This design comes from an exercise in tuning for small area, a short achievable clock period and few clock cycles on the open sky130 flow, not from production work.
RTL that was checked went through simulation tests only; none was proved equivalent to the original.
The series may have gaps, and a smaller design here may also do less where the tests do not look.
The RTL of runs 5 to 12 was laid out without a check of its function.

==> flow/design.v <==
module alu  (
	input  logic [15:0]	A,
	input  logic [15:0]	B,
	input  logic			s0,
	output logic [15:0]	OUT
	);
	always_comb OUT = s0 ? A + B :  A - B;
endmodule
module rf(
	input  logic 		  W_wr,
	input  logic 		  clk,
	input  logic 		  rst,
	input  logic [3:0]  Rp_addr,
	input  logic		  Rp_rd,
	input  logic [3:0]  Rq_addr,
	input  logic		  Rq_rd,
   input  logic [3:0]  W_addr,
   input  logic [15:0] W_data,
	output logic [15:0] Rp_data,
   output logic [15:0] Rq_data
);
	 logic [255:0] mem;
	 genvar g;
	 generate
		for (g = 0; g <= 15; g = g+1) begin : regs
			always_ff @(posedge clk)
				begin
					if (rst)
						mem[16*g +: 16] <= '0;
					else if (W_wr && (W_addr == g))
						mem[16*g +: 16] <= W_data;
				end
		end
	 endgenerate
		always_comb begin
			Rp_data = mem[16*Rp_addr +: 16];
			Rq_data = mem[16*Rq_addr +: 16];
		end
endmodule
module datapath (
	input  logic			clk,
	input  logic 			rst,
	input  logic			RF_s,
	input  logic [3:0]	RF_W_addr,
	input  logic			RF_W_wr,
	input  logic [3:0]	RF_Rp_addr,
	input  logic			RF_Rp_rd,
	input  logic [3:0]	RF_Rq_addr,
	input  logic 			RF_Rq_rd,
	input  logic 			alu_s0,
	input  logic [15:0]	DM_Din,
	input  logic [7:0]	Val_cons,
	input  logic			RF_cons,
	input  logic			RF_ext,
	output logic         RF_Rp_zero,
	output logic [15:0]	Rp_data
	);
	logic [15:0]	muxout;	
	logic [15:0]	valCte; 
	logic [15:0]	negative; 
	logic [15:0]	Rq_data;
	logic [15:0]	alu_res;
		always_comb muxout = RF_s ? DM_Din : alu_res;
		always_comb valCte = RF_cons ? {8'h00, Val_cons} : muxout;
		always_comb negative = RF_ext ? ~valCte+1'b1 : valCte;
		always_comb RF_Rp_zero = ~(|Rp_data);
	rf	RegBank	(
		.clk(clk),					 
		.rst(rst),					 
		.W_data(negative),			 
		.W_addr(RF_W_addr),		 
		.W_wr(RF_W_wr),			 
		.Rp_addr(RF_Rp_addr),	 
		.Rp_rd(RF_Rp_rd),			 
		.Rq_addr(RF_Rq_addr),	 
		.Rq_rd(RF_Rq_rd),			 
		.Rp_data(Rp_data),		 
		.Rq_data(Rq_data)			 
		);
	alu  ALU (
		.A(Rp_data),
		.B(Rq_data),
		.s0(alu_s0),
		.OUT(alu_res)
		);
endmodule
module controllerfsm (
	input  logic			clk,
	input  logic			rst,
	input	 logic [15:0]	instruction,
	input  logic			RF_Rp_zero,
	output logic			PC_clr,
	output logic			PC_inc,
	output logic			PC_ld,
	output logic			I_rd,
	output logic			IR_ld,
	output logic [7:0] 	D_addr,
	output logic			D_rd,
	output logic			D_wr,
	output logic			RF_s,
	output logic [3:0]	RF_W_addr,
	output logic			RF_W_wr,
	output logic [3:0]	RF_Rp_addr,
	output logic			RF_Rp_rd,
	output logic [3:0]	RF_Rq_addr,
	output logic			RF_Rq_rd,
	output logic			alu_s0,
	output logic [7:0] 	Val_cons,
	output logic			RF_cons,
	output logic			RF_ext,
	output logic			halt
	);
	localparam logic [3:0] INIT   = 4'b0000;
	localparam logic [3:0] FETCH  = 4'b0001;
	localparam logic [3:0] DECODE = 4'b0010;
	localparam logic [3:0] LOAD   = 4'b0011;
	localparam logic [3:0] STORE  = 4'b0100;
	localparam logic [3:0] ADD    = 4'b0101;
	localparam logic [3:0] LOC    = 4'b0110;
	localparam logic [3:0] SUB    = 4'b0111;
	localparam logic [3:0] JMZ    = 4'b1000;
	localparam logic [3:0] NOT    = 4'b1001;
	localparam logic [3:0] JMP    = 4'b1010;
	localparam logic [3:0] HALT   = 4'b1011;
	logic [3:0]	state;   	 
	logic [3:0]	nxtstate;	 
	logic [3:0] opcode;
	assign opcode = instruction[15:12];
		always_comb begin
			case (state)
				INIT	: nxtstate = FETCH;
				FETCH	: nxtstate = DECODE;
				DECODE: begin
							case (opcode)
								4'h0 : nxtstate = LOAD;
								4'h1 : nxtstate = STORE;
								4'h2 : nxtstate = ADD;
								4'h3 : nxtstate = LOC;
								4'h4 : nxtstate = SUB;
								4'h5 : nxtstate = JMZ;
								4'h6 : nxtstate = NOT;
								4'h7 : nxtstate = JMP;
								default : nxtstate = HALT;
							endcase
						  end
				LOAD	: nxtstate = FETCH;
				STORE	: nxtstate = FETCH;
				ADD	: nxtstate = FETCH;
				LOC	: nxtstate = FETCH;
				SUB	: nxtstate = FETCH;
				JMZ	: nxtstate = RF_Rp_zero ? JMP : FETCH;  
				JMP : nxtstate = FETCH;
				NOT	: nxtstate = FETCH;
				HALT	: nxtstate = HALT;
				default : nxtstate = INIT;
			endcase
		end
	always_ff @(posedge clk)
			state <= (rst) ? INIT : nxtstate;
	always_comb begin 
		PC_clr = (state == INIT);
		PC_inc = (state == FETCH);
		halt   = (state == HALT);
	end
	always_comb begin 
		IR_ld  = (state == FETCH);
		I_rd 	 = (state == FETCH);
	end
	always_comb begin
		D_addr = ((state == LOAD) || (state == STORE) || (state == NOT)) ? instruction[7:0] : '0;   
		D_rd	 = ((state == LOAD) || (state == NOT));
		D_wr   = (state == STORE);  
	end
	always_comb begin
		RF_s			= '0;
		RF_W_addr	= '0;
		RF_W_wr		= 1'b0;   
		RF_Rp_addr	= '0;
		RF_Rp_rd		= '0;
		RF_Rq_addr	= '0;
		RF_Rq_rd		= '0;
		RF_cons		= '0;
		RF_ext		= '0;
		PC_ld			= '0;
		case (state)
			ADD	: 	begin
							RF_Rp_addr 	= instruction[7:4];	  
							RF_Rp_rd	  	= 1'b1;
							RF_s		  	= 1'b0;
							RF_Rq_addr 	= instruction[3:0];	  
							RF_Rq_rd   	= 1'b1;
							RF_W_addr	= instruction[11:8];	  
							RF_W_wr		= 1'b1;
							RF_cons		  	= 1'b0;
							RF_ext		  	= 1'b0;
						end
			STORE	:	begin
							RF_Rp_addr	= instruction[11:8];   
							RF_Rp_rd		= 1'b1;
						end
			LOAD  :  begin
							RF_W_addr	= instruction[11:8];	  
							RF_W_wr		= 1'b1;
							RF_s		  	= 1'b1;
							RF_cons		= 1'b0;
							RF_ext		  	= 1'b0;
						end
			LOC :  	begin
							RF_W_addr	= instruction[11:8];	  
							RF_W_wr		= 1'b1;
							RF_cons		= 1'b1;
							RF_ext		= 1'b0;
						end
			SUB	: 	begin
							RF_Rp_addr 	= instruction[7:4];	  
							RF_Rp_rd	  	= 1'b1;
							RF_s		  	= 1'b0;
							RF_Rq_addr 	= instruction[3:0];	  
							RF_Rq_rd   	= 1'b1;
							RF_W_addr	= instruction[11:8];	  
							RF_W_wr		= 1'b1;
							RF_cons		= 1'b0;
							RF_ext		= 1'b0;
						end
			JMZ :  	begin
							RF_Rp_addr	= instruction[11:8];   
							RF_Rp_rd		= 1'b1;
						end
			JMP :	begin
							PC_ld       = 1'b1;
						end
			NOT :  	begin
							RF_W_addr	= instruction[11:8];	  
							RF_W_wr		= 1'b1;
							RF_s		  	= 1'b1;
							RF_cons		= 1'b0;
							RF_ext		= 1'b1;
						end		
			default : ;
		endcase
	end
	always_comb alu_s0 = (state == SUB) ? 1'b0 : 1'b1;
	always_comb begin
		Val_cons = (state == LOC) ? instruction[7:0] : '0;   
	end
endmodule
module controlunit (
	input  logic			clk,
	input  logic 			rst,
	input	 logic [15:0]	inst,
	output logic [15:0]	progcntr,
	output logic			fetch,
	output logic [7:0]	D_addr,
	output logic 			D_rd,
	output logic			D_wr,
	output logic			RF_s,
	output logic [7:0] 	Val_cons,
	output logic			RF_cons,
	output logic			RF_ext,
	output logic [3:0]	RF_W_addr,
	output logic			RF_W_wr,
	output logic [3:0]	RF_Rp_addr,
	output logic			RF_Rp_rd,
	output logic [3:0]	RF_Rq_addr,
	output logic 			RF_Rq_rd,
	input  logic         RF_Rp_zero,
	output logic [7:0] 	RF_W_data,
	output logic 			alu_s0,
	output logic 			halt
	);
	logic 			up;
	logic				ld;
	logic				clr;
	logic [15:0]	instruction_reg;
	logic				PC_ld; 
	logic [9:0]		pc_q;	 
	always_ff @ (posedge clk)
		if (rst|clr)
			pc_q <= '0;
		else if (up)
			pc_q <= pc_q + 1'b1;
		else if (PC_ld)
			pc_q <= pc_q + instruction_reg[7:0] - 1'b1;
	assign progcntr = {6'b000000, pc_q};
	always_ff @ (posedge clk)
		if (rst)
			instruction_reg <= '0;
		else if (ld)
			instruction_reg <= inst;
	always_ff @(posedge clk)
	    RF_W_data <= instruction_reg[7:0];
	controllerfsm fsm (
								.clk			(clk),
								.rst			(rst),
								.instruction(instruction_reg),
								.PC_clr		(clr),
								.PC_inc		(up),
								.I_rd			(fetch),
								.IR_ld		(ld),
								.D_addr		(D_addr),
								.D_rd			(D_rd),
								.D_wr			(D_wr),
								.RF_s			(RF_s),
								.RF_W_addr	(RF_W_addr),
								.RF_W_wr		(RF_W_wr),
								.RF_Rp_addr	(RF_Rp_addr),
								.RF_Rp_rd	(RF_Rp_rd),
								.RF_Rq_addr	(RF_Rq_addr),
								.RF_Rq_rd	(RF_Rq_rd),
								.Val_cons	(Val_cons),
								.RF_cons		(RF_cons),
								.RF_ext		(RF_ext),
								.RF_Rp_zero	(RF_Rp_zero),
								.PC_ld		(PC_ld),
								.alu_s0		(alu_s0),
								.halt			(halt)
							);
endmodule
module simplecpu (
	input  logic 			rst,
	input  logic 			clk,
	output logic [9:0]  	pc,
	input  logic [15:0]	inst,
	output logic [7:0]	d_addr,
	output logic 			d_wr,
	output logic [15:0]	d_wdata,
	input  logic [15:0]	d_rdata,
	output logic 			halted);
	logic [15:0] addr;
	logic [15:0] data;
	logic 		 rd;
	logic [7:0]	 D_addr;
	logic 		 D_rd;
	logic			 D_wr;
	logic [15:0] D_dataout;
	logic [15:0] D_datain;
	logic			 RF_s;
	logic [3:0]	 RF_W_addr;
	logic			 RF_W_wr;
	logic [3:0]	 RF_Rp_addr;
	logic			 RF_Rp_rd;
	logic [3:0]	 RF_Rq_addr;
	logic 		 RF_Rq_rd;
	logic 		 alu_s0;
	logic			 RF_Rp_zero; 
	logic [7:0]	 RF_W_data; 
	logic [7:0]	 Val_cons; 
	logic			 RF_cons; 
	logic			 RF_ext; 
	logic			 halt;
	assign data = inst;
	controlunit 	controller	(	
											.clk			(clk),	 
											.rst			(rst),	 
											.inst			(data),	 
											.progcntr	(addr),	 
											.fetch		(rd),		 
											.*						 
											);
	datapath			execunit		(
											.*,									 
											.DM_Din		(D_dataout),		 
											.Rp_data		(D_datain)			 
										);
	assign d_addr    = D_addr;
	assign d_wr      = D_wr;
	assign d_wdata   = D_datain;
	assign D_dataout = d_rdata;
	assign halted = halt;
	assign pc = addr[9:0];		 
endmodule
==> flow/run.sh <==
#!/bin/bash
# synth_recipe.tcl (not shown) runs the flow's synth.tcl, then flattens the netlist and writes it again
# the make line also repeats each setting of config.mk as NAME=value (left out here)
make -C /OpenROAD-flow-scripts/flow DESIGN_CONFIG=/design/flow/config.mk WORK_HOME=/design/flow/orfs CLKGATE_MAP_FILE= SYNTH_SCRIPT=/design/flow/synth_recipe.tcl finish
==> flow/config.mk <==
export PLATFORM = sky130hd
export DESIGN_NAME = simplecpu
export DESIGN_NICKNAME = simplecpu
export VERILOG_FILES = /design/flow/design.v
export SDC_FILE = /design/flow/constraint.sdc
export NUM_CORES = 4
export LEC_CHECK = 0
export CAP_MARGIN = 20
export CORE_MARGIN = 2
export CORE_UTILIZATION = 40
export PLACE_DENSITY = 0.6
export SLEW_MARGIN = 20
==> flow/constraint.sdc <==
create_clock -name core_clock -period 7.0 [get_ports {clk}]
set_input_delay 1.4000 -clock core_clock [delete_from_list [all_inputs] [get_ports {clk}]]
set_output_delay 1.4000 -clock core_clock [all_outputs]
set_load 0.01 [all_outputs]
==> results by group, run 1 <==
Outcome
  • Status: finished clean

Hold path
  • Hold Crit Class: register to register
  • Hold EP: execunit.RegBank.mem[78]
  • Hold path start: execunit.RegBank.mem[78]
  • Worst hold stages: 2

Route
  • Max Used Layer: met4
  • Initial DRC Count: 2267
  • DRT antenna net count: 0
  • WL met2: 31500 um
  • Vias per cell: 6.09
  • Remaining DRCs: 0
  • M1 WL: 30900 um
  • Drt first pass iters: 7
  • Met3 wire len: 7330 um

Global routing
  • Overflow after GRT: 0
  • Vias in the first global route: 17200
  • First-pass GRT wire length: 109000 um
  • GRT met3 Usage: 0.0574
  • Initial antenna violation count: 0
  • Grt met1 use: 0.422
  • Layer with the highest usage: met2

Worst setup path
  • Worst EP required: 7390 ps
  • Worst setup EP type: register
  • Delay-heaviest family, CP: compound AO/OA/AOI/OAI gates
  • Worst R2R Path Depth: 22
  • CP max stage delay: 880 ps
  • CP Max Fanout: 16
  • Crit path buf inv count: 1
  • Worst setup SP type: register
  • Crit-path slowest cell: o211ai_2
  • Crit path depth: 22
  • Reg2reg setup slack: 390 ps
  • Origin of the critical flop-to-flop path: controller.fsm.state[2]
  • Crit-path cells: and4b_1, mux2i_1, nor3_1, a2111oi_0, nor3_2, inv_1, ha_1, nand3_1, nor2_1, a21oi_1, xnor2_1, ha_1, nand2_1, a211oi_1, o2111ai_1, a21o_1, and2_1, o21ai_0, xnor2_1, xnor2_1, o211ai_2, o21ai_0
  • Worst R2R End: execunit.RegBank.mem[95]
  • Critical path class: register to register
  • Worst Setup EP: execunit.RegBank.mem[95]
  • CP arrival: 7000 ps
  • Critical Path Source: controller.fsm.state[2]

Yosys
  • Adder-Cell Fraction of Synth Area: 0.0298
  • Synth async-reset ratio: 0
  • Cell variety after synth: 91
  • Synth top cells by count: nand2_1, nor2_1, dfxtp_1
  • Cells after Synth: 2446
  • Ys Warns: 5
  • Synth top area cells: dfxtp_1, nand2_1, nor2_1
  • Top cell type by total area after synthesis: dfxtp_1
  • Mux cell area share after synthesis: 0.0320
  • Synth Area in Compound Gates: 0.220
  • Simple-Gate Fraction of Synth Area: 0.297
  • Register area share after synthesis: 0.328
  • Largest family of logic cells by synthesized area: simple AND/OR/NAND/NOR gates
  • Syn_area_per_cell: 7.24 um^2
  • Post-synthesis instance area: 17700 um^2
  • Most common cell in the synthesized netlist: nand2_1
  • Number of flops mapped to enable cells by yosys: 0
  • Syn nets: 2521
  • Post-Synth XOR/XNOR Area: 0.0234
  • Synth top area share: 0.328
  • #FFs+latches synth: 290

Layout
  • Clock-cell share of area: 0.0624
  • Multi-input gate count: 1902
  • Nets@finish: 2528
  • Multi-input logic area: 10800 um^2
  • Num sequential: 290
  • Commonest cells after routing, fill and taps aside: nand2_1, nor2_1, dfxtp_1
  • Antenna cells: 0
  • Final core utilization: 0.462
  • Clock buffer count: 49
  • Inverter count: 57
  • Final Cell Area: 20300 um^2
  • Layout fillers: 4471
  • Post-route insts no fill: 3072
  • Multi-input gate share of total cell area: 0.532
  • Buffers excl. clock: 167
  • Seq. cell area: 5810 um^2
  • Largest register FFs: 256
  • Layout cell share with drive strength beyond 1: 0.0960
  • Layout area overhead: 14.5%
  • Top cell category: multi-input combinational cells

CTS
  • Clk root buf: clkbuf_16
  • Clk sink count: 290
  • CTS Buf Count: 35
  • Post-CTS Setup Inserts: 0
  • Clock Path Buffers: 3
  • Post-cts sizing count: 0
  • Worst skew pair latency: 570 ps
  • CTS tree: yes
  • Hold Buf Count CTS: 0

STA
  • Max_slew headroom: 0.244
  • Worst hold margin: 457 ps
  • Final worst-path cycle share: 0.944
  • Max-slew violation count: 0
  • Tmin final: 6610 ps
  • Final setup TNS: 0 ps
  • Final Worst Setup Slack: 391 ps
  • RSZ-0062 raised after global routing: false
  • Final Hold Fails: 0
  • Skew final: 25.1 ps

Die
  • FP Rows: 77
  • Initial Util: 0.403
  • Chip height: 214 um
  • Tap cell count: 592
  • IO Pins: 70
  • Die area: 46000 um^2
  • Die width: 214 um

Place
  • DP Cell Count: 3005
  • Placed cell areas: 19000 um^2
  • DP HPWL: 49500 um
  • Routability cong.: 0.980
Testbench counts for the RTL of run 1, summed over its fixed seeds: cycles 218,765.
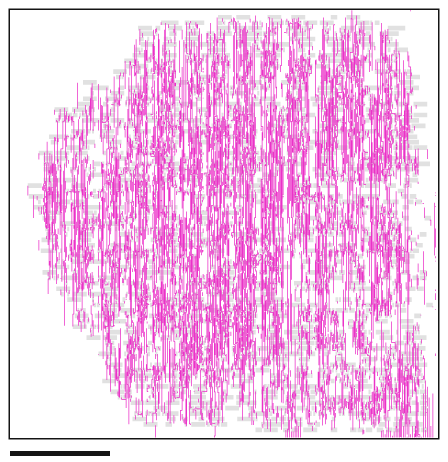
Figure 1: run 1, metal 2.
The bar under the picture is 50 um long. Cells faint in the background.
main direction: vertical
wire length on this layer: 31.5 mm
longest straight run: 79.2 um
nets with wire on the layer: 1923
routed vias: 18700
final WL: 73000 um
grt met2 use: 0.470

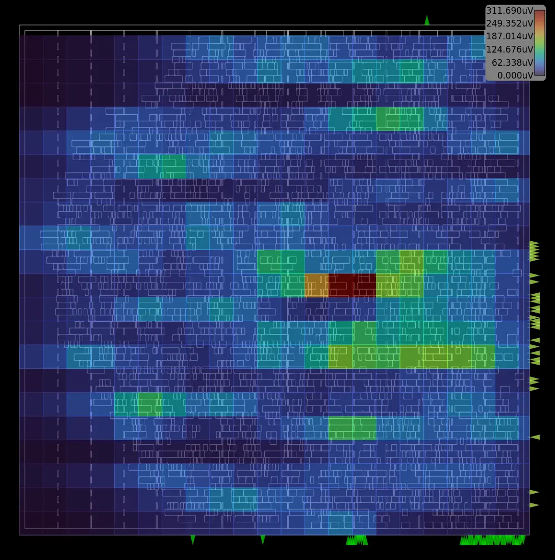
Figure 2: run 1, IR drop over the die.

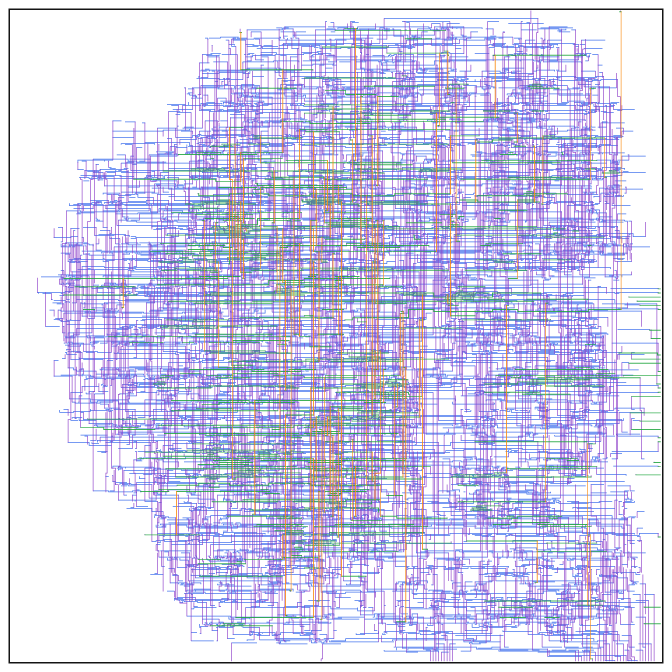
Figure 3: run 1, metal layers overlaid.
[metal 3] green | wire length: 7330 um
[metal 4] orange | wire length: 3250 um
[metal 1] blue | wire length: 30.9 mm
[metal 2] purple | wire length: 31.5 mm
Total GRT Usage: 0.307
post-detailed-route wirelength per cell: 23.8 um

Figure 4. Register map, names as in the netlist (run 1).
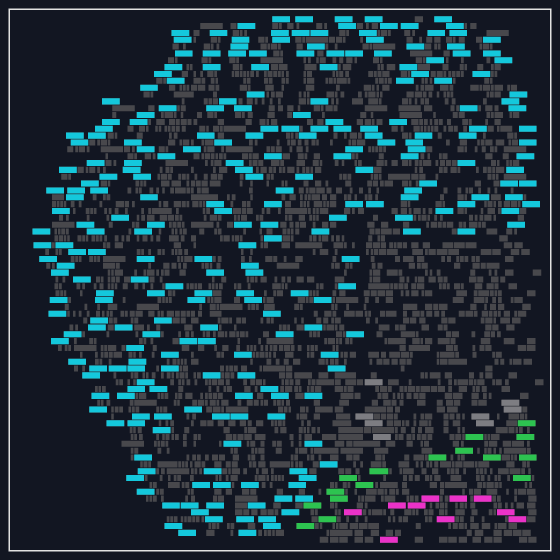

==> run 2: changes to the inputs <==
==> flow/design.v (replaced) <==
module simplecpu (
	input  logic        rst,
	input  logic        clk,
	output logic [9:0]  pc,
	input  logic [15:0] inst,
	output logic [7:0]  d_addr,
	output logic        d_wr,
	output logic [15:0] d_wdata,
	input  logic [15:0] d_rdata,
	output logic        halted);
	logic [9:0]   pc_q;
	logic         halt_q;
	logic [255:0] regs;     
	logic [15:0]  valid;    
	logic [3:0]  op, ra, rb, rc, pa;
	logic [7:0]  d;
	logic [15:0] p_data, q_data, w_data;
	logic        we, jump;
	assign op = inst[15:12];
	assign ra = inst[11:8];
	assign rb = inst[7:4];
	assign rc = inst[3:0];
	assign d  = inst[7:0];
	assign pa = (op == 4'h1 || op == 4'h5) ? ra : rb;
	assign p_data = valid[pa] ? regs[16*pa +: 16] : 16'h0000;
	assign q_data = valid[rc] ? regs[16*rc +: 16] : 16'h0000;
	always_comb begin
		case (op[2:0])
			3'h0:    w_data = d_rdata;
			3'h2:    w_data = p_data + q_data;
			3'h3:    w_data = {8'h00, d};
			3'h4:    w_data = p_data - q_data;
			default: w_data = -d_rdata;
		endcase
	end
	assign we   = ~halt_q & ~op[3] & (op[2:0] == 3'h0 || op[2:0] == 3'h2 || op[2:0] == 3'h3 ||
	                                  op[2:0] == 3'h4 || op[2:0] == 3'h6);
	assign jump = (op == 4'h7) || (op == 4'h5 && p_data == 16'h0000);
	always_ff @(posedge clk) begin
		if (rst) begin
			pc_q   <= '0;
			halt_q <= 1'b0;
		end else if (~halt_q) begin
			if (op[3]) halt_q <= 1'b1;
			else pc_q <= pc_q + (jump ? {2'b00, d} : 10'd1);
		end
	end
	always_ff @(posedge clk) begin
		if (rst) valid <= '0;
		else if (we) valid[ra] <= 1'b1;
	end
	genvar g;
	generate
		for (g = 0; g < 16; g = g + 1) begin : rf
			always_ff @(posedge clk)
				if (we && ra == g) regs[16*g +: 16] <= w_data;
		end
	endgenerate
	assign pc      = pc_q;
	assign d_addr  = d;
	assign d_wr    = ~halt_q & (op == 4'h1);
	assign d_wdata = p_data;
	assign halted  = halt_q;
endmodule
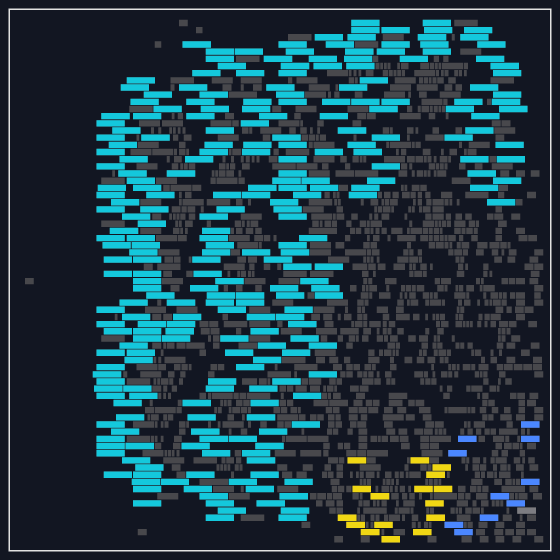
Figure 5: run 2, register map, names as in the netlist.
[valid] yellow | sequential cells: 16 | where: south-east
[pc_q] blue | sequential cells: 10 | where: south-east
[regs] cyan | sequential cells: 256
not colored: 1
Seq. cell area: 8230 um^2
Seq/total area: 0.429
final core utilization: 0.482

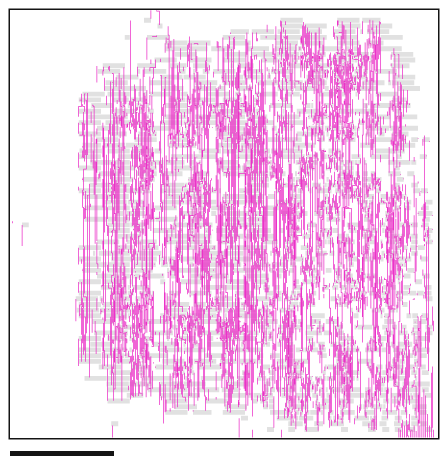
Figure 6: run 2, metal 2.
The bar under the picture is 50 um long. Cells faint in the background.
main direction: vertical
nets with wire on the layer: 1305
share of all routed wire: 47%
grt met2 use: 0.396
routed vias: 12200
final WL: 51100 um

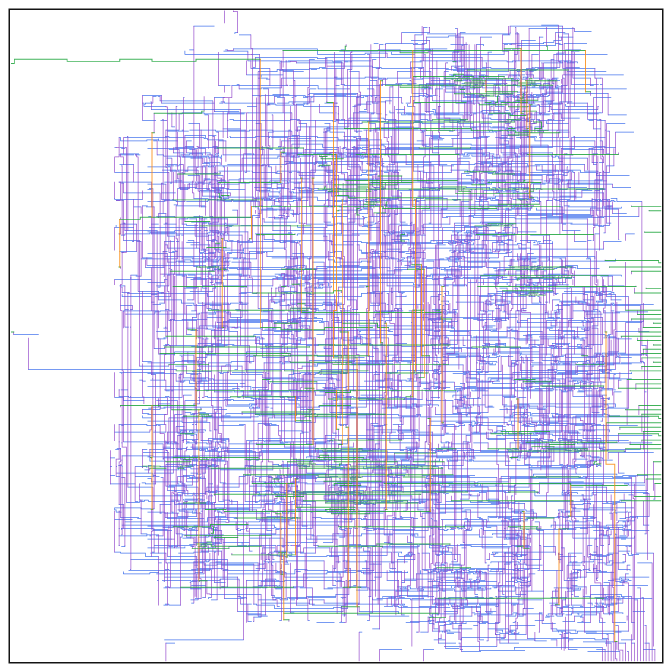
Figure 7: run 2, metal layers overlaid.
[metal 2] purple | wire length: 24.0 mm
[metal 1] blue | wire length: 21.1 mm
[metal 3] green | wire length: 4490 um
[metal 4] orange | wire length: 1580 um
post-detailed-route wirelength per cell: 25.5 um
Total GRT Usage: 0.243

==> results by group, run 2 <==
CTS
  • CTS tree: yes
  • Hold Buf Count CTS: 0 (unchanged)
  • Clk sink count: 283 (-2.4%)
  • Clock Path Buffers: 3 (unchanged)
  • Post-cts sizing count: 0 (unchanged)
  • Post-CTS Setup Inserts: 0 (unchanged)
  • Clk root buf: clkbuf_16

Die
  • Die width: 205 um (-4.5%)
  • Tap cell count: 525 (-11%)
  • IO Pins: 70 (unchanged)
  • Chip height: 205 um (-4.5%)
  • FP Rows: 73 (-5.2%)

Yosys
  • Simple-Gate Fraction of Synth Area: 0.112 (-0.186)
  • Number of flops mapped to enable cells by yosys: 256 (+256)
  • #FFs+latches synth: 283 (-2.4%)
  • Cells after Synth: 1324 (-46%)
  • Top cell type by total area after synthesis: edfxtp_1
  • Syn nets: 1390 (-45%)
  • Syn_area_per_cell: 12.2 um^2 (+68%)
  • Synth top area cells: edfxtp_1, mux4_2, mux2i_1
  • Largest family of logic cells by synthesized area: multiplexers
  • Synth async-reset ratio: 0 (unchanged)
  • Mux cell area share after synthesis: 0.188 (+0.156)
  • Adder-Cell Fraction of Synth Area: 0.0257 (-0.00406)
  • Cell variety after synth: 71 (-22%)
  • Ys Warns: 1 (-4)

STA
  • Final Worst Setup Slack: 412 ps (+20.9 ps)
  • Skew final: 11.2 ps (-13.9 ps)
  • Worst hold margin: 482 ps (+25.3 ps)
  • Max-slew violation count: 0 (unchanged)
  • Final worst-path cycle share: 0.941 (-0.00299)

Layout
  • Clock-cell share of area: 0.0502 (-0.0122)
  • Buffers excl. clock: 196 (+17%)
  • Clock buffer count: 33 (-33%)
  • Num sequential: 283 (-2.4%)
  • Nets@finish: 1526 (-40%)
  • Inverter count: 29 (-49%)
  • Layout cell share with drive strength beyond 1: 0.209 (+0.113)
  • Final Cell Area: 19200 um^2 (-5.5%)

Worst setup path
  • Critical Path Source: inst[15]
  • Worst setup EP type: register
  • Worst Setup EP: regs[94]
  • Critical path class: primary input to register
  • CP Max Fanout: 30 (+14)
  • Worst EP required: 7390 ps (about the same)
  • Origin of the critical flop-to-flop path: regs[196]
  • Crit-path cells: clkdlybuf4s50_1, or3b_1, buf_4, a21o_2, buf_12, a211oi_1, a311oi_1, a31oi_1, o22ai_1, buf_4, ha_1, inv_1, a21oi_1, o41ai_1, o21ai_0, o41ai_1, buf_4, o21ai_0, xnor2_1, a221oi_1, buf_4
  • Delay-heaviest family, CP: compound AO/OA/AOI/OAI gates

Hold path
  • Hold EP: pc_q[7]
  • Hold Crit Class: register to register

Route
  • Remaining DRCs: 0 (unchanged)
  • WL met2: 24000 um (-24%)
  • M1 WL: 21100 um (-32%)
  • DRT antenna net count: 0 (unchanged)
  • Drt first pass iters: 6 (-1)

Global routing
  • Overflow after GRT: 0 (unchanged)
  • Layer with the highest usage: met2
  • First-pass GRT wire length: 75200 um (-31%)

Place
  • Placed cell areas: 18200 um^2 (-4.1%)
  • DP Cell Count: 1952 (-35%)
  • Routability cong.: 0.944 (-3.7%)

Outcome
  • Status: finished clean
Testbench counts for the RTL of run 2, summed over its fixed seeds: cycles 71,743.
==> run 3: a larger rewrite; changed files in full <==
==> flow/design.v <==
module addsub16 (
	input  logic [15:0] a,
	input  logic [15:0] b,
	input  logic        sub,
	output logic [15:0] s);
	logic [15:0] bb;
	logic [15:0] g0, p0, g1, p1, g2, p2, g3, p3, g4;
	logic [15:0] c;
	assign bb = b ^ {16{sub}};
	assign g0 = (a & bb) | {15'b0, (a[0] ^ bb[0]) & sub};
	assign p0 = a ^ bb;
	genvar i;
	generate
		for (i = 0; i < 16; i = i + 1) begin : pfx
			if (i >= 1) begin
				assign g1[i] = g0[i] | (p0[i] & g0[i-1]);
				assign p1[i] = p0[i] & p0[i-1];
			end else begin
				assign g1[i] = g0[i];
				assign p1[i] = p0[i];
			end
			if (i >= 2) begin
				assign g2[i] = g1[i] | (p1[i] & g1[i-2]);
				assign p2[i] = p1[i] & p1[i-2];
			end else begin
				assign g2[i] = g1[i];
				assign p2[i] = p1[i];
			end
			if (i >= 4) begin
				assign g3[i] = g2[i] | (p2[i] & g2[i-4]);
				assign p3[i] = p2[i] & p2[i-4];
			end else begin
				assign g3[i] = g2[i];
				assign p3[i] = p2[i];
			end
			if (i >= 8) assign g4[i] = g3[i] | (p3[i] & g3[i-8]);
			else        assign g4[i] = g3[i];
		end
	endgenerate
	assign c = {g4[14:0], sub};
	assign s = p0 ^ c;
endmodule
module simplecpu (
	input  logic        rst,
	input  logic        clk,
	output logic [9:0]  pc,
	input  logic [15:0] inst,
	output logic [7:0]  d_addr,
	output logic        d_wr,
	output logic [15:0] d_wdata,
	input  logic [15:0] d_rdata,
	output logic        halted);
	logic [9:0]   pc_q;
	logic         f_halt;             
	logic [255:0] regs;               
	logic [15:0]  valid;              
	logic [15:0]  nz;                 
	logic         r_we, r_st, r_ld, r_not, r_loc, r_sub, r_halt;
	logic [3:0]   r_pa, r_qa, r_wa;
	logic [7:0]   r_d;
	logic         x_we, x_st, x_ld, x_not, x_alu, x_loc, x_sub, x_halt;
	logic [3:0]   x_wa;
	logic [15:0]  x_a, x_b;
	logic [3:0]  op, ra;
	logic [7:0]  d;
	logic        is_jmp, is_jmz, is_halt, busy_ra, stall, taken, hold;
	logic [15:0] busy;                
	assign op = inst[15:12];
	assign ra = inst[11:8];
	assign d  = inst[7:0];
	assign is_halt = op[3];
	assign is_jmp  = (op == 4'h7);
	assign is_jmz  = (op == 4'h5);
	always_comb begin
		busy = '0;
		if (r_we) busy[r_wa] = 1'b1;
		if (x_we) busy[x_wa] = 1'b1;
	end
	assign busy_ra = busy[ra];
	assign stall   = is_jmz & busy_ra;
	assign taken   = is_jmp | (is_jmz & ~nz[ra]);
	assign hold    = f_halt | is_halt | stall;
	always_ff @(posedge clk) begin
		if (rst) begin
			pc_q   <= '0;
			f_halt <= 1'b0;
		end else begin
			if (~hold) pc_q <= pc_q + (taken ? {2'b00, d} : 10'd1);
			if (is_halt) f_halt <= 1'b1;
		end
	end
	logic f_ok;
	assign f_ok = ~f_halt & ~op[3];
	always_ff @(posedge clk) begin
		if (rst) begin
			r_we   <= 1'b0;
			r_st   <= 1'b0;
			r_halt <= 1'b0;
		end else begin
			r_we   <= f_ok & (op == 4'h0 || op == 4'h2 || op == 4'h3 || op == 4'h4 || op == 4'h6);
			r_st   <= f_ok & (op == 4'h1);
			r_halt <= f_halt | is_halt;
		end
	end
	always_ff @(posedge clk) begin
		r_ld  <= (op[2:0] == 3'h0);
		r_not <= (op[2:0] == 3'h6);
		r_loc <= (op[2:0] == 3'h3) | (op[2:0] == 3'h0) | (op[2:0] == 3'h1) | (op[2:0] == 3'h6);
		r_sub <= (op[2:0] == 3'h4);
		r_pa  <= (op[2:0] == 3'h1) ? ra : inst[7:4];
		r_qa  <= inst[3:0];
		r_wa  <= ra;
		r_d   <= d;
	end
	logic [15:0] w_data;              
	logic [15:0] p_rd, q_rd;
	assign p_rd = valid[r_pa] ? regs[16*r_pa +: 16] : 16'h0000;
	assign q_rd = valid[r_qa] ? regs[16*r_qa +: 16] : 16'h0000;
	always_ff @(posedge clk) begin
		if (rst) begin
			x_we   <= 1'b0;
			x_st   <= 1'b0;
			x_halt <= 1'b0;
		end else begin
			x_we   <= r_we;
			x_st   <= r_st;
			x_halt <= r_halt;
		end
	end
	always_ff @(posedge clk) begin
		x_ld  <= r_ld;
		x_not <= r_not;
		x_loc <= r_loc & ~r_ld & ~r_not;
		x_alu <= ~r_loc;
		x_sub <= r_sub;
		x_wa  <= r_wa;
		x_a   <= (x_we && x_wa == r_pa) ? w_data : p_rd;
		x_b   <= r_loc ? {8'h00, r_d} : (x_we && x_wa == r_qa) ? w_data : q_rd;
	end
	logic [15:0] sum, neg;
	addsub16 alu (.a(x_a), .b(x_b), .sub(x_sub), .s(sum));
	assign neg = -d_rdata;
	assign w_data = ({16{x_alu}} & sum) | ({16{x_ld}} & d_rdata) |
	                ({16{x_not}} & neg) | ({16{x_loc}} & x_b);
	always_ff @(posedge clk) begin
		if (rst) begin
			valid <= '0;
			nz    <= '0;
		end else if (x_we) begin
			valid[x_wa] <= 1'b1;
			nz[x_wa]    <= |w_data;
		end
	end
	genvar g;
	generate
		for (g = 0; g < 16; g = g + 1) begin : rf
			always_ff @(posedge clk)
				if (x_we && x_wa == g) regs[16*g +: 16] <= w_data;
		end
	endgenerate
	assign pc      = pc_q;
	assign d_addr  = x_b[7:0];
	assign d_wr    = x_st;
	assign d_wdata = x_a;
	assign halted  = x_halt;
endmodule
==> flow/config.mk <==
export PLATFORM = sky130hd
export DESIGN_NAME = simplecpu
export DESIGN_NICKNAME = simplecpu
export VERILOG_FILES = /design/flow/design.v
export SDC_FILE = /design/flow/constraint.sdc
export NUM_CORES = 4
export LEC_CHECK = 0
export CAP_MARGIN = 20
export CORE_MARGIN = 2
export CORE_UTILIZATION = 40
export PLACE_DENSITY = 0.6
export SETUP_SLACK_MARGIN = 3.0
export SLEW_MARGIN = 20
==> results by group, run 3 <==
Outcome
  • Status: finished clean

Yosys
  • Ys Warns: 1 (unchanged)
  • Most common cell in the synthesized netlist: edfxtp_1
  • Synth async-reset ratio: 0 (unchanged)
  • Simple-Gate Fraction of Synth Area: 0.0880 (-0.0236)
  • #FFs+latches synth: 366 (+29%)
  • Post-Synth XOR/XNOR Area: 0.0204
  • Register area share after synthesis: 0.536
  • Top cell type by total area after synthesis: edfxtp_1
  • Cell variety after synth: 69 (-2.8%)
  • Synth top cells by count: edfxtp_1, mux4_2, dfxtp_1
  • Adder-Cell Fraction of Synth Area: 0.0259 (+0.000143)
  • Syn nets: 1373 (-1.2%)
  • Synth top area share: 0.416
  • Synth top area cells: edfxtp_1, mux4_2, dfxtp_1
  • Mux cell area share after synthesis: 0.220 (+0.0326)
  • Cells after Synth: 1302 (-1.7%)
  • Largest family of logic cells by synthesized area: multiplexers
  • Syn_area_per_cell: 14.2 um^2 (+16%)
  • Post-synthesis instance area: 18500 um^2
  • Number of flops mapped to enable cells by yosys: 256 (unchanged)
  • Synth Area in Compound Gates: 0.0805

CTS
  • Clk sink count: 366 (+29%)
  • Clk slew on worst S/H paths: 60 ps
  • CTS tree: yes
  • CTS Buf Count: 38
  • H-tree level count: 2
  • Post-CTS Setup Inserts: 11 (+11)
  • Hold Buf Count CTS: 0 (unchanged)
  • Clk root buf: clkbuf_16
  • Worst skew pair latency: 540 ps
  • Clock Path Buffers: 3 (unchanged)
  • Post-cts sizing count: 74 (+74)

STA
  • Fmax: 0.239 GHz
  • Final Hold Fails: 0
  • RSZ-0062 raised after global routing: true
  • Setup violations, final: 0
  • Final setup TNS: 0 ps
  • Worst-Margin Slew: 926 ps
  • Final worst-path cycle share: 0.598 (-0.343)
  • Tmin final: 4190 ps
  • Skew final: 16.0 ps (+4.78 ps)
  • Max-slew violation count: 0 (unchanged)
  • Max_slew headroom: 0.383
  • Worst hold margin: 330 ps (-152 ps)
  • Final Worst Setup Slack: 2810 ps (+2400 ps)

Worst setup path
  • CP max stage delay: 530 ps
  • Crit-path slowest cell: mux4_2
  • CP arrival: 4650 ps
  • Origin of the critical flop-to-flop path: x_sub
  • Crit path buf inv count: 2
  • Crit-path cells: buf_6, buf_8, mux4_2, mux4_2, a211oi_4, nand2_2, fa_2, nor2b_4, o21ai_2, a21boi_2, o21ai_1, nand2b_1, a31oi_1, or4_1, a21oi_1
  • Worst EP required: 7470 ps (+80 ps)
  • Crit path depth: 15
  • Delay-heaviest family, CP: multiplexers
  • Worst R2R Path Depth: 16
  • Critical path class: primary input to register
  • Most used cell, CP: mux4_2
  • Worst R2R End: nz[7]
  • Worst setup EP type: register
  • CP Max Fanout: 6 (-80%)
  • Critical Path Source: inst[8]
  • Worst Setup EP: pc_q[8]
  • Worst setup SP type: primary input
  • Reg2reg setup slack: 3100 ps

Run
  • Maxcap violations: 0

Layout
  • Largest Register: regs
  • Final Cell Area: 21700 um^2 (+13%)
  • Buffers excl. clock: 133 (-32%)
  • Num sequential: 366 (+29%)
  • Layout fillers: 3922
  • Buffer share of cell area: 0.0552
  • Clock buffer count: 54 (+64%)
  • Post-route insts no fill: 2018
  • Multi-input logic area: 8420 um^2
  • Largest register FFs: 256
  • Multi-input gate share of total cell area: 0.389
  • Commonest cells after routing, fill and taps aside: edfxtp_1, mux4_2, dfxtp_1
  • Layout cell share with drive strength beyond 1: 0.275 (+0.0657)
  • Clock-cell share of area: 0.0558 (+0.00563)
  • Top cell category: flip-flops and latches
  • Antenna cells: 0
  • Inverter count: 46 (+59%)
  • Layout area overhead: 17.3%
  • Nets@finish: 1460 (-4.3%)
  • Multi-input gate count: 804
  • Most common cell after layout, fill and taps aside: edfxtp_1

Place
  • Routability cong.: 0.884 (-6.3%)
  • Pre-CTS WS: 1600 ps
  • DP HPWL: 31900 um
  • DP Cell Count: 1918 (-1.7%)
  • Placed cell areas: 19900 um^2 (+9.4%)

Route
  • Remaining DRCs: 0 (unchanged)
  • Post-detailed-route wirelength per cell: 25.6 um (+0.30%)
  • Max Used Layer: met4
  • Initial DRC Count: 1424
  • Drt first pass iters: 8 (+2)
  • M1 WL: 21600 um (+2.7%)
  • Met3 wire len: 3780 um
  • DRT antenna net count: 0 (unchanged)
  • WL met2: 25100 um (+4.8%)
  • Vias per cell: 6.07

Global routing
  • Layer with the highest usage: met2
  • Initial antenna violation count: 0
  • GRT met3 Usage: 0.0322
  • Total GRT Usage: 0.214 (-0.0294)
  • First-pass GRT wire length: 76000 um (+1.0%)
  • Overflow after GRT: 0 (unchanged)
  • Largest net degree at the start of global routing: 52

Hold path
  • Hold EP: x_sub
  • Hold path start: r_sub
  • Hold Crit Class: register to register
  • Worst hold stages: 0

Die
  • Die width: 219 um (+6.8%)
  • Core area: 45500 um^2
  • IO Pins: 70 (unchanged)
  • Chip height: 219 um (+6.8%)
  • Tap cell count: 600 (+14%)
  • FP Rows: 78 (+6.8%)
  • Die area: 47900 um^2
Testbench counts for the RTL of run 3, summed over its fixed seeds: cycles 74,336.
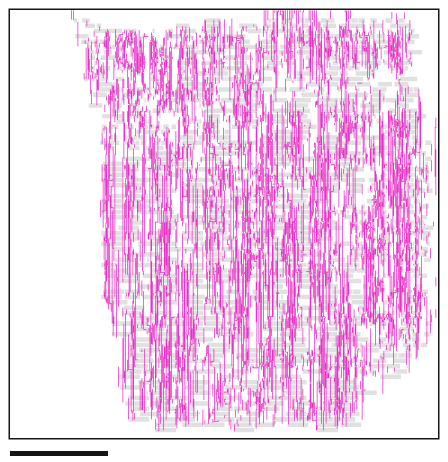
Figure 8: run 3, metal 2.
The bar under the picture is 50 um long. Cells faint in the background.
main direction: vertical
longest straight run: 76.2 um
share of all routed wire: 49%
nets with wire on the layer: 1287
wire length on this layer: 25.1 mm
routed vias: 12200
grt met2 use: 0.352
final WL: 51600 um

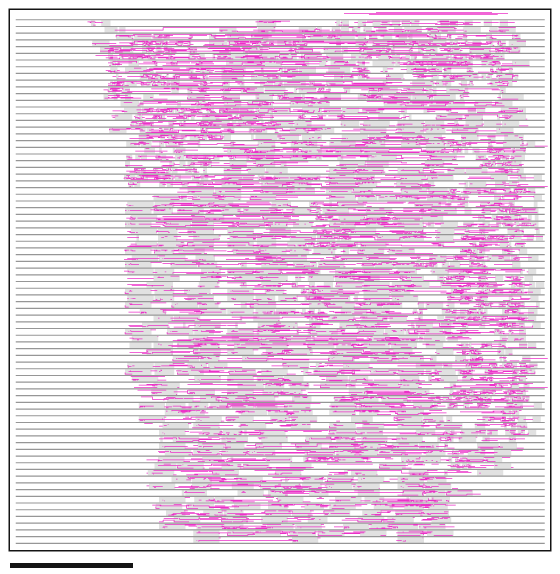
Figure 9: run 3, metal 1.
The bar under the picture is 50 um long. Supply wires on this layer in gray. Cells faint in the background.
longest straight run: 76.8 um
share of all routed wire: 42%
nets with wire on the layer: 1384
main direction: horizontal
wire length on this layer: 21.6 mm
grt met1 use: 0.300

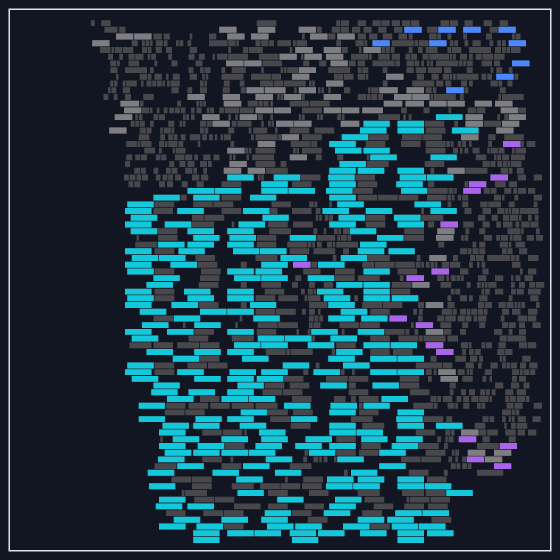
Figure 10: run 3, register map, names as in the netlist.
[pc_q] blue | sequential cells: 10 | where: north-east
[x_a] purple | sequential cells: 16
[regs] cyan | sequential cells: 256
not colored: 84
Seq. cell area: 9900 um^2
final core utilization: 0.476
Seq/total area: 0.457

==> run 4: changes to the inputs <==
--- a/flow/config.mk
+++ b/flow/config.mk
@@ -9,5 +9,4 @@
 export CORE_MARGIN = 2
 export CORE_UTILIZATION = 40
 export PLACE_DENSITY = 0.6
-export SETUP_SLACK_MARGIN = 3.0
 export SLEW_MARGIN = 20
==> results by group, run 4 <==
Die
  • Die width: 219 um (unchanged)
  • Tap cell count: 600 (unchanged)
  • FP Rows: 78 (unchanged)
  • Core area: 45500 um^2 (unchanged)
  • Chip height: 219 um (unchanged)
  • IO Pins: 70 (unchanged)
  • Die area: 47900 um^2 (unchanged)

Hold path
  • Hold EP: x_sub
  • Hold Crit Class: register to register
  • Hold path start: r_sub

Worst setup path
  • Origin of the critical flop-to-flop path: x_sub
  • Worst R2R Path Depth: 14 (-2)
  • CP max stage delay: 840 ps (+310 ps)
  • Crit-path cells: clkdlybuf4s50_1, mux4_2, mux4_2, a211oi_1, nand2_1, fa_1, nor2b_1, o21ai_0, a21boi_0, o21ai_0, nand2b_1, a31oi_1, or4_1, a21oi_1
  • Critical path class: primary input to register
  • Reg2reg setup slack: 2330 ps (-770 ps)
  • Crit path depth: 14 (-1)
  • Worst setup EP type: register
  • Worst EP required: 7500 ps (+30 ps)
  • Crit path buf inv count: 1 (-1)
  • Crit-path slowest cell: clkdlybuf4s50_1
  • Worst Setup EP: pc_q[8]
  • CP arrival: 6060 ps (+1410 ps)
  • Worst setup SP type: primary input
  • Delay-heaviest family, CP: compound AO/OA/AOI/OAI gates
  • Critical Path Source: inst[8]

Route
  • Drt first pass iters: 5 (-3)
  • Initial DRC Count: 1353 (-5.0%)
  • Met3 wire len: 2760 um (-27%)
  • Max Used Layer: met4
  • Remaining DRCs: 0 (unchanged)
  • DRT antenna net count: 0 (unchanged)
  • Post-detailed-route wirelength per cell: 25.7 um (+0.40%)
  • Vias per cell: 6.05 (-0.19%)
  • M1 WL: 21700 um (+0.44%)
  • WL met2: 25200 um (+0.15%)

Layout
  • Largest Register: regs
  • Final Cell Area: 21100 um^2 (-2.6%)
  • Antenna cells: 0 (unchanged)
  • Buffer share of cell area: 0.0446 (-0.0105)
  • Multi-input gate share of total cell area: 0.382 (-0.00693)
  • Multi-input gate count: 803 (-0.12%)
  • Largest register FFs: 256 (unchanged)
  • Layout cell share with drive strength beyond 1: 0.209 (-0.0657)
  • Nets@finish: 1430 (-2.1%)
  • Num sequential: 366 (unchanged)
  • Top cell category: flip-flops and latches
  • Most common cell after layout, fill and taps aside: edfxtp_1
  • Clock buffer count: 49 (-9.3%)
  • Layout area overhead: 14.3%
  • Commonest cells after routing, fill and taps aside: edfxtp_1, mux4_2, dfxtp_1
  • Layout fillers: 4035 (+2.9%)
  • Clock-cell share of area: 0.0605 (+0.00463)
  • Inverter count: 46 (unchanged)
  • Buffers excl. clock: 102 (-23%)
  • Post-route insts no fill: 1990 (-1.4%)

STA
  • Setup violations, final: 0 (unchanged)
  • Skew final: 22.4 ps (+6.40 ps)
  • Final worst-path cycle share: 0.795 (+0.196)
  • Final Worst Setup Slack: 1440 ps (-1370 ps)
  • RSZ-0062 raised after global routing: false
  • Max_slew headroom: 0.311 (-0.0717)
  • Worst hold margin: 332 ps (+1.66 ps)
  • Final setup TNS: 0 ps (unchanged)
  • Tmin final: 5560 ps (+1370 ps)
  • Final Hold Fails: 0 (unchanged)
  • Worst-Margin Slew: 1030 ps (+108 ps)

Yosys
  • Synth async-reset ratio: 0 (unchanged)
  • Simple-Gate Fraction of Synth Area: 0.0880 (unchanged)
  • Top cell type by total area after synthesis: edfxtp_1
  • Register area share after synthesis: 0.536 (unchanged)
  • #FFs+latches synth: 366 (unchanged)
  • Syn_area_per_cell: 14.2 um^2 (unchanged)
  • Most common cell in the synthesized netlist: edfxtp_1
  • Cells after Synth: 1302 (unchanged)
  • Ys Warns: 1 (unchanged)
  • Cell variety after synth: 69 (unchanged)
  • Synth Area in Compound Gates: 0.0805 (unchanged)
  • Post-synthesis instance area: 18500 um^2 (unchanged)
  • Largest family of logic cells by synthesized area: multiplexers
  • Synth top area cells: edfxtp_1, mux4_2, dfxtp_1
  • Synth top cells by count: edfxtp_1, mux4_2, dfxtp_1
  • Synth top area share: 0.416 (unchanged)
  • Post-Synth XOR/XNOR Area: 0.0204 (unchanged)
  • Adder-Cell Fraction of Synth Area: 0.0259 (unchanged)
  • Mux cell area share after synthesis: 0.220 (unchanged)

Global routing
  • Total GRT Usage: 0.216 (+0.00179)
  • First-pass GRT wire length: 76300 um (+0.40%)
  • Grt met2 use: 0.355 (+0.00327)
  • Largest net degree at the start of global routing: 52 (unchanged)
  • Initial antenna violation count: 0 (unchanged)
  • Layer with the highest usage: met2
  • Overflow after GRT: 0 (unchanged)
  • GRT met3 Usage: 0.0298 (-0.00236)

CTS
  • Clk sink count: 366 (unchanged)
  • Clk slew on worst S/H paths: 60 ps (about the same)
  • H-tree level count: 2 (unchanged)
  • Clk root buf: clkbuf_16
  • CTS Buf Count: 40 (+5.3%)
  • Post-cts sizing count: 0 (-100%)
  • Hold Buf Count CTS: 0 (unchanged)
  • Post-CTS Setup Inserts: 0 (-11)
  • CTS tree: yes
  • Clock Path Buffers: 3 (unchanged)

Place
  • Input/output buffers: 69
  • Placed cell areas: 19800 um^2 (-0.40%)
  • DP HPWL: 33100 um (+3.8%)
  • Routability cong.: 0.867 (-2.0%)
  • DP Cell Count: 1917 (-0.052%)
  • Pre-CTS WS: 827 ps (-768 ps)

Run
  • Maxcap violations: 0 (unchanged)

Outcome
  • Status: finished clean
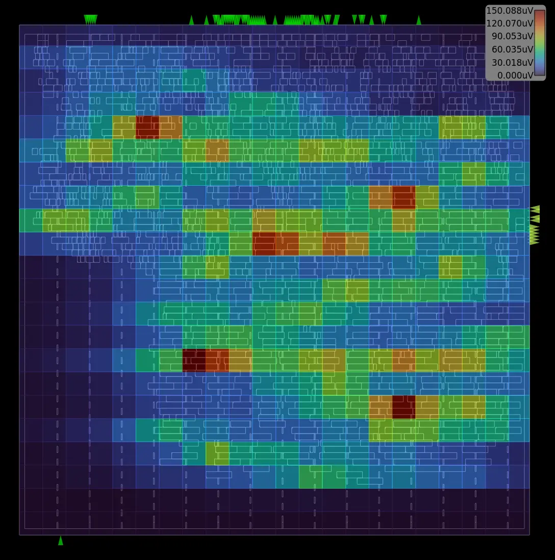
Figure 11: run 4, IR drop over the die.

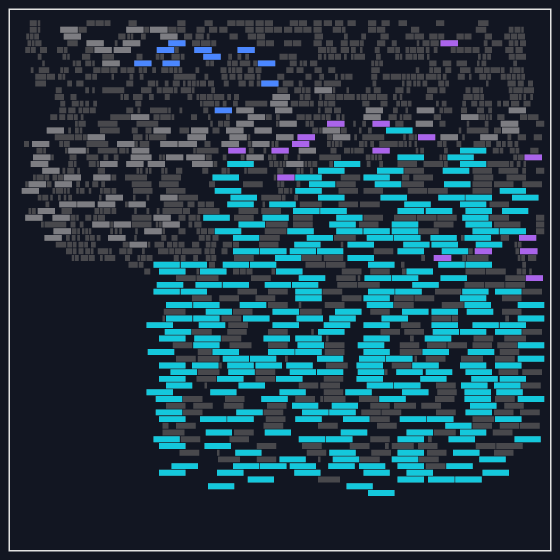
Figure 12: run 4, register map, names as in the netlist.
[regs] cyan | sequential cells: 256
[pc_q] blue | sequential cells: 10
[x_a] purple | sequential cells: 16
not colored: 84
Seq. cell area: 9900 um^2
Seq/total area: 0.469
final core utilization: 0.464

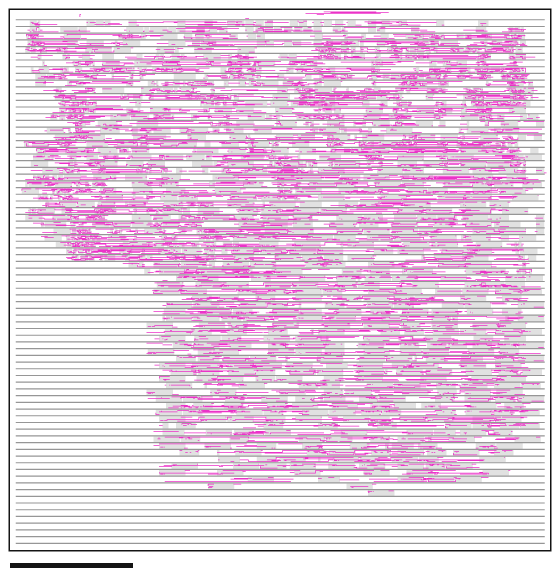
Figure 13: run 4, metal 1.
The bar under the picture is 50 um long. Supply wires on this layer in gray. Cells faint in the background.
wire length on this layer: 21.7 mm
main direction: horizontal
routed vias: 12000
final WL: 51100 um
grt met1 use: 0.299

==> run 5: changes to the inputs <==
--- a/flow/design.v
+++ b/flow/design.v
@@ -2,7 +2,8 @@
 	input  logic [15:0] a,
 	input  logic [15:0] b,
 	input  logic        sub,
-	output logic [15:0] s);
+	output logic [15:0] s,
+	output logic        zero);    
 	logic [15:0] bb;
 	logic [15:0] g0, p0, g1, p1, g2, p2, g3, p3, g4;
 	logic [15:0] c;
@@ -39,6 +40,28 @@
 	endgenerate
 	assign c = {g4[14:0], sub};
 	assign s = p0 ^ c;
+	assign zero = ~|(p0 ^ {a[14:0] | bb[14:0], sub});
+endmodule
+module pcadd (
+	input  logic [9:0] pc,
+	input  logic [7:0] d,
+	output logic [9:0] pc_inc,
+	output logic [9:0] pc_jmp);
+	assign pc_inc = pc + 10'd1;
+	assign pc_jmp = pc + {2'b00, d};
+endmodule
+module neg16 (
+	input  logic [15:0] a,
+	output logic [15:0] n);
+	logic [15:0] lo;    
+	genvar i;
+	generate
+		for (i = 0; i < 16; i = i + 1) begin : b
+			if (i == 0) assign lo[i] = 1'b0;
+			else        assign lo[i] = |a[i-1:0];
+		end
+	endgenerate
+	assign n = a ^ lo;
 endmodule
 module simplecpu (
 	input  logic        rst,
@@ -63,29 +86,32 @@
 	logic [15:0]  x_a, x_b;
 	logic [3:0]  op, ra;
 	logic [7:0]  d;
-	logic        is_jmp, is_jmz, is_halt, busy_ra, stall, taken, hold;
-	logic [15:0] busy;                
+	logic        is_jmp, is_jmz, is_halt, stall, taken, hold;
+	logic        x_zero;              
 	assign op = inst[15:12];
 	assign ra = inst[11:8];
 	assign d  = inst[7:0];
 	assign is_halt = op[3];
 	assign is_jmp  = (op == 4'h7);
 	assign is_jmz  = (op == 4'h5);
-	always_comb begin
-		busy = '0;
-		if (r_we) busy[r_wa] = 1'b1;
-		if (x_we) busy[x_wa] = 1'b1;
-	end
-	assign busy_ra = busy[ra];
-	assign stall   = is_jmz & busy_ra;
-	assign taken   = is_jmp | (is_jmz & ~nz[ra]);
+	logic [15:0] zflag;
+	logic        r_hit, x_hit, r_known, z_ra, pc_step;
+	logic [9:0]  pc_inc, pc_jmp;
+	assign zflag   = ~nz;
+	assign r_hit   = r_we & (r_wa == ra);
+	assign x_hit   = x_we & (x_wa == ra);
+	assign r_known = r_loc & ~r_ld & ~r_not & ~r_st;           
+	assign z_ra    = r_hit ? (r_d == 8'h00) : x_hit ? x_zero : zflag[ra];
+	assign stall   = is_jmz & r_hit & ~r_known;
+	assign taken   = is_jmp | (is_jmz & z_ra);
 	assign hold    = f_halt | is_halt | stall;
+	pcadd pcadd (.pc(pc_q), .d(d), .pc_inc(pc_inc), .pc_jmp(pc_jmp));
 	always_ff @(posedge clk) begin
 		if (rst) begin
 			pc_q   <= '0;
 			f_halt <= 1'b0;
 		end else begin
-			if (~hold) pc_q <= pc_q + (taken ? {2'b00, d} : 10'd1);
+			if (~hold) pc_q <= taken ? pc_jmp : pc_inc;
 			if (is_halt) f_halt <= 1'b1;
 		end
 	end
@@ -138,17 +164,19 @@
 		x_b   <= r_loc ? {8'h00, r_d} : (x_we && x_wa == r_qa) ? w_data : q_rd;
 	end
 	logic [15:0] sum, neg;
-	addsub16 alu (.a(x_a), .b(x_b), .sub(x_sub), .s(sum));
-	assign neg = -d_rdata;
+	logic sum_zero;
+	addsub16 alu (.a(x_a), .b(x_b), .sub(x_sub), .s(sum), .zero(sum_zero));
+	neg16 negu (.a(d_rdata), .n(neg));
 	assign w_data = ({16{x_alu}} & sum) | ({16{x_ld}} & d_rdata) |
 	                ({16{x_not}} & neg) | ({16{x_loc}} & x_b);
+	assign x_zero = x_alu ? sum_zero : (x_ld | x_not) ? (d_rdata == 16'h0000) : (x_b[7:0] == 8'h00);
 	always_ff @(posedge clk) begin
 		if (rst) begin
 			valid <= '0;
 			nz    <= '0;
 		end else if (x_we) begin
 			valid[x_wa] <= 1'b1;
-			nz[x_wa]    <= |w_data;
+			nz[x_wa]    <= ~x_zero;
 		end
 	end
 	genvar g;
--- a/flow/config.mk
+++ b/flow/config.mk
@@ -5,8 +5,11 @@
 export SDC_FILE = /design/flow/constraint.sdc
 export NUM_CORES = 4
 export LEC_CHECK = 0
+export ABC_AREA = 1
 export CAP_MARGIN = 20
 export CORE_MARGIN = 2
 export CORE_UTILIZATION = 40
 export PLACE_DENSITY = 0.6
+export SETUP_SLACK_MARGIN = 3.5
 export SLEW_MARGIN = 20
+export SYNTH_HIERARCHICAL = 1
==> results by group, run 5 <==
Worst setup path
  • Worst EP required: 7420 ps (-80 ps)
  • Worst Setup EP: x_b[8]
  • Crit-path slowest cell: clkdlybuf4s50_1
  • Critical path class: primary input to register
  • Worst R2R Path Depth: 18 (+4)
  • CP arrival: 3780 ps (-2280 ps)

Yosys
  • Cell variety after synth: 51 (-26%)
  • Ys Warns: 7 (+6)
  • Largest family of logic cells by synthesized area: compound AO/OA/AOI/OAI gates
  • Adder-Cell Fraction of Synth Area: 0.0316 (+0.00573)
  • Synth Area in Compound Gates: 0.199 (+0.119)
  • Synth top area share: 0.379 (-0.0370)
  • Synth top cells by count: nand2_1, o21ai_0, inv_1
  • Register area share after synthesis: 0.488 (-0.0475)
  • Post-synthesis instance area: 20300 um^2 (+9.7%)
  • Simple-Gate Fraction of Synth Area: 0.164 (+0.0762)
  • Most common cell in the synthesized netlist: nand2_1
  • Syn_area_per_cell: 8.41 um^2 (-41%)

Route
  • Max Used Layer: met4
  • Met3 wire len: 5200 um (+88%)
  • M1 WL: 27200 um (+25%)
  • Drt first pass iters: 6 (+1)
  • DRT antenna net count: 0 (unchanged)
  • Initial DRC Count: 1775 (+31%)

CTS
  • Post-cts sizing count: 1 (+1)
  • Clk root buf: clkbuf_16
  • CTS tree: yes
  • Post-CTS Setup Inserts: 0 (unchanged)
  • H-tree level count: 2 (unchanged)
  • Hold Buf Count CTS: 0 (unchanged)

STA
  • Final Worst Setup Slack: 3640 ps (+2200 ps)
  • Skew final: 32.2 ps (+9.81 ps)
  • Worst hold margin: 325 ps (-7.11 ps)
  • Setup violations, final: 0 (unchanged)

Die
  • Chip height: 229 um (+4.7%)
  • FP Rows: 82 (+5.1%)
  • Core area: 50100 um^2 (+10%)
  • IO Pins: 70 (unchanged)
  • Die area: 52500 um^2 (+9.6%)

Hold path
  • Hold Crit Class: register to register
  • Hold EP: x_sub

Layout
  • Final core utilization: 0.451 (-0.0128)
  • Commonest cells after routing, fill and taps aside: nand2_1, o21ai_0, inv_1
  • Clock-cell share of area: 0.0555 (-0.00498)
  • Post-route insts no fill: 3108 (+56%)
  • Nets@finish: 2490 (+74%)
  • Most common cell after layout, fill and taps aside: nand2_1
  • Multi-input gate share of total cell area: 0.380 (-0.00161)
  • Final Cell Area: 22600 um^2 (+7.0%)
  • Antenna cells: 0 (unchanged)
  • Buffer share of cell area: 0.0434 (-0.00122)
  • Layout fillers: 4906 (+22%)

Outcome
  • Status: finished clean

Global routing
  • First-pass GRT wire length: 95600 um (+25%)
  • Overflow after GRT: 0 (unchanged)

Place
  • Placed cell areas: 21300 um^2 (+7.3%)
  • Routability cong.: 0.926 (+6.8%)
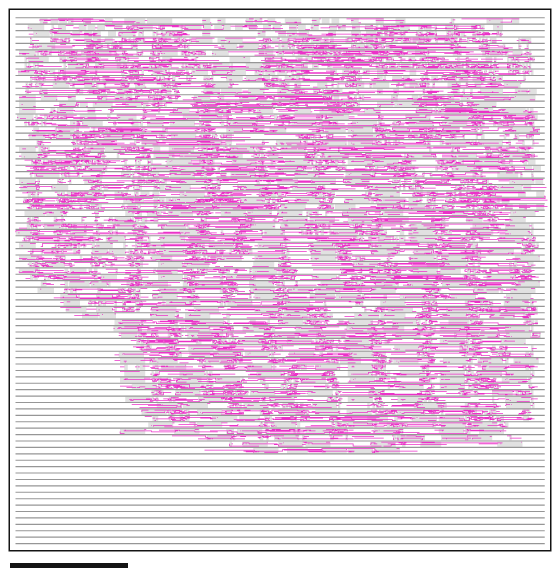
Figure 14: run 5, metal 1.
The bar under the picture is 50 um long. Supply wires on this layer in gray. Cells faint in the background.
wire length on this layer: 27.2 mm
share of all routed wire: 43%
grt met1 use: 0.325
routed vias: 17500
final WL: 63600 um

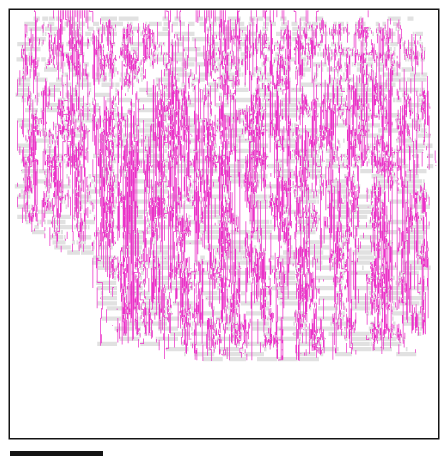
Figure 15: run 5, metal 2.
The bar under the picture is 50 um long. Cells faint in the background.
grt met2 use: 0.379

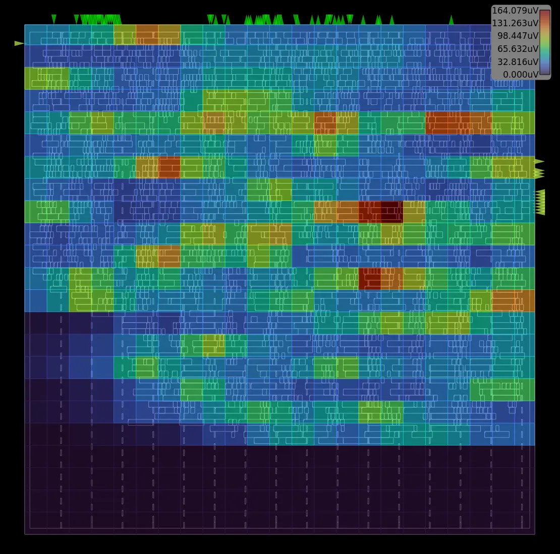
Figure 16: run 5, IR drop over the die.

Figure 17. Register map, names as in the netlist (run 5).
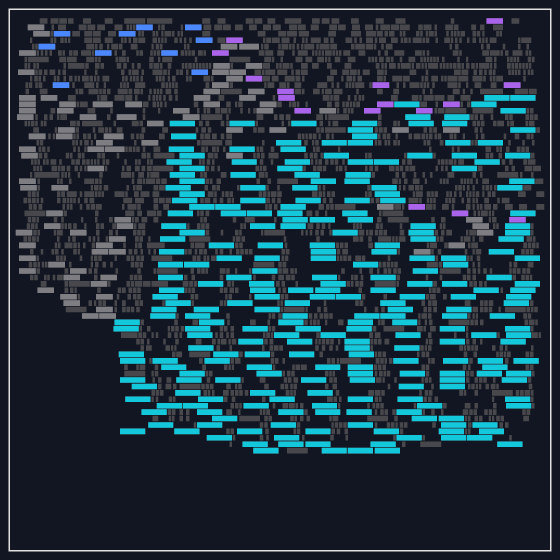

==> run 6: changes to the inputs <==
--- a/flow/config.mk
+++ b/flow/config.mk
@@ -5,7 +5,6 @@
 export SDC_FILE = /design/flow/constraint.sdc
 export NUM_CORES = 4
 export LEC_CHECK = 0
-export ABC_AREA = 1
 export CAP_MARGIN = 20
 export CORE_MARGIN = 2
 export CORE_UTILIZATION = 40
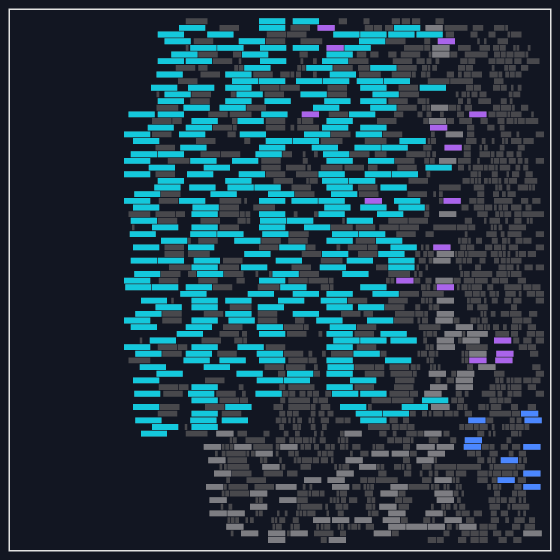
Figure 18: run 6, register map, names as in the netlist.
final core utilization: 0.464
Seq/total area: 0.460
Seq. cell area: 9910 um^2

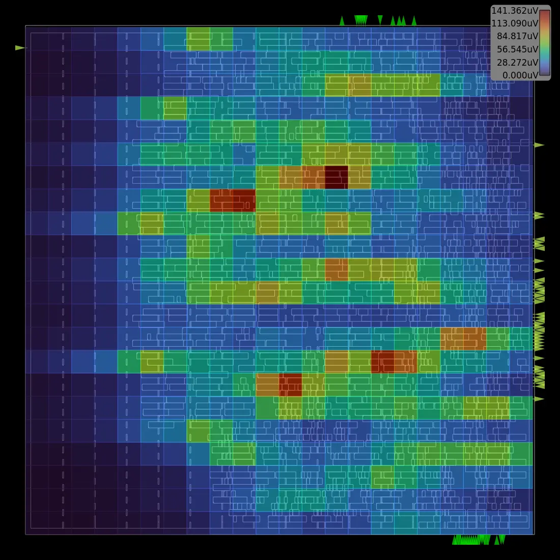
Figure 19: run 6, IR drop over the die.

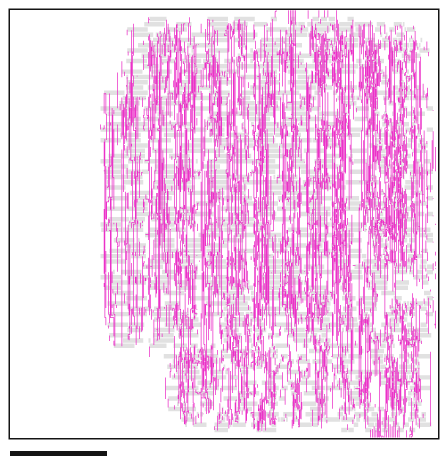
Figure 20: run 6, metal 2.
The bar under the picture is 50 um long. Cells faint in the background.
nets with wire on the layer: 1290
longest straight run: 101 um
main direction: vertical
share of all routed wire: 51%
wire length on this layer: 25.5 mm
routed vias: 12100
final WL: 49800 um
grt met2 use: 0.357

==> results by group, run 6 <==
Outcome
  • Status: finished clean

Layout
  • Layout fillers: 4048 (-17%)
  • Clock-cell share of area: 0.0549 (-0.000558)
  • Top cell category: flip-flops and latches
  • Commonest cells after routing, fill and taps aside: edfxtp_1, mux4_2, dfxtp_1
  • Nets@finish: 1479 (-41%)
  • Layout cell share with drive strength beyond 1: 0.233
  • Layout area overhead: 14.6%
  • Buffer share of cell area: 0.0438 (+0.000424)
  • Multi-input logic area: 8480 um^2
  • Clock buffer count: 52
  • Post-route insts no fill: 2029 (-35%)
  • Largest Register: regs
  • Num sequential: 366
  • Inverter count: 71
  • Buffers excl. clock: 101
  • Largest register FFs: 256
  • Multi-input gate count: 818
  • Most common cell after layout, fill and taps aside: edfxtp_1
  • Final Cell Area: 21500 um^2 (-4.6%)
  • Multi-input gate share of total cell area: 0.393 (+0.0131)
  • Antenna cells: 0 (unchanged)

CTS
  • Clk sink count: 366
  • CTS Buf Count: 37
  • H-tree level count: 2 (unchanged)
  • CTS tree: yes
  • Worst skew pair latency: 530 ps
  • Post-cts sizing count: 29 (+28)
  • Clock Path Buffers: 3
  • Clk slew on worst S/H paths: 60 ps
  • Clk root buf: clkbuf_16
  • Hold Buf Count CTS: 0 (unchanged)
  • Post-CTS Setup Inserts: 4 (+4)

Die
  • FP Rows: 79 (-3.7%)
  • Core area: 46500 um^2 (-7.2%)
  • Die area: 48800 um^2 (-7.0%)
  • Initial Util: 0.405
  • IO Pins: 70 (unchanged)
  • Tap cell count: 607
  • Chip height: 221 um (-3.6%)
  • Die width: 221 um

Route
  • Met3 wire len: 3010 um (-42%)
  • Vias per cell: 5.95
  • Post-detailed-route wirelength per cell: 24.6 um
  • Max Used Layer: met4
  • WL met2: 25500 um
  • Remaining DRCs: 0
  • DRT antenna net count: 0 (unchanged)
  • Initial DRC Count: 1148 (-35%)
  • Drt first pass iters: 5 (-1)
  • M1 WL: 20000 um (-27%)

STA
  • Max_slew headroom: 0.297
  • Setup violations, final: 0 (unchanged)
  • Worst hold margin: 325 ps (+0.142 ps)
  • Max-slew violation count: 0
  • Fmax: 0.291 GHz
  • RSZ-0062 raised after global routing: true
  • Final Hold Fails: 0
  • Final worst-path cycle share: 0.491
  • Final Worst Setup Slack: 3560 ps (-75.6 ps)
  • Final setup TNS: 0 ps
  • Tmin final: 3440 ps
  • Worst-Margin Slew: 1050 ps
  • Skew final: 9.45 ps (-22.8 ps)

Place
  • DP HPWL: 31200 um
  • Pre-CTS WS: 2320 ps
  • Routability cong.: 0.866 (-6.5%)
  • Placed cell areas: 20000 um^2 (-5.7%)
  • Input/output buffers: 69
  • DP Cell Count: 1951

Yosys
  • Post-synthesis instance area: 18800 um^2 (-7.2%)
  • Synth top area cells: edfxtp_1, mux4_2, dfxtp_1
  • Synth top cells by count: edfxtp_1, mux4_2, dfxtp_1
  • Mux cell area share after synthesis: 0.211
  • Syn nets: 1441
  • Register area share after synthesis: 0.526 (+0.0377)
  • Syn_area_per_cell: 13.9 um^2 (+65%)
  • Synth async-reset ratio: 0
  • Top cell type by total area after synthesis: edfxtp_1
  • Post-Synth XOR/XNOR Area: 0.0414
  • Synth top area share: 0.409 (+0.0293)
  • Adder-Cell Fraction of Synth Area: 0.0341 (+0.00244)
  • Cells after Synth: 1357
  • Main synth FF type: edfxtp_1
  • #FFs+latches synth: 366
  • Most common cell in the synthesized netlist: edfxtp_1
  • Simple-Gate Fraction of Synth Area: 0.0768 (-0.0874)
  • Ys Warns: 7 (unchanged)
  • Cell variety after synth: 69 (+35%)
  • Synth Area in Compound Gates: 0.0718 (-0.127)
  • Number of flops mapped to enable cells by yosys: 256
  • Largest family of logic cells by synthesized area: multiplexers

Worst setup path
  • Reg2reg setup slack: 3580 ps
  • Crit path buf inv count: 1
  • Worst setup EP type: register
  • Worst Setup EP: pc_q[6]
  • Worst setup SP type: primary input
  • Critical Path Source: inst[8]
  • Worst EP required: 7420 ps (about the same)
  • Critical path class: primary input to register
  • CP arrival: 3850 ps (+70 ps)
  • CP Max Fanout: 10
  • Crit path depth: 6
  • Crit-path cells: dlygate4sd2_1, mux4_2, a311o_1, nor4b_4, o32ai_4, a221o_1
  • Worst R2R Path Depth: 12 (-6)
  • Crit-path slowest cell: mux4_2
  • Origin of the critical flop-to-flop path: x_sub
  • Worst R2R End: regs[156]
  • CP max stage delay: 590 ps
  • Delay-heaviest family, CP: compound AO/OA/AOI/OAI gates

Hold path
  • Hold path start: r_sub
  • Hold EP: x_sub
  • Worst hold stages: 0
  • Hold Crit Class: register to register

Global routing
  • Layer with the highest usage: met2
  • Vias in the first global route: 12200
  • Initial antenna violation count: 0
  • First-pass GRT wire length: 75700 um (-21%)
  • Grt met1 use: 0.260 (-0.0650)
  • Overflow after GRT: 0 (unchanged)
  • GRT met3 Usage: 0.0309
  • Total GRT Usage: 0.203
  • Largest net degree at the start of global routing: 66

Run
  • Maxcap violations: 0
==> run 7: changes to the inputs <==
--- a/flow/config.mk
+++ b/flow/config.mk
@@ -9,6 +9,6 @@
 export CORE_MARGIN = 2
 export CORE_UTILIZATION = 40
 export PLACE_DENSITY = 0.6
-export SETUP_SLACK_MARGIN = 3.5
+export SETUP_SLACK_MARGIN = 4.3
 export SLEW_MARGIN = 20
 export SYNTH_HIERARCHICAL = 1
==> results by group, run 7 <==
Outcome
  • Status: finished clean

Route
  • Max Used Layer: met4
  • WL met2: 26200 um (+2.6%)
  • DRT antenna net count: 0 (unchanged)
  • M1 WL: 23000 um (+15%)
  • Initial DRC Count: 1263 (+10%)
  • Met3 wire len: 3430 um (+14%)
  • Vias per cell: 6.03 (+1.4%)

Layout
  • Top cell category: flip-flops and latches
  • Most common cell after layout, fill and taps aside: edfxtp_1
  • Antenna cells: 0 (unchanged)
  • Nets@finish: 1535 (+3.8%)
  • Multi-input gate count: 819 (+0.12%)
  • Multi-input logic area: 9320 um^2 (+10%)
  • Largest register FFs: 256 (unchanged)
  • Commonest cells after routing, fill and taps aside: edfxtp_1, mux4_2, dfxtp_1
  • Buffers excl. clock: 150 (+49%)
  • Seq/total area: 0.431 (-0.0283)
  • Layout fillers: 3875 (-4.3%)
  • Final core utilization: 0.497 (+0.0328)
  • Layout cell share with drive strength beyond 1: 0.340 (+0.107)
  • Clock buffer count: 53 (+1.9%)
  • Inverter count: 75 (+5.6%)
  • Seq. cell area: 9950 um^2 (+0.48%)
  • Layout area overhead: 22.7%
  • Final Cell Area: 23100 um^2 (+7.1%)

Yosys
  • Main synth FF type: edfxtp_1
  • Number of flops mapped to enable cells by yosys: 256 (unchanged)
  • Post-synthesis instance area: 18800 um^2 (unchanged)
  • Mux cell area share after synthesis: 0.211 (unchanged)
  • Syn nets: 1441 (unchanged)
  • Synth top area cells: edfxtp_1, mux4_2, dfxtp_1
  • Most common cell in the synthesized netlist: edfxtp_1
  • Adder-Cell Fraction of Synth Area: 0.0341 (unchanged)
  • Largest family of logic cells by synthesized area: multiplexers
  • Synth top cells by count: edfxtp_1, mux4_2, dfxtp_1
  • Top cell type by total area after synthesis: edfxtp_1
  • Cell variety after synth: 69 (unchanged)
  • Post-Synth XOR/XNOR Area: 0.0414 (unchanged)
  • Ys Warns: 7 (unchanged)
  • Cells after Synth: 1357 (unchanged)
  • Syn_area_per_cell: 13.9 um^2 (unchanged)
  • #FFs+latches synth: 366 (unchanged)

Place
  • Pre-CTS WS: 2600 ps (+284 ps)
  • DP HPWL: 32100 um (+2.9%)
  • DP Cell Count: 1951 (unchanged)
  • Routability cong.: 0.854 (-1.4%)

Worst setup path
  • Crit-path slowest cell: dfxtp_4
  • CP Max Fanout: 6 (-4)
  • Worst Setup EP: pc_q[9]
  • CP arrival: 3680 ps (-170 ps)
  • Reg2reg setup slack: 3740 ps (+160 ps)
  • Worst R2R Path Depth: 14 (+2)
  • Delay-heaviest family, CP: compound AO/OA/AOI/OAI gates
  • CP max stage delay: 400 ps (-190 ps)
  • Origin of the critical flop-to-flop path: x_sub
  • Worst setup SP type: register
  • Worst R2R End: pc_q[9]
  • Critical Path Source: x_sub

CTS
  • Worst skew pair latency: 560 ps (+30 ps)
  • Clk root buf: clkbuf_16
  • Hold Buf Count CTS: 0 (unchanged)
  • CTS tree: yes
  • Clk sink count: 366 (unchanged)
  • CTS Buf Count: 39 (+5.4%)
  • Clock Path Buffers: 3 (unchanged)

Die
  • IO Pins: 70 (unchanged)
  • Chip height: 221 um (unchanged)
  • Core area: 46500 um^2 (unchanged)
  • Tap cell count: 607 (unchanged)
  • Initial Util: 0.405 (unchanged)
  • FP Rows: 79 (unchanged)
  • Die width: 221 um (unchanged)

Hold path
  • Hold path start: r_sub
  • Hold Crit Class: register to register
  • Worst hold stages: 0 (unchanged)

STA
  • Final setup TNS: 0 ps (unchanged)
  • Final worst-path cycle share: 0.465 (-0.0260)
  • Max_slew headroom: 0.227 (-0.0698)
  • Worst hold margin: 328 ps (+3.00 ps)
  • Final Worst Setup Slack: 3740 ps (+182 ps)
  • RSZ-0062 raised after global routing: true
  • Skew final: 23.6 ps (+14.1 ps)

Global routing
  • Vias in the first global route: 12700 (+4.1%)
  • Overflow after GRT: 0 (unchanged)
  • First-pass GRT wire length: 80200 um (+6.0%)
  • Layer with the highest usage: met2
  • Largest net degree at the start of global routing: 67 (+1.5%)
  • Grt met2 use: 0.353 (-0.00444)
  • GRT met3 Usage: 0.0242 (-0.00677)
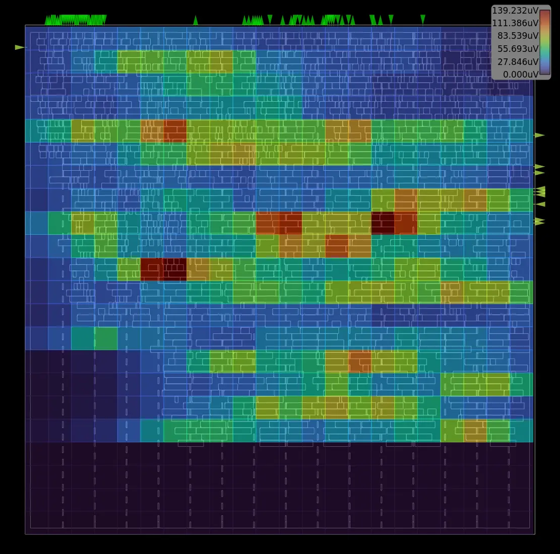
Figure 21: run 7, IR drop over the die.

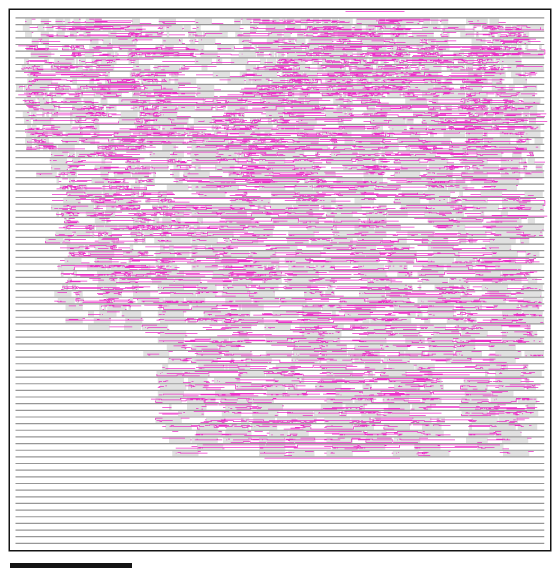
Figure 22: run 7, metal 1.
The bar under the picture is 50 um long. Supply wires on this layer in gray. Cells faint in the background.
wire length on this layer: 23.0 mm
main direction: horizontal
share of all routed wire: 43%
grt met1 use: 0.309
final WL: 53700 um
routed vias: 12600

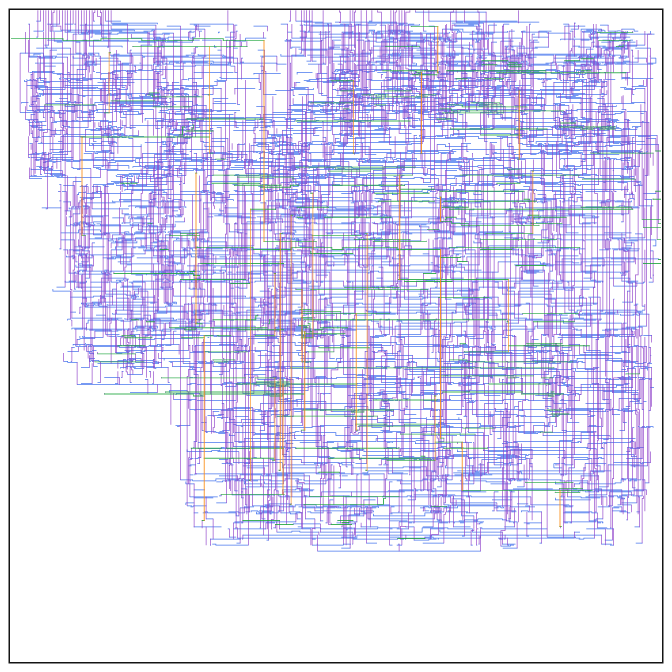
Figure 23: run 7, metal layers overlaid.
[metal 2] purple | wire length: 26.2 mm
[metal 3] green | wire length: 3430 um
[metal 4] orange | wire length: 1150 um
[metal 1] blue | wire length: 23.0 mm
Total GRT Usage: 0.216
post-detailed-route wirelength per cell: 25.8 um

==> run 8: changes to the inputs <==
--- a/flow/design.v
+++ b/flow/design.v
@@ -1,13 +1,11 @@
 module addsub16 (
 	input  logic [15:0] a,
-	input  logic [15:0] b,
+	input  logic [15:0] bb,
 	input  logic        sub,
 	output logic [15:0] s,
 	output logic        zero);    
-	logic [15:0] bb;
 	logic [15:0] g0, p0, g1, p1, g2, p2, g3, p3, g4;
 	logic [15:0] c;
-	assign bb = b ^ {16{sub}};
 	assign g0 = (a & bb) | {15'b0, (a[0] ^ bb[0]) & sub};
 	assign p0 = a ^ bb;
 	genvar i;
@@ -161,11 +159,11 @@
 		x_sub <= r_sub;
 		x_wa  <= r_wa;
 		x_a   <= (x_we && x_wa == r_pa) ? w_data : p_rd;
-		x_b   <= r_loc ? {8'h00, r_d} : (x_we && x_wa == r_qa) ? w_data : q_rd;
+		x_b   <= r_loc ? {8'h00, r_d} : {16{r_sub}} ^ ((x_we && x_wa == r_qa) ? w_data : q_rd);
 	end
 	logic [15:0] sum, neg;
 	logic sum_zero;
-	addsub16 alu (.a(x_a), .b(x_b), .sub(x_sub), .s(sum), .zero(sum_zero));
+	addsub16 alu (.a(x_a), .bb(x_b), .sub(x_sub), .s(sum), .zero(sum_zero));
 	neg16 negu (.a(d_rdata), .n(neg));
 	assign w_data = ({16{x_alu}} & sum) | ({16{x_ld}} & d_rdata) |
 	                ({16{x_not}} & neg) | ({16{x_loc}} & x_b);
--- a/flow/config.mk
+++ b/flow/config.mk
@@ -9,6 +9,6 @@
 export CORE_MARGIN = 2
 export CORE_UTILIZATION = 40
 export PLACE_DENSITY = 0.6
-export SETUP_SLACK_MARGIN = 4.3
+export SETUP_SLACK_MARGIN = 3.6
 export SLEW_MARGIN = 20
 export SYNTH_HIERARCHICAL = 1
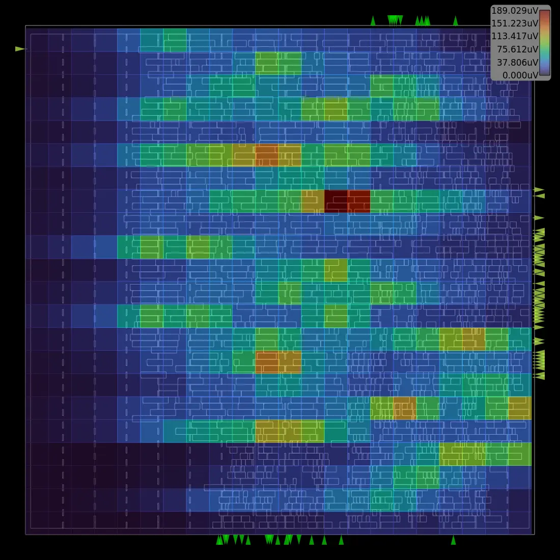
Figure 24: run 8, IR drop over the die.

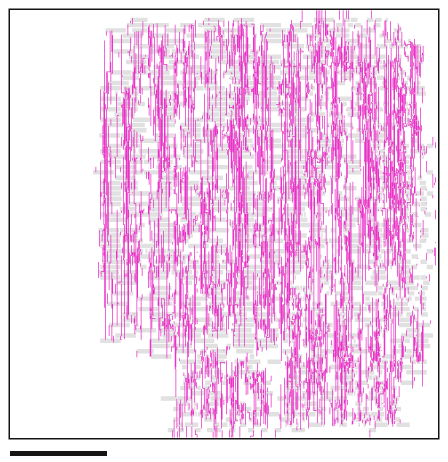
Figure 25: run 8, metal 2.
The bar under the picture is 50 um long. Cells faint in the background.
grt met2 use: 0.337
routed vias: 11900
final WL: 48700 um

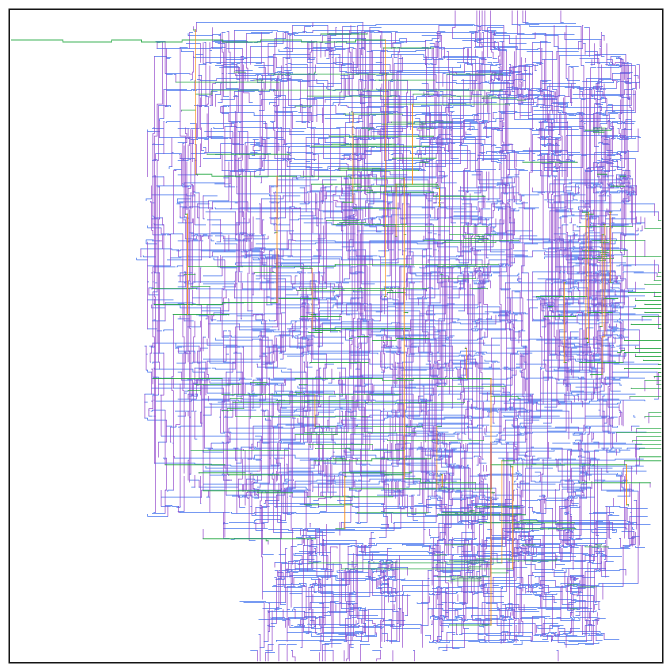
Figure 26: run 8, metal layers overlaid.
Total GRT Usage: 0.199
post-detailed-route wirelength per cell: 24.0 um

==> results by group, run 8 <==
Worst setup path
  • Worst Setup EP: pc_q[0]
  • Crit-path slowest cell: clkdlybuf4s50_1
  • CP Max Fanout: 10 (+4)
  • Reg2reg setup slack: 3750 ps (about the same)
  • CP max stage delay: 530 ps (+130 ps)
  • Worst setup SP type: primary input
  • Worst R2R Path Depth: 12 (-2)
  • CP arrival: 3730 ps (+50 ps)
  • Worst setup EP type: register
  • Worst EP required: 7400 ps
  • Origin of the critical flop-to-flop path: x_b[3]
  • Delay-heaviest family, CP: compound AO/OA/AOI/OAI gates
  • Critical path class: primary input to register
  • Crit path buf inv count: 2
  • Critical Path Source: d_rdata[4]
  • Worst R2R End: pc_q[0]
  • Crit-path cells: clkdlybuf4s50_1, nor4_1, o211ai_1, o31a_1, mux2i_1, o21a_2, nor3_4, buf_12, a221o_1
  • Crit path depth: 9

Layout
  • Multi-input gate share of total cell area: 0.391
  • Post-route insts no fill: 2035
  • Num sequential: 366
  • Seq. cell area: 9900 um^2 (-0.50%)
  • Final Cell Area: 21600 um^2 (-6.2%)
  • Buffers excl. clock: 105 (-30%)
  • Largest Register: regs
  • Antenna cells: 1 (+1)
  • Most common cell after layout, fill and taps aside: edfxtp_1
  • Multi-input gate count: 811 (-0.98%)
  • Inverter count: 74 (-1.3%)
  • Buffer share of cell area: 0.0457
  • Layout fillers: 4076 (+5.2%)
  • Nets@finish: 1481 (-3.5%)
  • Multi-input logic area: 8450 um^2 (-9.3%)
  • Layout cell share with drive strength beyond 1: 0.245 (-0.0948)
  • Commonest cells after routing, fill and taps aside: edfxtp_1, mux4_2, dfxtp_1
  • Seq/total area: 0.458 (+0.0261)
  • Clock-cell share of area: 0.0582
  • Final core utilization: 0.465 (-0.0317)
  • Layout area overhead: 14.6%
  • Clock buffer count: 51 (-3.8%)
  • Largest register FFs: 256 (unchanged)
  • Top cell category: flip-flops and latches

Hold path
  • Hold Crit Class: register to register
  • Worst hold stages: 0 (unchanged)
  • Hold EP: x_wa[2]
  • Hold path start: r_wa[2]

Yosys
  • Syn nets: 1433 (-0.56%)
  • Synth top cells by count: edfxtp_1, mux4_2, dfxtp_1
  • Number of flops mapped to enable cells by yosys: 256 (unchanged)
  • Mux cell area share after synthesis: 0.209 (-0.00149)
  • Ys Warns: 7 (unchanged)
  • Syn_area_per_cell: 14.0 um^2 (+1.1%)
  • #FFs+latches synth: 366 (unchanged)
  • Most common cell in the synthesized netlist: edfxtp_1
  • Synth top area cells: edfxtp_1, mux4_2, dfxtp_1
  • Post-Synth XOR/XNOR Area: 0.0394 (-0.00204)
  • Cell variety after synth: 77 (+12%)
  • Synth top area share: 0.407
  • Cells after Synth: 1349 (-0.59%)
  • Synth async-reset ratio: 0
  • Adder-Cell Fraction of Synth Area: 0.0343 (+0.000242)
  • Simple-Gate Fraction of Synth Area: 0.0740
  • Largest family of logic cells by synthesized area: multiplexers
  • Top cell type by total area after synthesis: edfxtp_1
  • Post-synthesis instance area: 18900 um^2 (+0.46%)
  • Register area share after synthesis: 0.523
  • Synth Area in Compound Gates: 0.0785
  • Main synth FF type: edfxtp_1

Route
  • Vias per cell: 5.84 (-3.1%)
  • Drt first pass iters: 5
  • WL met2: 24000 um (-8.2%)
  • Remaining DRCs: 0
  • Max Used Layer: met4
  • DRT antenna net count: 0 (unchanged)
  • M1 WL: 20500 um (-11%)
  • Met3 wire len: 3410 um (-0.50%)
  • Initial DRC Count: 1331 (+5.4%)

STA
  • Skew final: 21.7 ps (-1.89 ps)
  • Max_slew headroom: 0.323 (+0.0961)
  • Worst-Margin Slew: 1010 ps
  • Max-slew violation count: 0
  • Setup violations, final: 0
  • Tmin final: 3330 ps
  • Final setup TNS: 0 ps (unchanged)
  • Final Hold Fails: 0
  • Fmax: 0.300 GHz
  • Final worst-path cycle share: 0.476 (+0.0106)
  • Final Worst Setup Slack: 3670 ps (-74.1 ps)
  • Worst hold margin: 360 ps (+32.0 ps)
  • RSZ-0062 raised after global routing: false

Global routing
  • Grt met1 use: 0.267 (-0.0420)
  • GRT met3 Usage: 0.0337 (+0.00956)
  • Overflow after GRT: 0 (unchanged)
  • Layer with the highest usage: met2
  • Initial antenna violation count: 0
  • Largest net degree at the start of global routing: 60 (-10%)
  • Vias in the first global route: 11900 (-5.8%)
  • First-pass GRT wire length: 74300 um (-7.3%)

Place
  • Placed cell areas: 20100 um^2
  • Routability cong.: 0.900 (+5.4%)
  • DP Cell Count: 1951 (unchanged)
  • DP HPWL: 31100 um (-3.0%)
  • Pre-CTS WS: 2650 ps (+47.9 ps)
  • Input/output buffers: 69

CTS
  • H-tree level count: 2
  • Hold Buf Count CTS: 0 (unchanged)
  • CTS Buf Count: 39 (unchanged)
  • Clk sink count: 366 (unchanged)
  • CTS tree: yes
  • Post-CTS Setup Inserts: 8
  • Clock Path Buffers: 3 (unchanged)
  • Clk slew on worst S/H paths: 60 ps
  • Worst skew pair latency: 540 ps (-20 ps)
  • Clk root buf: clkbuf_16
  • Post-cts sizing count: 31

Die
  • Die area: 49000 um^2
  • Chip height: 221 um (+0.23%)
  • IO Pins: 70 (unchanged)
  • Core area: 46600 um^2 (+0.21%)
  • Die width: 221 um (+0.23%)
  • Initial Util: 0.406 (+0.000995)
  • FP Rows: 79 (unchanged)
  • Tap cell count: 607 (unchanged)

Run
  • Maxcap violations: 0

Outcome
  • Status: finished clean
==> run 9: changes to the inputs <==
==> flow/flow/run.sh (new file) <==
#!/bin/bash
# Standard ORFS layout (standard.sh, synthesis unchanged), except that the
# input/output port buffers are sky130_fd_sc_hd__buf_2 cells instead of the default
# pick (a slow delay buffer). ORFS keeps each step's log under orfs/logs/; make's
# own output goes to standard.log here.
set -euo pipefail
bash standard.sh "BUFFER_PORTS_ARGS=-buffer_cell sky130_fd_sc_hd__buf_2" finish > standard.log 2>&1
==> flow/standard.sh (new file) <==
#!/bin/bash
# synth_recipe.tcl (not shown) runs the flow's synth.tcl, then flattens the netlist and writes it again
# the make line also repeats each setting of config.mk as NAME=value (left out here)
make -C /OpenROAD-flow-scripts/flow DESIGN_CONFIG=/design/flow/config.mk WORK_HOME=/design/flow/orfs CLKGATE_MAP_FILE= SYNTH_SCRIPT=/design/flow/synth_recipe.tcl "${@:-finish}"
removed: flow/run.sh
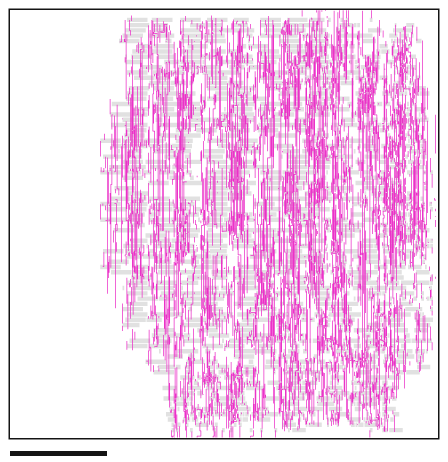
Figure 27: run 9, metal 2.
The bar under the picture is 50 um long. Cells faint in the background.
share of all routed wire: 50%
nets with wire on the layer: 1265
longest straight run: 91.8 um
grt met2 use: 0.340
final WL: 49100 um
routed vias: 11900

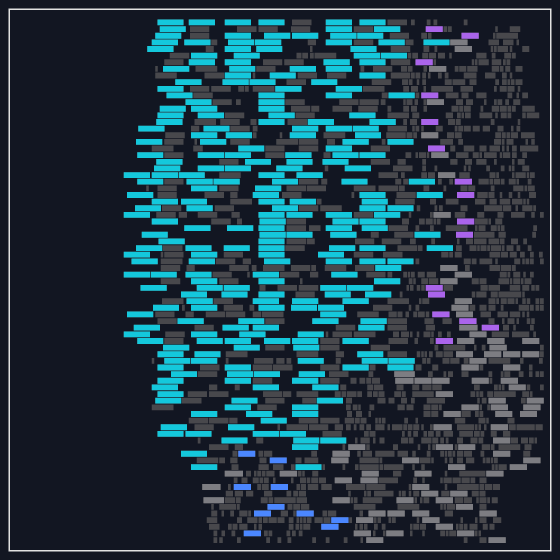
Figure 28: run 9, register map, names as in the netlist.
[regs] cyan | sequential cells: 256
[x_a] purple | sequential cells: 16
[pc_q] blue | sequential cells: 10 | where: south
final core utilization: 0.455
Seq/total area: 0.468
Seq. cell area: 9900 um^2

==> results by group, run 9 <==
Worst setup path
  • Worst Setup EP: x_b[5]
  • Critical path class: register to register
  • Crit path depth: 12 (+3)
  • Delay-heaviest family, CP: compound AO/OA/AOI/OAI gates
  • Reg2reg setup slack: 3700 ps (-50 ps)
  • Crit-path slowest cell: a221oi_1
  • Worst setup EP type: register
  • Worst R2R Path Depth: 12 (unchanged)
  • Worst EP required: 7420 ps (+20 ps)
  • CP Max Fanout: 4 (-6)

Layout
  • Buffer share of cell area: 0.0295 (-0.0162)
  • Layout fillers: 4106 (+0.74%)
  • Layout area overhead: 12.0%
  • Antenna cells: 0 (-1)
  • Largest register FFs: 256 (unchanged)
  • Layout cell share with drive strength beyond 1: 0.282 (+0.0368)
  • Buffers excl. clock: 104 (-0.95%)
  • Top cell category: flip-flops and latches
  • Multi-input gate share of total cell area: 0.398 (+0.00708)
  • Multi-input gate count: 811 (unchanged)

Yosys
  • Synth Area in Compound Gates: 0.0785 (unchanged)
  • Most common cell in the synthesized netlist: edfxtp_1
  • Cell variety after synth: 77 (unchanged)
  • Largest family of logic cells by synthesized area: multiplexers
  • Synth async-reset ratio: 0 (unchanged)
  • Ys Warns: 7 (unchanged)
  • Adder-Cell Fraction of Synth Area: 0.0343 (unchanged)
  • Mux cell area share after synthesis: 0.209 (unchanged)
  • Simple-Gate Fraction of Synth Area: 0.0740 (unchanged)
  • Number of flops mapped to enable cells by yosys: 256 (unchanged)
  • Synth top area cells: edfxtp_1, mux4_2, dfxtp_1
  • Register area share after synthesis: 0.523 (unchanged)
  • Main synth FF type: edfxtp_1

STA
  • Worst-Margin Slew: 1050 ps (+39.5 ps)
  • Worst hold margin: 356 ps (-3.75 ps)
  • Skew final: 14.1 ps (-7.60 ps)
  • Final Hold Fails: 0 (unchanged)
  • Max-slew violation count: 0 (unchanged)
  • RSZ-0062 raised after global routing: true
  • Final Worst Setup Slack: 3700 ps (+29.7 ps)
  • Tmin final: 3300 ps (-29.7 ps)
  • Final setup TNS: 0 ps (unchanged)

Place
  • Pre-CTS WS: 3010 ps (+366 ps)
  • Routability cong.: 0.892 (-0.88%)
  • DP Cell Count: 1950 (-0.051%)
  • DP HPWL: 31200 um (+0.16%)

CTS
  • Clk root buf: clkbuf_16
  • CTS Buf Count: 38 (-2.6%)
  • Post-cts sizing count: 14 (-55%)
  • Clock Path Buffers: 3 (unchanged)
  • Worst skew pair latency: 540 ps (about the same)
  • H-tree level count: 2 (unchanged)
  • CTS tree: yes
  • Clk slew on worst S/H paths: 60 ps (about the same)

Global routing
  • Total GRT Usage: 0.199 (+0.000447)
  • Vias in the first global route: 11900 (-0.65%)
  • Overflow after GRT: 0 (unchanged)

Route
  • DRT antenna net count: 0 (unchanged)
  • Drt first pass iters: 5 (unchanged)

Outcome
  • Status: finished clean

Run
  • Maxcap violations: 0 (unchanged)

Hold path
  • Hold EP: x_ld
  • Worst hold stages: 0 (unchanged)

Die
  • Core area: 46600 um^2 (unchanged)
  • FP Rows: 79 (unchanged)
  • Chip height: 221 um (unchanged)
  • Tap cell count: 607 (unchanged)
  • Initial Util: 0.406 (unchanged)
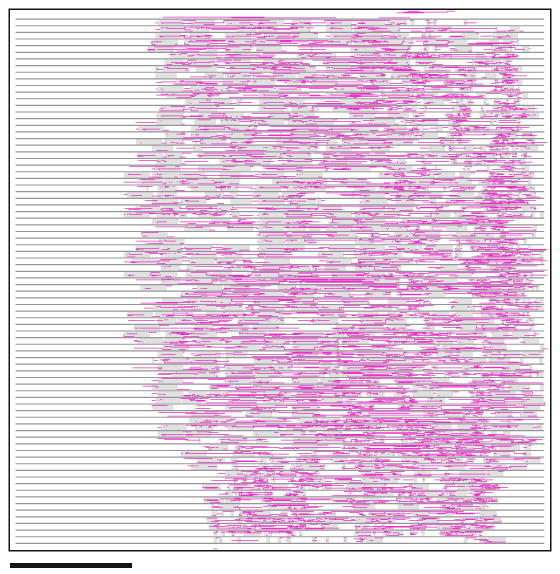
Figure 29: run 9, metal 1.
The bar under the picture is 50 um long. Supply wires on this layer in gray. Cells faint in the background.
grt met1 use: 0.269

==> run 10: changes to the inputs <==
--- a/flow/config.mk
+++ b/flow/config.mk
@@ -9,6 +9,6 @@
 export CORE_MARGIN = 2
 export CORE_UTILIZATION = 40
 export PLACE_DENSITY = 0.6
-export SETUP_SLACK_MARGIN = 3.6
+export SETUP_SLACK_MARGIN = 4.1
 export SLEW_MARGIN = 20
 export SYNTH_HIERARCHICAL = 1
==> results by group, run 10 <==
Outcome
  • Status: finished clean

Global routing
  • Layer with the highest usage: met2
  • Vias in the first global route: 12100 (+1.9%)
  • GRT met3 Usage: 0.0267
  • Overflow after GRT: 0 (unchanged)
  • Initial antenna violation count: 0
  • First-pass GRT wire length: 76600 um
  • Largest net degree at the start of global routing: 51

STA
  • Fmax: 0.331 GHz
  • Final Hold Fails: 0 (unchanged)
  • Skew final: 16.2 ps (+2.07 ps)
  • Final setup TNS: 0 ps (unchanged)
  • Setup violations, final: 0
  • Final worst-path cycle share: 0.432
  • RSZ-0062 raised after global routing: true
  • Max_slew headroom: 0.174
  • Worst hold margin: 362 ps (+5.59 ps)
  • Final Worst Setup Slack: 3980 ps (+276 ps)
  • Worst-Margin Slew: 1240 ps (+185 ps)
  • Tmin final: 3020 ps (-276 ps)
  • Max-slew violation count: 0 (unchanged)

Route
  • Remaining DRCs: 0
  • M1 WL: 22500 um
  • Max Used Layer: met4
  • Met3 wire len: 2720 um
  • Initial DRC Count: 1184
  • WL met2: 24300 um
  • DRT antenna net count: 0 (unchanged)
  • Vias per cell: 5.91
  • Drt first pass iters: 5 (unchanged)

Yosys
  • Synth async-reset ratio: 0 (unchanged)
  • Post-synthesis instance area: 18900 um^2
  • Mux cell area share after synthesis: 0.209 (unchanged)
  • #FFs+latches synth: 366
  • Synth Area in Compound Gates: 0.0785 (unchanged)
  • Most common cell in the synthesized netlist: edfxtp_1
  • Post-Synth XOR/XNOR Area: 0.0394
  • Main synth FF type: edfxtp_1
  • Largest family of logic cells by synthesized area: multiplexers
  • Adder-Cell Fraction of Synth Area: 0.0343 (unchanged)
  • Syn nets: 1433
  • Synth top area cells: edfxtp_1, mux4_2, dfxtp_1
  • Register area share after synthesis: 0.523 (unchanged)
  • Syn_area_per_cell: 14.0 um^2
  • Ys Warns: 7 (unchanged)
  • Cell variety after synth: 77 (unchanged)
  • Simple-Gate Fraction of Synth Area: 0.0740 (unchanged)
  • Synth top cells by count: edfxtp_1, mux4_2, dfxtp_1
  • Number of flops mapped to enable cells by yosys: 256 (unchanged)
  • Top cell type by total area after synthesis: edfxtp_1
  • Synth top area share: 0.407
  • Cells after Synth: 1349

Run
  • Maxcap violations: 0 (unchanged)

Place
  • DP HPWL: 31800 um (+2.0%)
  • Pre-CTS WS: 3270 ps (+258 ps)
  • DP Cell Count: 1950 (unchanged)
  • Input/output buffers: 69
  • Placed cell areas: 19900 um^2
  • Routability cong.: 0.860 (-3.7%)

Layout
  • Seq/total area: 0.449 (-0.0185)
  • Inverter count: 74
  • Layout area overhead: 17.1%
  • Nets@finish: 1506
  • Multi-input gate share of total cell area: 0.399 (+0.00176)
  • Top cell category: flip-flops and latches
  • Multi-input gate count: 811 (unchanged)
  • Buffers excl. clock: 131 (+26%)
  • Multi-input logic area: 8840 um^2
  • Most common cell after layout, fill and taps aside: edfxtp_1
  • Num sequential: 366
  • Buffer share of cell area: 0.0417 (+0.0122)
  • Layout cell share with drive strength beyond 1: 0.355 (+0.0733)
  • Final Cell Area: 22100 um^2
  • Clock buffer count: 47
  • Clock-cell share of area: 0.0610
  • Antenna cells: 0 (unchanged)
  • Layout fillers: 3999 (-2.6%)
  • Commonest cells after routing, fill and taps aside: edfxtp_1, mux4_2, dfxtp_1
  • Final core utilization: 0.475 (+0.0207)
  • Post-route insts no fill: 2059
  • Seq. cell area: 9940 um^2 (+0.42%)
  • Largest register FFs: 256 (unchanged)

Worst setup path
  • Reg2reg setup slack: 4000 ps (+300 ps)
  • Worst Setup EP: pc_q[0]
  • Worst setup SP type: primary input
  • Worst EP required: 7430 ps (about the same)
  • Crit-path slowest cell: nor4_2
  • CP arrival: 3460 ps
  • Delay-heaviest family, CP: compound AO/OA/AOI/OAI gates
  • Worst setup EP type: register
  • Worst R2R End: pc_q[0]
  • Origin of the critical flop-to-flop path: x_b[4]
  • Crit path buf inv count: 2
  • CP max stage delay: 420 ps
  • Critical path class: primary input to register
  • Crit-path cells: buf_2, nor4_2, nand2_1, o31a_1, mux2i_2, o21a_2, nor3_4, buf_12, a221o_1
  • Crit path depth: 9 (-3)
  • CP Max Fanout: 10 (+6)
  • Worst R2R Path Depth: 12 (unchanged)
  • Critical Path Source: d_rdata[11]

CTS
  • Worst skew pair latency: 540 ps (about the same)
  • Clk root buf: clkbuf_16
  • CTS tree: yes
  • Clock Path Buffers: 3 (unchanged)
  • Post-CTS Setup Inserts: 23
  • CTS Buf Count: 38 (unchanged)
  • Post-cts sizing count: 79 (+65)
  • Clk sink count: 366
  • H-tree level count: 2 (unchanged)
  • Hold Buf Count CTS: 0
  • Clk slew on worst S/H paths: 60 ps (about the same)

Hold path
  • Worst hold stages: 0 (unchanged)
  • Hold Crit Class: register to register
  • Hold EP: x_wa[0]

Die
  • Core area: 46600 um^2 (unchanged)
  • Chip height: 221 um (unchanged)
  • FP Rows: 79 (unchanged)
  • Initial Util: 0.406 (unchanged)
  • Die width: 221 um
  • Die area: 49000 um^2
  • Tap cell count: 607 (unchanged)
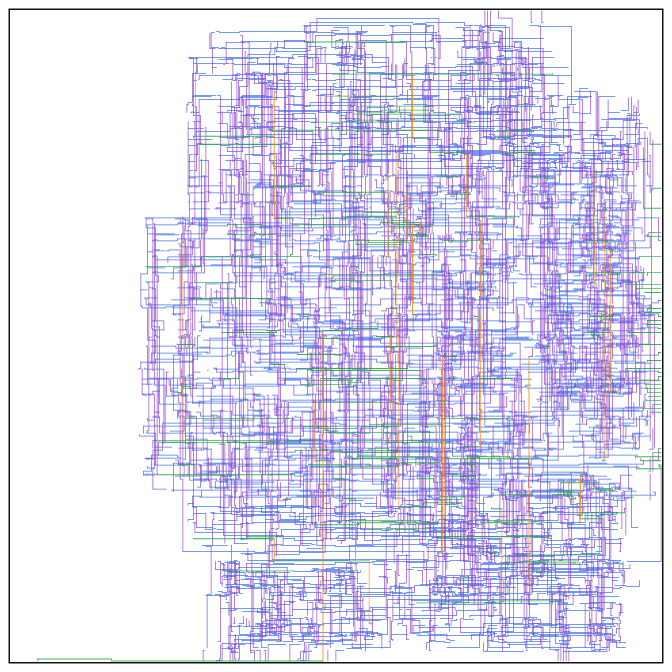
Figure 30: run 10, metal layers overlaid.
[metal 1] blue | wire length: 22.5 mm
[metal 2] purple | wire length: 24.3 mm
[metal 4] orange | wire length: 1130 um
[metal 3] green | wire length: 2720 um
Total GRT Usage: 0.205
post-detailed-route wirelength per cell: 24.6 um

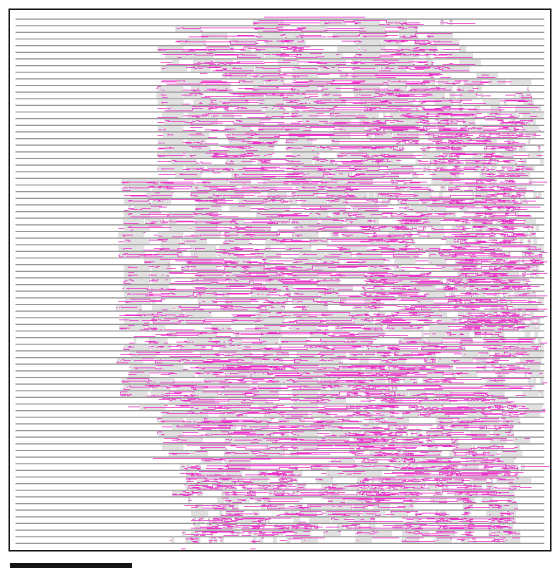
Figure 31: run 10, metal 1.
The bar under the picture is 50 um long. Supply wires on this layer in gray. Cells faint in the background.
share of all routed wire: 44%
longest straight run: 56.6 um
main direction: horizontal
grt met1 use: 0.289
final WL: 50600 um

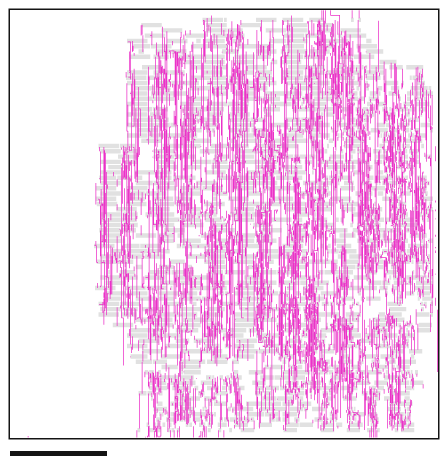
Figure 32: run 10, metal 2.
The bar under the picture is 50 um long. Cells faint in the background.
longest straight run: 75.8 um
main direction: vertical
wire length on this layer: 24.3 mm
share of all routed wire: 48%
grt met2 use: 0.338
routed vias: 12200

==> run 11: changes to the inputs <==
--- a/flow/config.mk
+++ b/flow/config.mk
@@ -8,6 +8,8 @@
 export CAP_MARGIN = 20
 export CORE_MARGIN = 2
 export CORE_UTILIZATION = 40
+export CTS_BUF_LIST = sky130_fd_sc_hd__clkbuf_8
+export CTS_CLUSTER_SIZE = 30
 export PLACE_DENSITY = 0.6
 export SETUP_SLACK_MARGIN = 4.1
 export SLEW_MARGIN = 20
==> results by group, run 11 <==
Yosys
  • Mux cell area share after synthesis: 0.209 (unchanged)
  • Syn nets: 1433 (unchanged)
  • Cell variety after synth: 77 (unchanged)
  • Top cell type by total area after synthesis: edfxtp_1
  • Adder-Cell Fraction of Synth Area: 0.0343 (unchanged)
  • #FFs+latches synth: 366 (unchanged)
  • Post-Synth XOR/XNOR Area: 0.0394 (unchanged)
  • Cells after Synth: 1349 (unchanged)
  • Most common cell in the synthesized netlist: edfxtp_1
  • Number of flops mapped to enable cells by yosys: 256 (unchanged)
  • Synth top area share: 0.407 (unchanged)
  • Syn_area_per_cell: 14.0 um^2 (unchanged)
  • Register area share after synthesis: 0.523 (unchanged)
  • Main synth FF type: edfxtp_1
  • Synth Area in Compound Gates: 0.0785 (unchanged)
  • Ys Warns: 7 (unchanged)
  • Post-synthesis instance area: 18900 um^2 (unchanged)
  • Largest family of logic cells by synthesized area: multiplexers
  • Synth async-reset ratio: 0 (unchanged)

Global routing
  • Initial antenna violation count: 2 (+2)
  • Vias in the first global route: 12200 (+1.0%)

Hold path
  • Hold Crit Class: register to register
  • Hold EP: x_wa[2]
  • Worst hold stages: 0 (unchanged)

Place
  • DP HPWL: 31800 um (unchanged)
  • Placed cell areas: 19900 um^2 (unchanged)
  • DP Cell Count: 1950 (unchanged)
  • Pre-CTS WS: 3270 ps (unchanged)
  • Input/output buffers: 69 (unchanged)
  • Routability cong.: 0.860 (unchanged)

Layout
  • Buffers excl. clock: 129 (-1.5%)
  • Clock buffer count: 63 (+34%)
  • Multi-input gate count: 811 (unchanged)
  • Clock-cell share of area: 0.0567 (-0.00430)
  • Top cell category: flip-flops and latches
  • Num sequential: 366 (unchanged)
  • Most common cell after layout, fill and taps aside: edfxtp_1
  • Buffer share of cell area: 0.0417 (about the same)
  • Nets@finish: 1524 (+1.2%)
  • Multi-input gate share of total cell area: 0.401 (+0.00195)
  • Post-route insts no fill: 2096 (+1.8%)
  • Seq. cell area: 9940 um^2 (about the same)
  • Final core utilization: 0.473 (-0.00231)
  • Inverter count: 74 (unchanged)
  • Commonest cells after routing, fill and taps aside: edfxtp_1, mux4_2, dfxtp_1
  • Multi-input logic area: 8840 um^2 (unchanged)

Route
  • Max Used Layer: met4
  • WL met2: 24400 um (+0.43%)
  • Met3 wire len: 3310 um (+22%)
  • M1 WL: 22100 um (-1.7%)
  • Drt first pass iters: 7 (+2)
  • DRT antenna net count: 0 (unchanged)
  • Initial DRC Count: 1170 (-1.2%)
  • Remaining DRCs: 0 (unchanged)

CTS
  • Post-CTS Setup Inserts: 23 (unchanged)
  • Post-cts sizing count: 73 (-7.6%)
  • Clk slew on worst S/H paths: 70 ps (about the same)
  • H-tree level count: 2 (unchanged)
  • CTS Buf Count: 58 (+53%)
  • Hold Buf Count CTS: 0 (unchanged)
  • Clock Path Buffers: 3 (unchanged)
  • CTS tree: yes
  • Clk root buf: clkbuf_8

STA
  • Fmax: 0.331 GHz (about the same)
  • Setup violations, final: 0 (unchanged)
  • Tmin final: 3020 ps (-1.95 ps)
  • Skew final: 26.2 ps (+10.1 ps)
  • Max-slew violation count: 0 (unchanged)
  • Max_slew headroom: 0.195 (+0.0219)
  • Worst hold margin: 360 ps (-2.24 ps)
  • Final setup TNS: 0 ps (unchanged)
  • Worst-Margin Slew: 1210 ps (-32.9 ps)

Die
  • Core area: 46600 um^2 (unchanged)
  • Initial Util: 0.406 (unchanged)
  • Die area: 49000 um^2 (unchanged)
  • FP Rows: 79 (unchanged)
  • Chip height: 221 um (unchanged)
  • Die width: 221 um (unchanged)

Worst setup path
  • Worst setup EP type: register
  • Crit path buf inv count: 2 (unchanged)
  • Crit-path cells: buf_2, nor4_1, nand2_1, o31a_1, mux2i_2, o21a_2, nor3_4, buf_12, a221o_1
  • Crit path depth: 9 (unchanged)
  • Worst EP required: 7500 ps (+70 ps)
  • Origin of the critical flop-to-flop path: x_b[0]
  • Delay-heaviest family, CP: compound AO/OA/AOI/OAI gates
  • CP max stage delay: 560 ps (+140 ps)
  • Worst R2R Path Depth: 12 (unchanged)
  • Worst setup SP type: primary input
  • Critical path class: primary input to register
  • Reg2reg setup slack: 4010 ps (about the same)
  • CP Max Fanout: 10 (unchanged)
  • Crit-path slowest cell: nor4_1

Outcome
  • Status: finished clean

Run
  • Maxcap violations: 0 (unchanged)
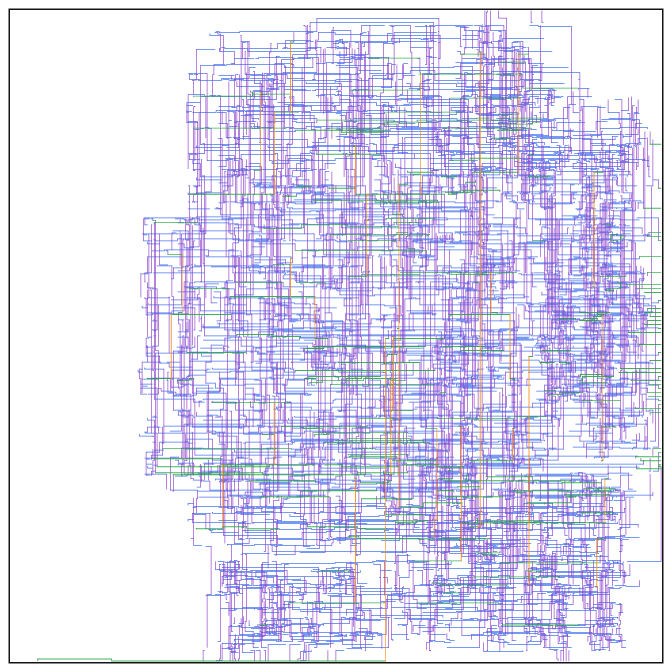
Figure 33: run 11, metal layers overlaid.
[metal 2] purple | wire length: 24.4 mm
[metal 3] green | wire length: 3310 um
[metal 4] orange | wire length: 1120 um
[metal 1] blue | wire length: 22.1 mm
final WL: 50900 um
Total GRT Usage: 0.205
post-detailed-route wirelength per cell: 24.3 um

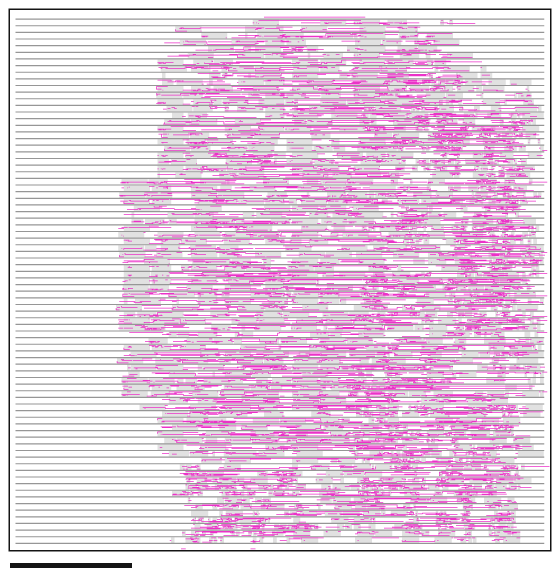
Figure 34: run 11, metal 1.
The bar under the picture is 50 um long. Supply wires on this layer in gray. Cells faint in the background.
share of all routed wire: 43%
longest straight run: 65.8 um
grt met1 use: 0.288
routed vias: 12300

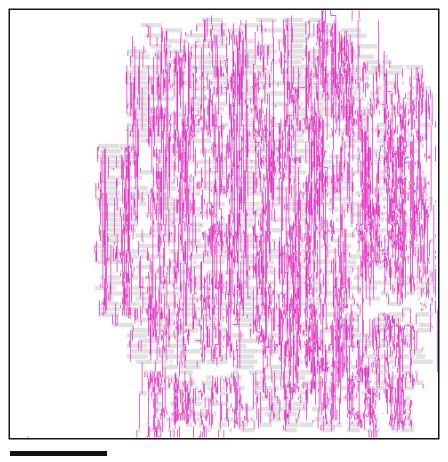
Figure 35: run 11, metal 2.
The bar under the picture is 50 um long. Cells faint in the background.
grt met2 use: 0.333

==> run 12: changes to the inputs <==
--- a/flow/config.mk
+++ b/flow/config.mk
@@ -8,9 +8,8 @@
 export CAP_MARGIN = 20
 export CORE_MARGIN = 2
 export CORE_UTILIZATION = 40
-export CTS_BUF_LIST = sky130_fd_sc_hd__clkbuf_8
-export CTS_CLUSTER_SIZE = 30
+export CTS_BUF_LIST = sky130_fd_sc_hd__clkbuf_4
 export PLACE_DENSITY = 0.6
-export SETUP_SLACK_MARGIN = 4.1
+export SETUP_SLACK_MARGIN = 3.6
 export SLEW_MARGIN = 20
 export SYNTH_HIERARCHICAL = 1
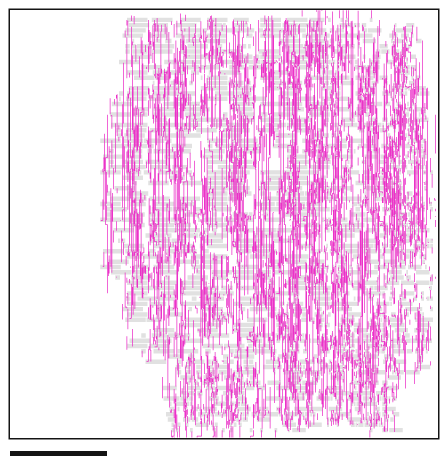
Figure 36: run 12, metal 2.
The bar under the picture is 50 um long. Cells faint in the background.
share of all routed wire: 50%
main direction: vertical
routed vias: 12200
grt met2 use: 0.342

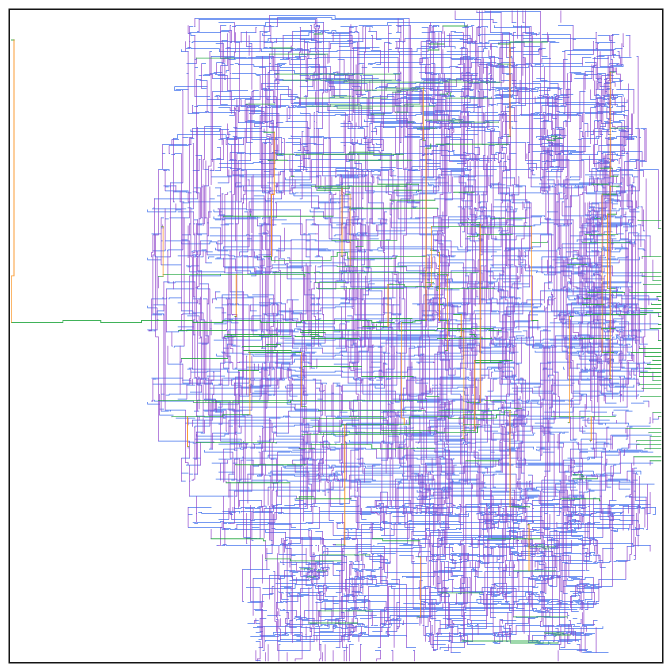
Figure 37: run 12, metal layers overlaid.
post-detailed-route wirelength per cell: 23.4 um
final WL: 49800 um
Total GRT Usage: 0.203

==> results by group, run 12 <==
Yosys
  • Synth top area share: 0.407 (unchanged)
  • Synth top cells by count: edfxtp_1, mux4_2, dfxtp_1
  • Syn nets: 1433 (unchanged)
  • Synth Area in Compound Gates: 0.0785 (unchanged)
  • Main synth FF type: edfxtp_1
  • Top cell type by total area after synthesis: edfxtp_1
  • Largest family of logic cells by synthesized area: multiplexers
  • Number of flops mapped to enable cells by yosys: 256 (unchanged)
  • Syn_area_per_cell: 14.0 um^2 (unchanged)
  • Ys Warns: 7 (unchanged)
  • Register area share after synthesis: 0.523 (unchanged)
  • Post-synthesis instance area: 18900 um^2 (unchanged)
  • Most common cell in the synthesized netlist: edfxtp_1
  • Adder-Cell Fraction of Synth Area: 0.0343 (unchanged)
  • Cells after Synth: 1349 (unchanged)
  • Simple-Gate Fraction of Synth Area: 0.0740
  • Synth async-reset ratio: 0 (unchanged)
  • Synth top area cells: edfxtp_1, mux4_2, dfxtp_1
  • Post-Synth XOR/XNOR Area: 0.0394 (unchanged)
  • Mux cell area share after synthesis: 0.209 (unchanged)
  • Cell variety after synth: 77 (unchanged)
  • #FFs+latches synth: 366 (unchanged)

Die
  • Die area: 49000 um^2 (unchanged)
  • FP Rows: 79 (unchanged)
  • Die width: 221 um (unchanged)
  • Core area: 46600 um^2 (unchanged)
  • Initial Util: 0.406 (unchanged)
  • Chip height: 221 um (unchanged)

Layout
  • Multi-input gate share of total cell area: 0.398 (-0.00372)
  • Seq. cell area: 9900 um^2 (-0.35%)
  • Layout cell share with drive strength beyond 1: 0.322
  • Clock-cell share of area: 0.0539 (-0.00280)
  • Multi-input gate count: 811 (unchanged)
  • Nets@finish: 1534 (+0.66%)
  • Clock buffer count: 131 (+110%)
  • Num sequential: 366 (unchanged)
  • Buffer share of cell area: 0.0299 (-0.0117)
  • Most common cell after layout, fill and taps aside: edfxtp_1
  • Post-route insts no fill: 2126 (+1.4%)
  • Top cell category: flip-flops and latches
  • Buffers excl. clock: 105 (-19%)
  • Commonest cells after routing, fill and taps aside: edfxtp_1, mux4_2, clkbuf_4
  • Multi-input logic area: 8400 um^2 (-5.0%)
  • Inverter count: 74 (unchanged)
  • Final core utilization: 0.454 (-0.0193)

STA
  • Fmax: 0.307 GHz (-7.2%)
  • Skew final: 51.9 ps (+25.7 ps)
  • Final setup TNS: 0 ps (unchanged)
  • Tmin final: 3260 ps (+236 ps)
  • Worst-Margin Slew: 1090 ps (-113 ps)
  • Final Hold Fails: 0
  • Final Worst Setup Slack: 3740 ps
  • Max-slew violation count: 0 (unchanged)
  • Setup violations, final: 0 (unchanged)
  • Max_slew headroom: 0.270 (+0.0749)
  • Worst hold margin: 360 ps (+0.343 ps)
  • Final worst-path cycle share: 0.465

CTS
  • Post-CTS Setup Inserts: 3 (-87%)
  • Clk sink count: 366
  • Clock Path Buffers: 3 (unchanged)
  • Hold Buf Count CTS: 0 (unchanged)
  • Clk slew on worst S/H paths: 80 ps (about the same)
  • Post-cts sizing count: 11 (-85%)
  • CTS tree: yes
  • Clk root buf: clkbuf_4
  • CTS Buf Count: 92 (+59%)
  • H-tree level count: 3 (+1)

Worst setup path
  • Origin of the critical flop-to-flop path: x_a[0]
  • Crit-path slowest cell: a221oi_1
  • CP max stage delay: 500 ps (-60 ps)
  • Reg2reg setup slack: 3740 ps (-270 ps)
  • Crit-path cells: inv_1, fa_1, fa_1, nor2b_4, o31ai_4, nand2_1, xor2_1, a22o_1, a221oi_1, nand2_1, o21ai_1, xnor2_1, mux2_2
  • Critical path class: register to register
  • Crit path buf inv count: 1 (-1)
  • Delay-heaviest family, CP: adder cells
  • Worst R2R Path Depth: 13 (+1)
  • Worst EP required: 7660 ps (+160 ps)
  • Crit path depth: 13 (+4)
  • CP Max Fanout: 4 (-6)
  • Worst setup SP type: register
  • Worst setup EP type: register

Global routing
  • Largest net degree at the start of global routing: 53
  • Initial antenna violation count: 2 (unchanged)
  • Vias in the first global route: 12400 (+1.6%)
  • Grt met1 use: 0.265 (-0.0231)
  • GRT met3 Usage: 0.0360

Outcome
  • Status: finished clean

Route
  • Initial DRC Count: 1216 (+3.9%)
  • WL met2: 25100 um (+2.9%)
  • Remaining DRCs: 0 (unchanged)
  • M1 WL: 20900 um (-5.7%)
  • Vias per cell: 5.75
  • Max Used Layer: met4
  • Drt first pass iters: 5 (-2)
  • DRT antenna net count: 0 (unchanged)
  • Met3 wire len: 2880 um (-13%)

Hold path
  • Worst hold stages: 0 (unchanged)
  • Hold EP: x_ld
  • Hold Crit Class: register to register

Place
  • Pre-CTS WS: 3010 ps (-258 ps)
  • DP HPWL: 31200 um (-2.0%)
  • Placed cell areas: 19800 um^2 (-0.69%)
  • Input/output buffers: 69 (unchanged)
  • Routability cong.: 0.892 (+3.8%)
  • DP Cell Count: 1950 (unchanged)

Run
  • Maxcap violations: 0 (unchanged)
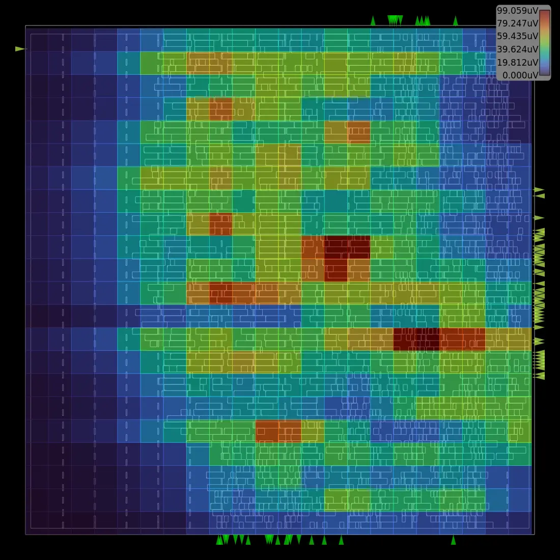
Figure 38: run 12, IR drop over the die.

[static timing again, ports no longer ideal]
The flow's constraints put no driver on any port. The routed layouts listed below were extracted and timed again, unchanged, in two steps.
Step 1, drivers: a clkbuf_16 drives clk and a buf_2 each remaining input, both assumed.
Step 2 adds t to the input delays and takes it off the output delays; t is the mean of the earliest and latest rising clock arrival at the registers after step 1. Input paths then give back, and output paths get back, about the clock's delay inside the block.
a / b / c = ideal / step 1 / step 2; a / b = the first two.
run	t, ns	setup slack, ns	worst setup path after step 2
run 1	0.615	0.391 / 0.391 / 0.391	register to register
run 2	0.617	0.412 / 0.445 / -0.171	input to register
run 3	0.589	2.813 / 2.830 / 2.242	input to register
run 4	0.615	1.438 / 1.456 / 0.840	input to register
run 5	0.604	3.638 / 3.666 / 3.062	input to register
run 6	0.587	3.563 / 3.579 / 3.006	input to register
run 7	0.601	3.745 / 3.745 / 3.209	input to register
run 8	0.587	3.670 / 3.700 / 3.114	input to register
run 9	0.593	3.700 / 3.700 / 3.248	input to register
run 10	0.591	3.976 / 3.990 / 3.399	input to register
run 11	0.665	3.978 / 3.983 / 3.318	input to register
run 12	0.830	3.742 / 3.742 / 3.223	input to register
With both steps, setup timing fails in run 2, where it was met with ideal ports. The setup slack of run 11, which loses most, moves by +0.005 ns with the drivers and by -0.660 ns with both steps.
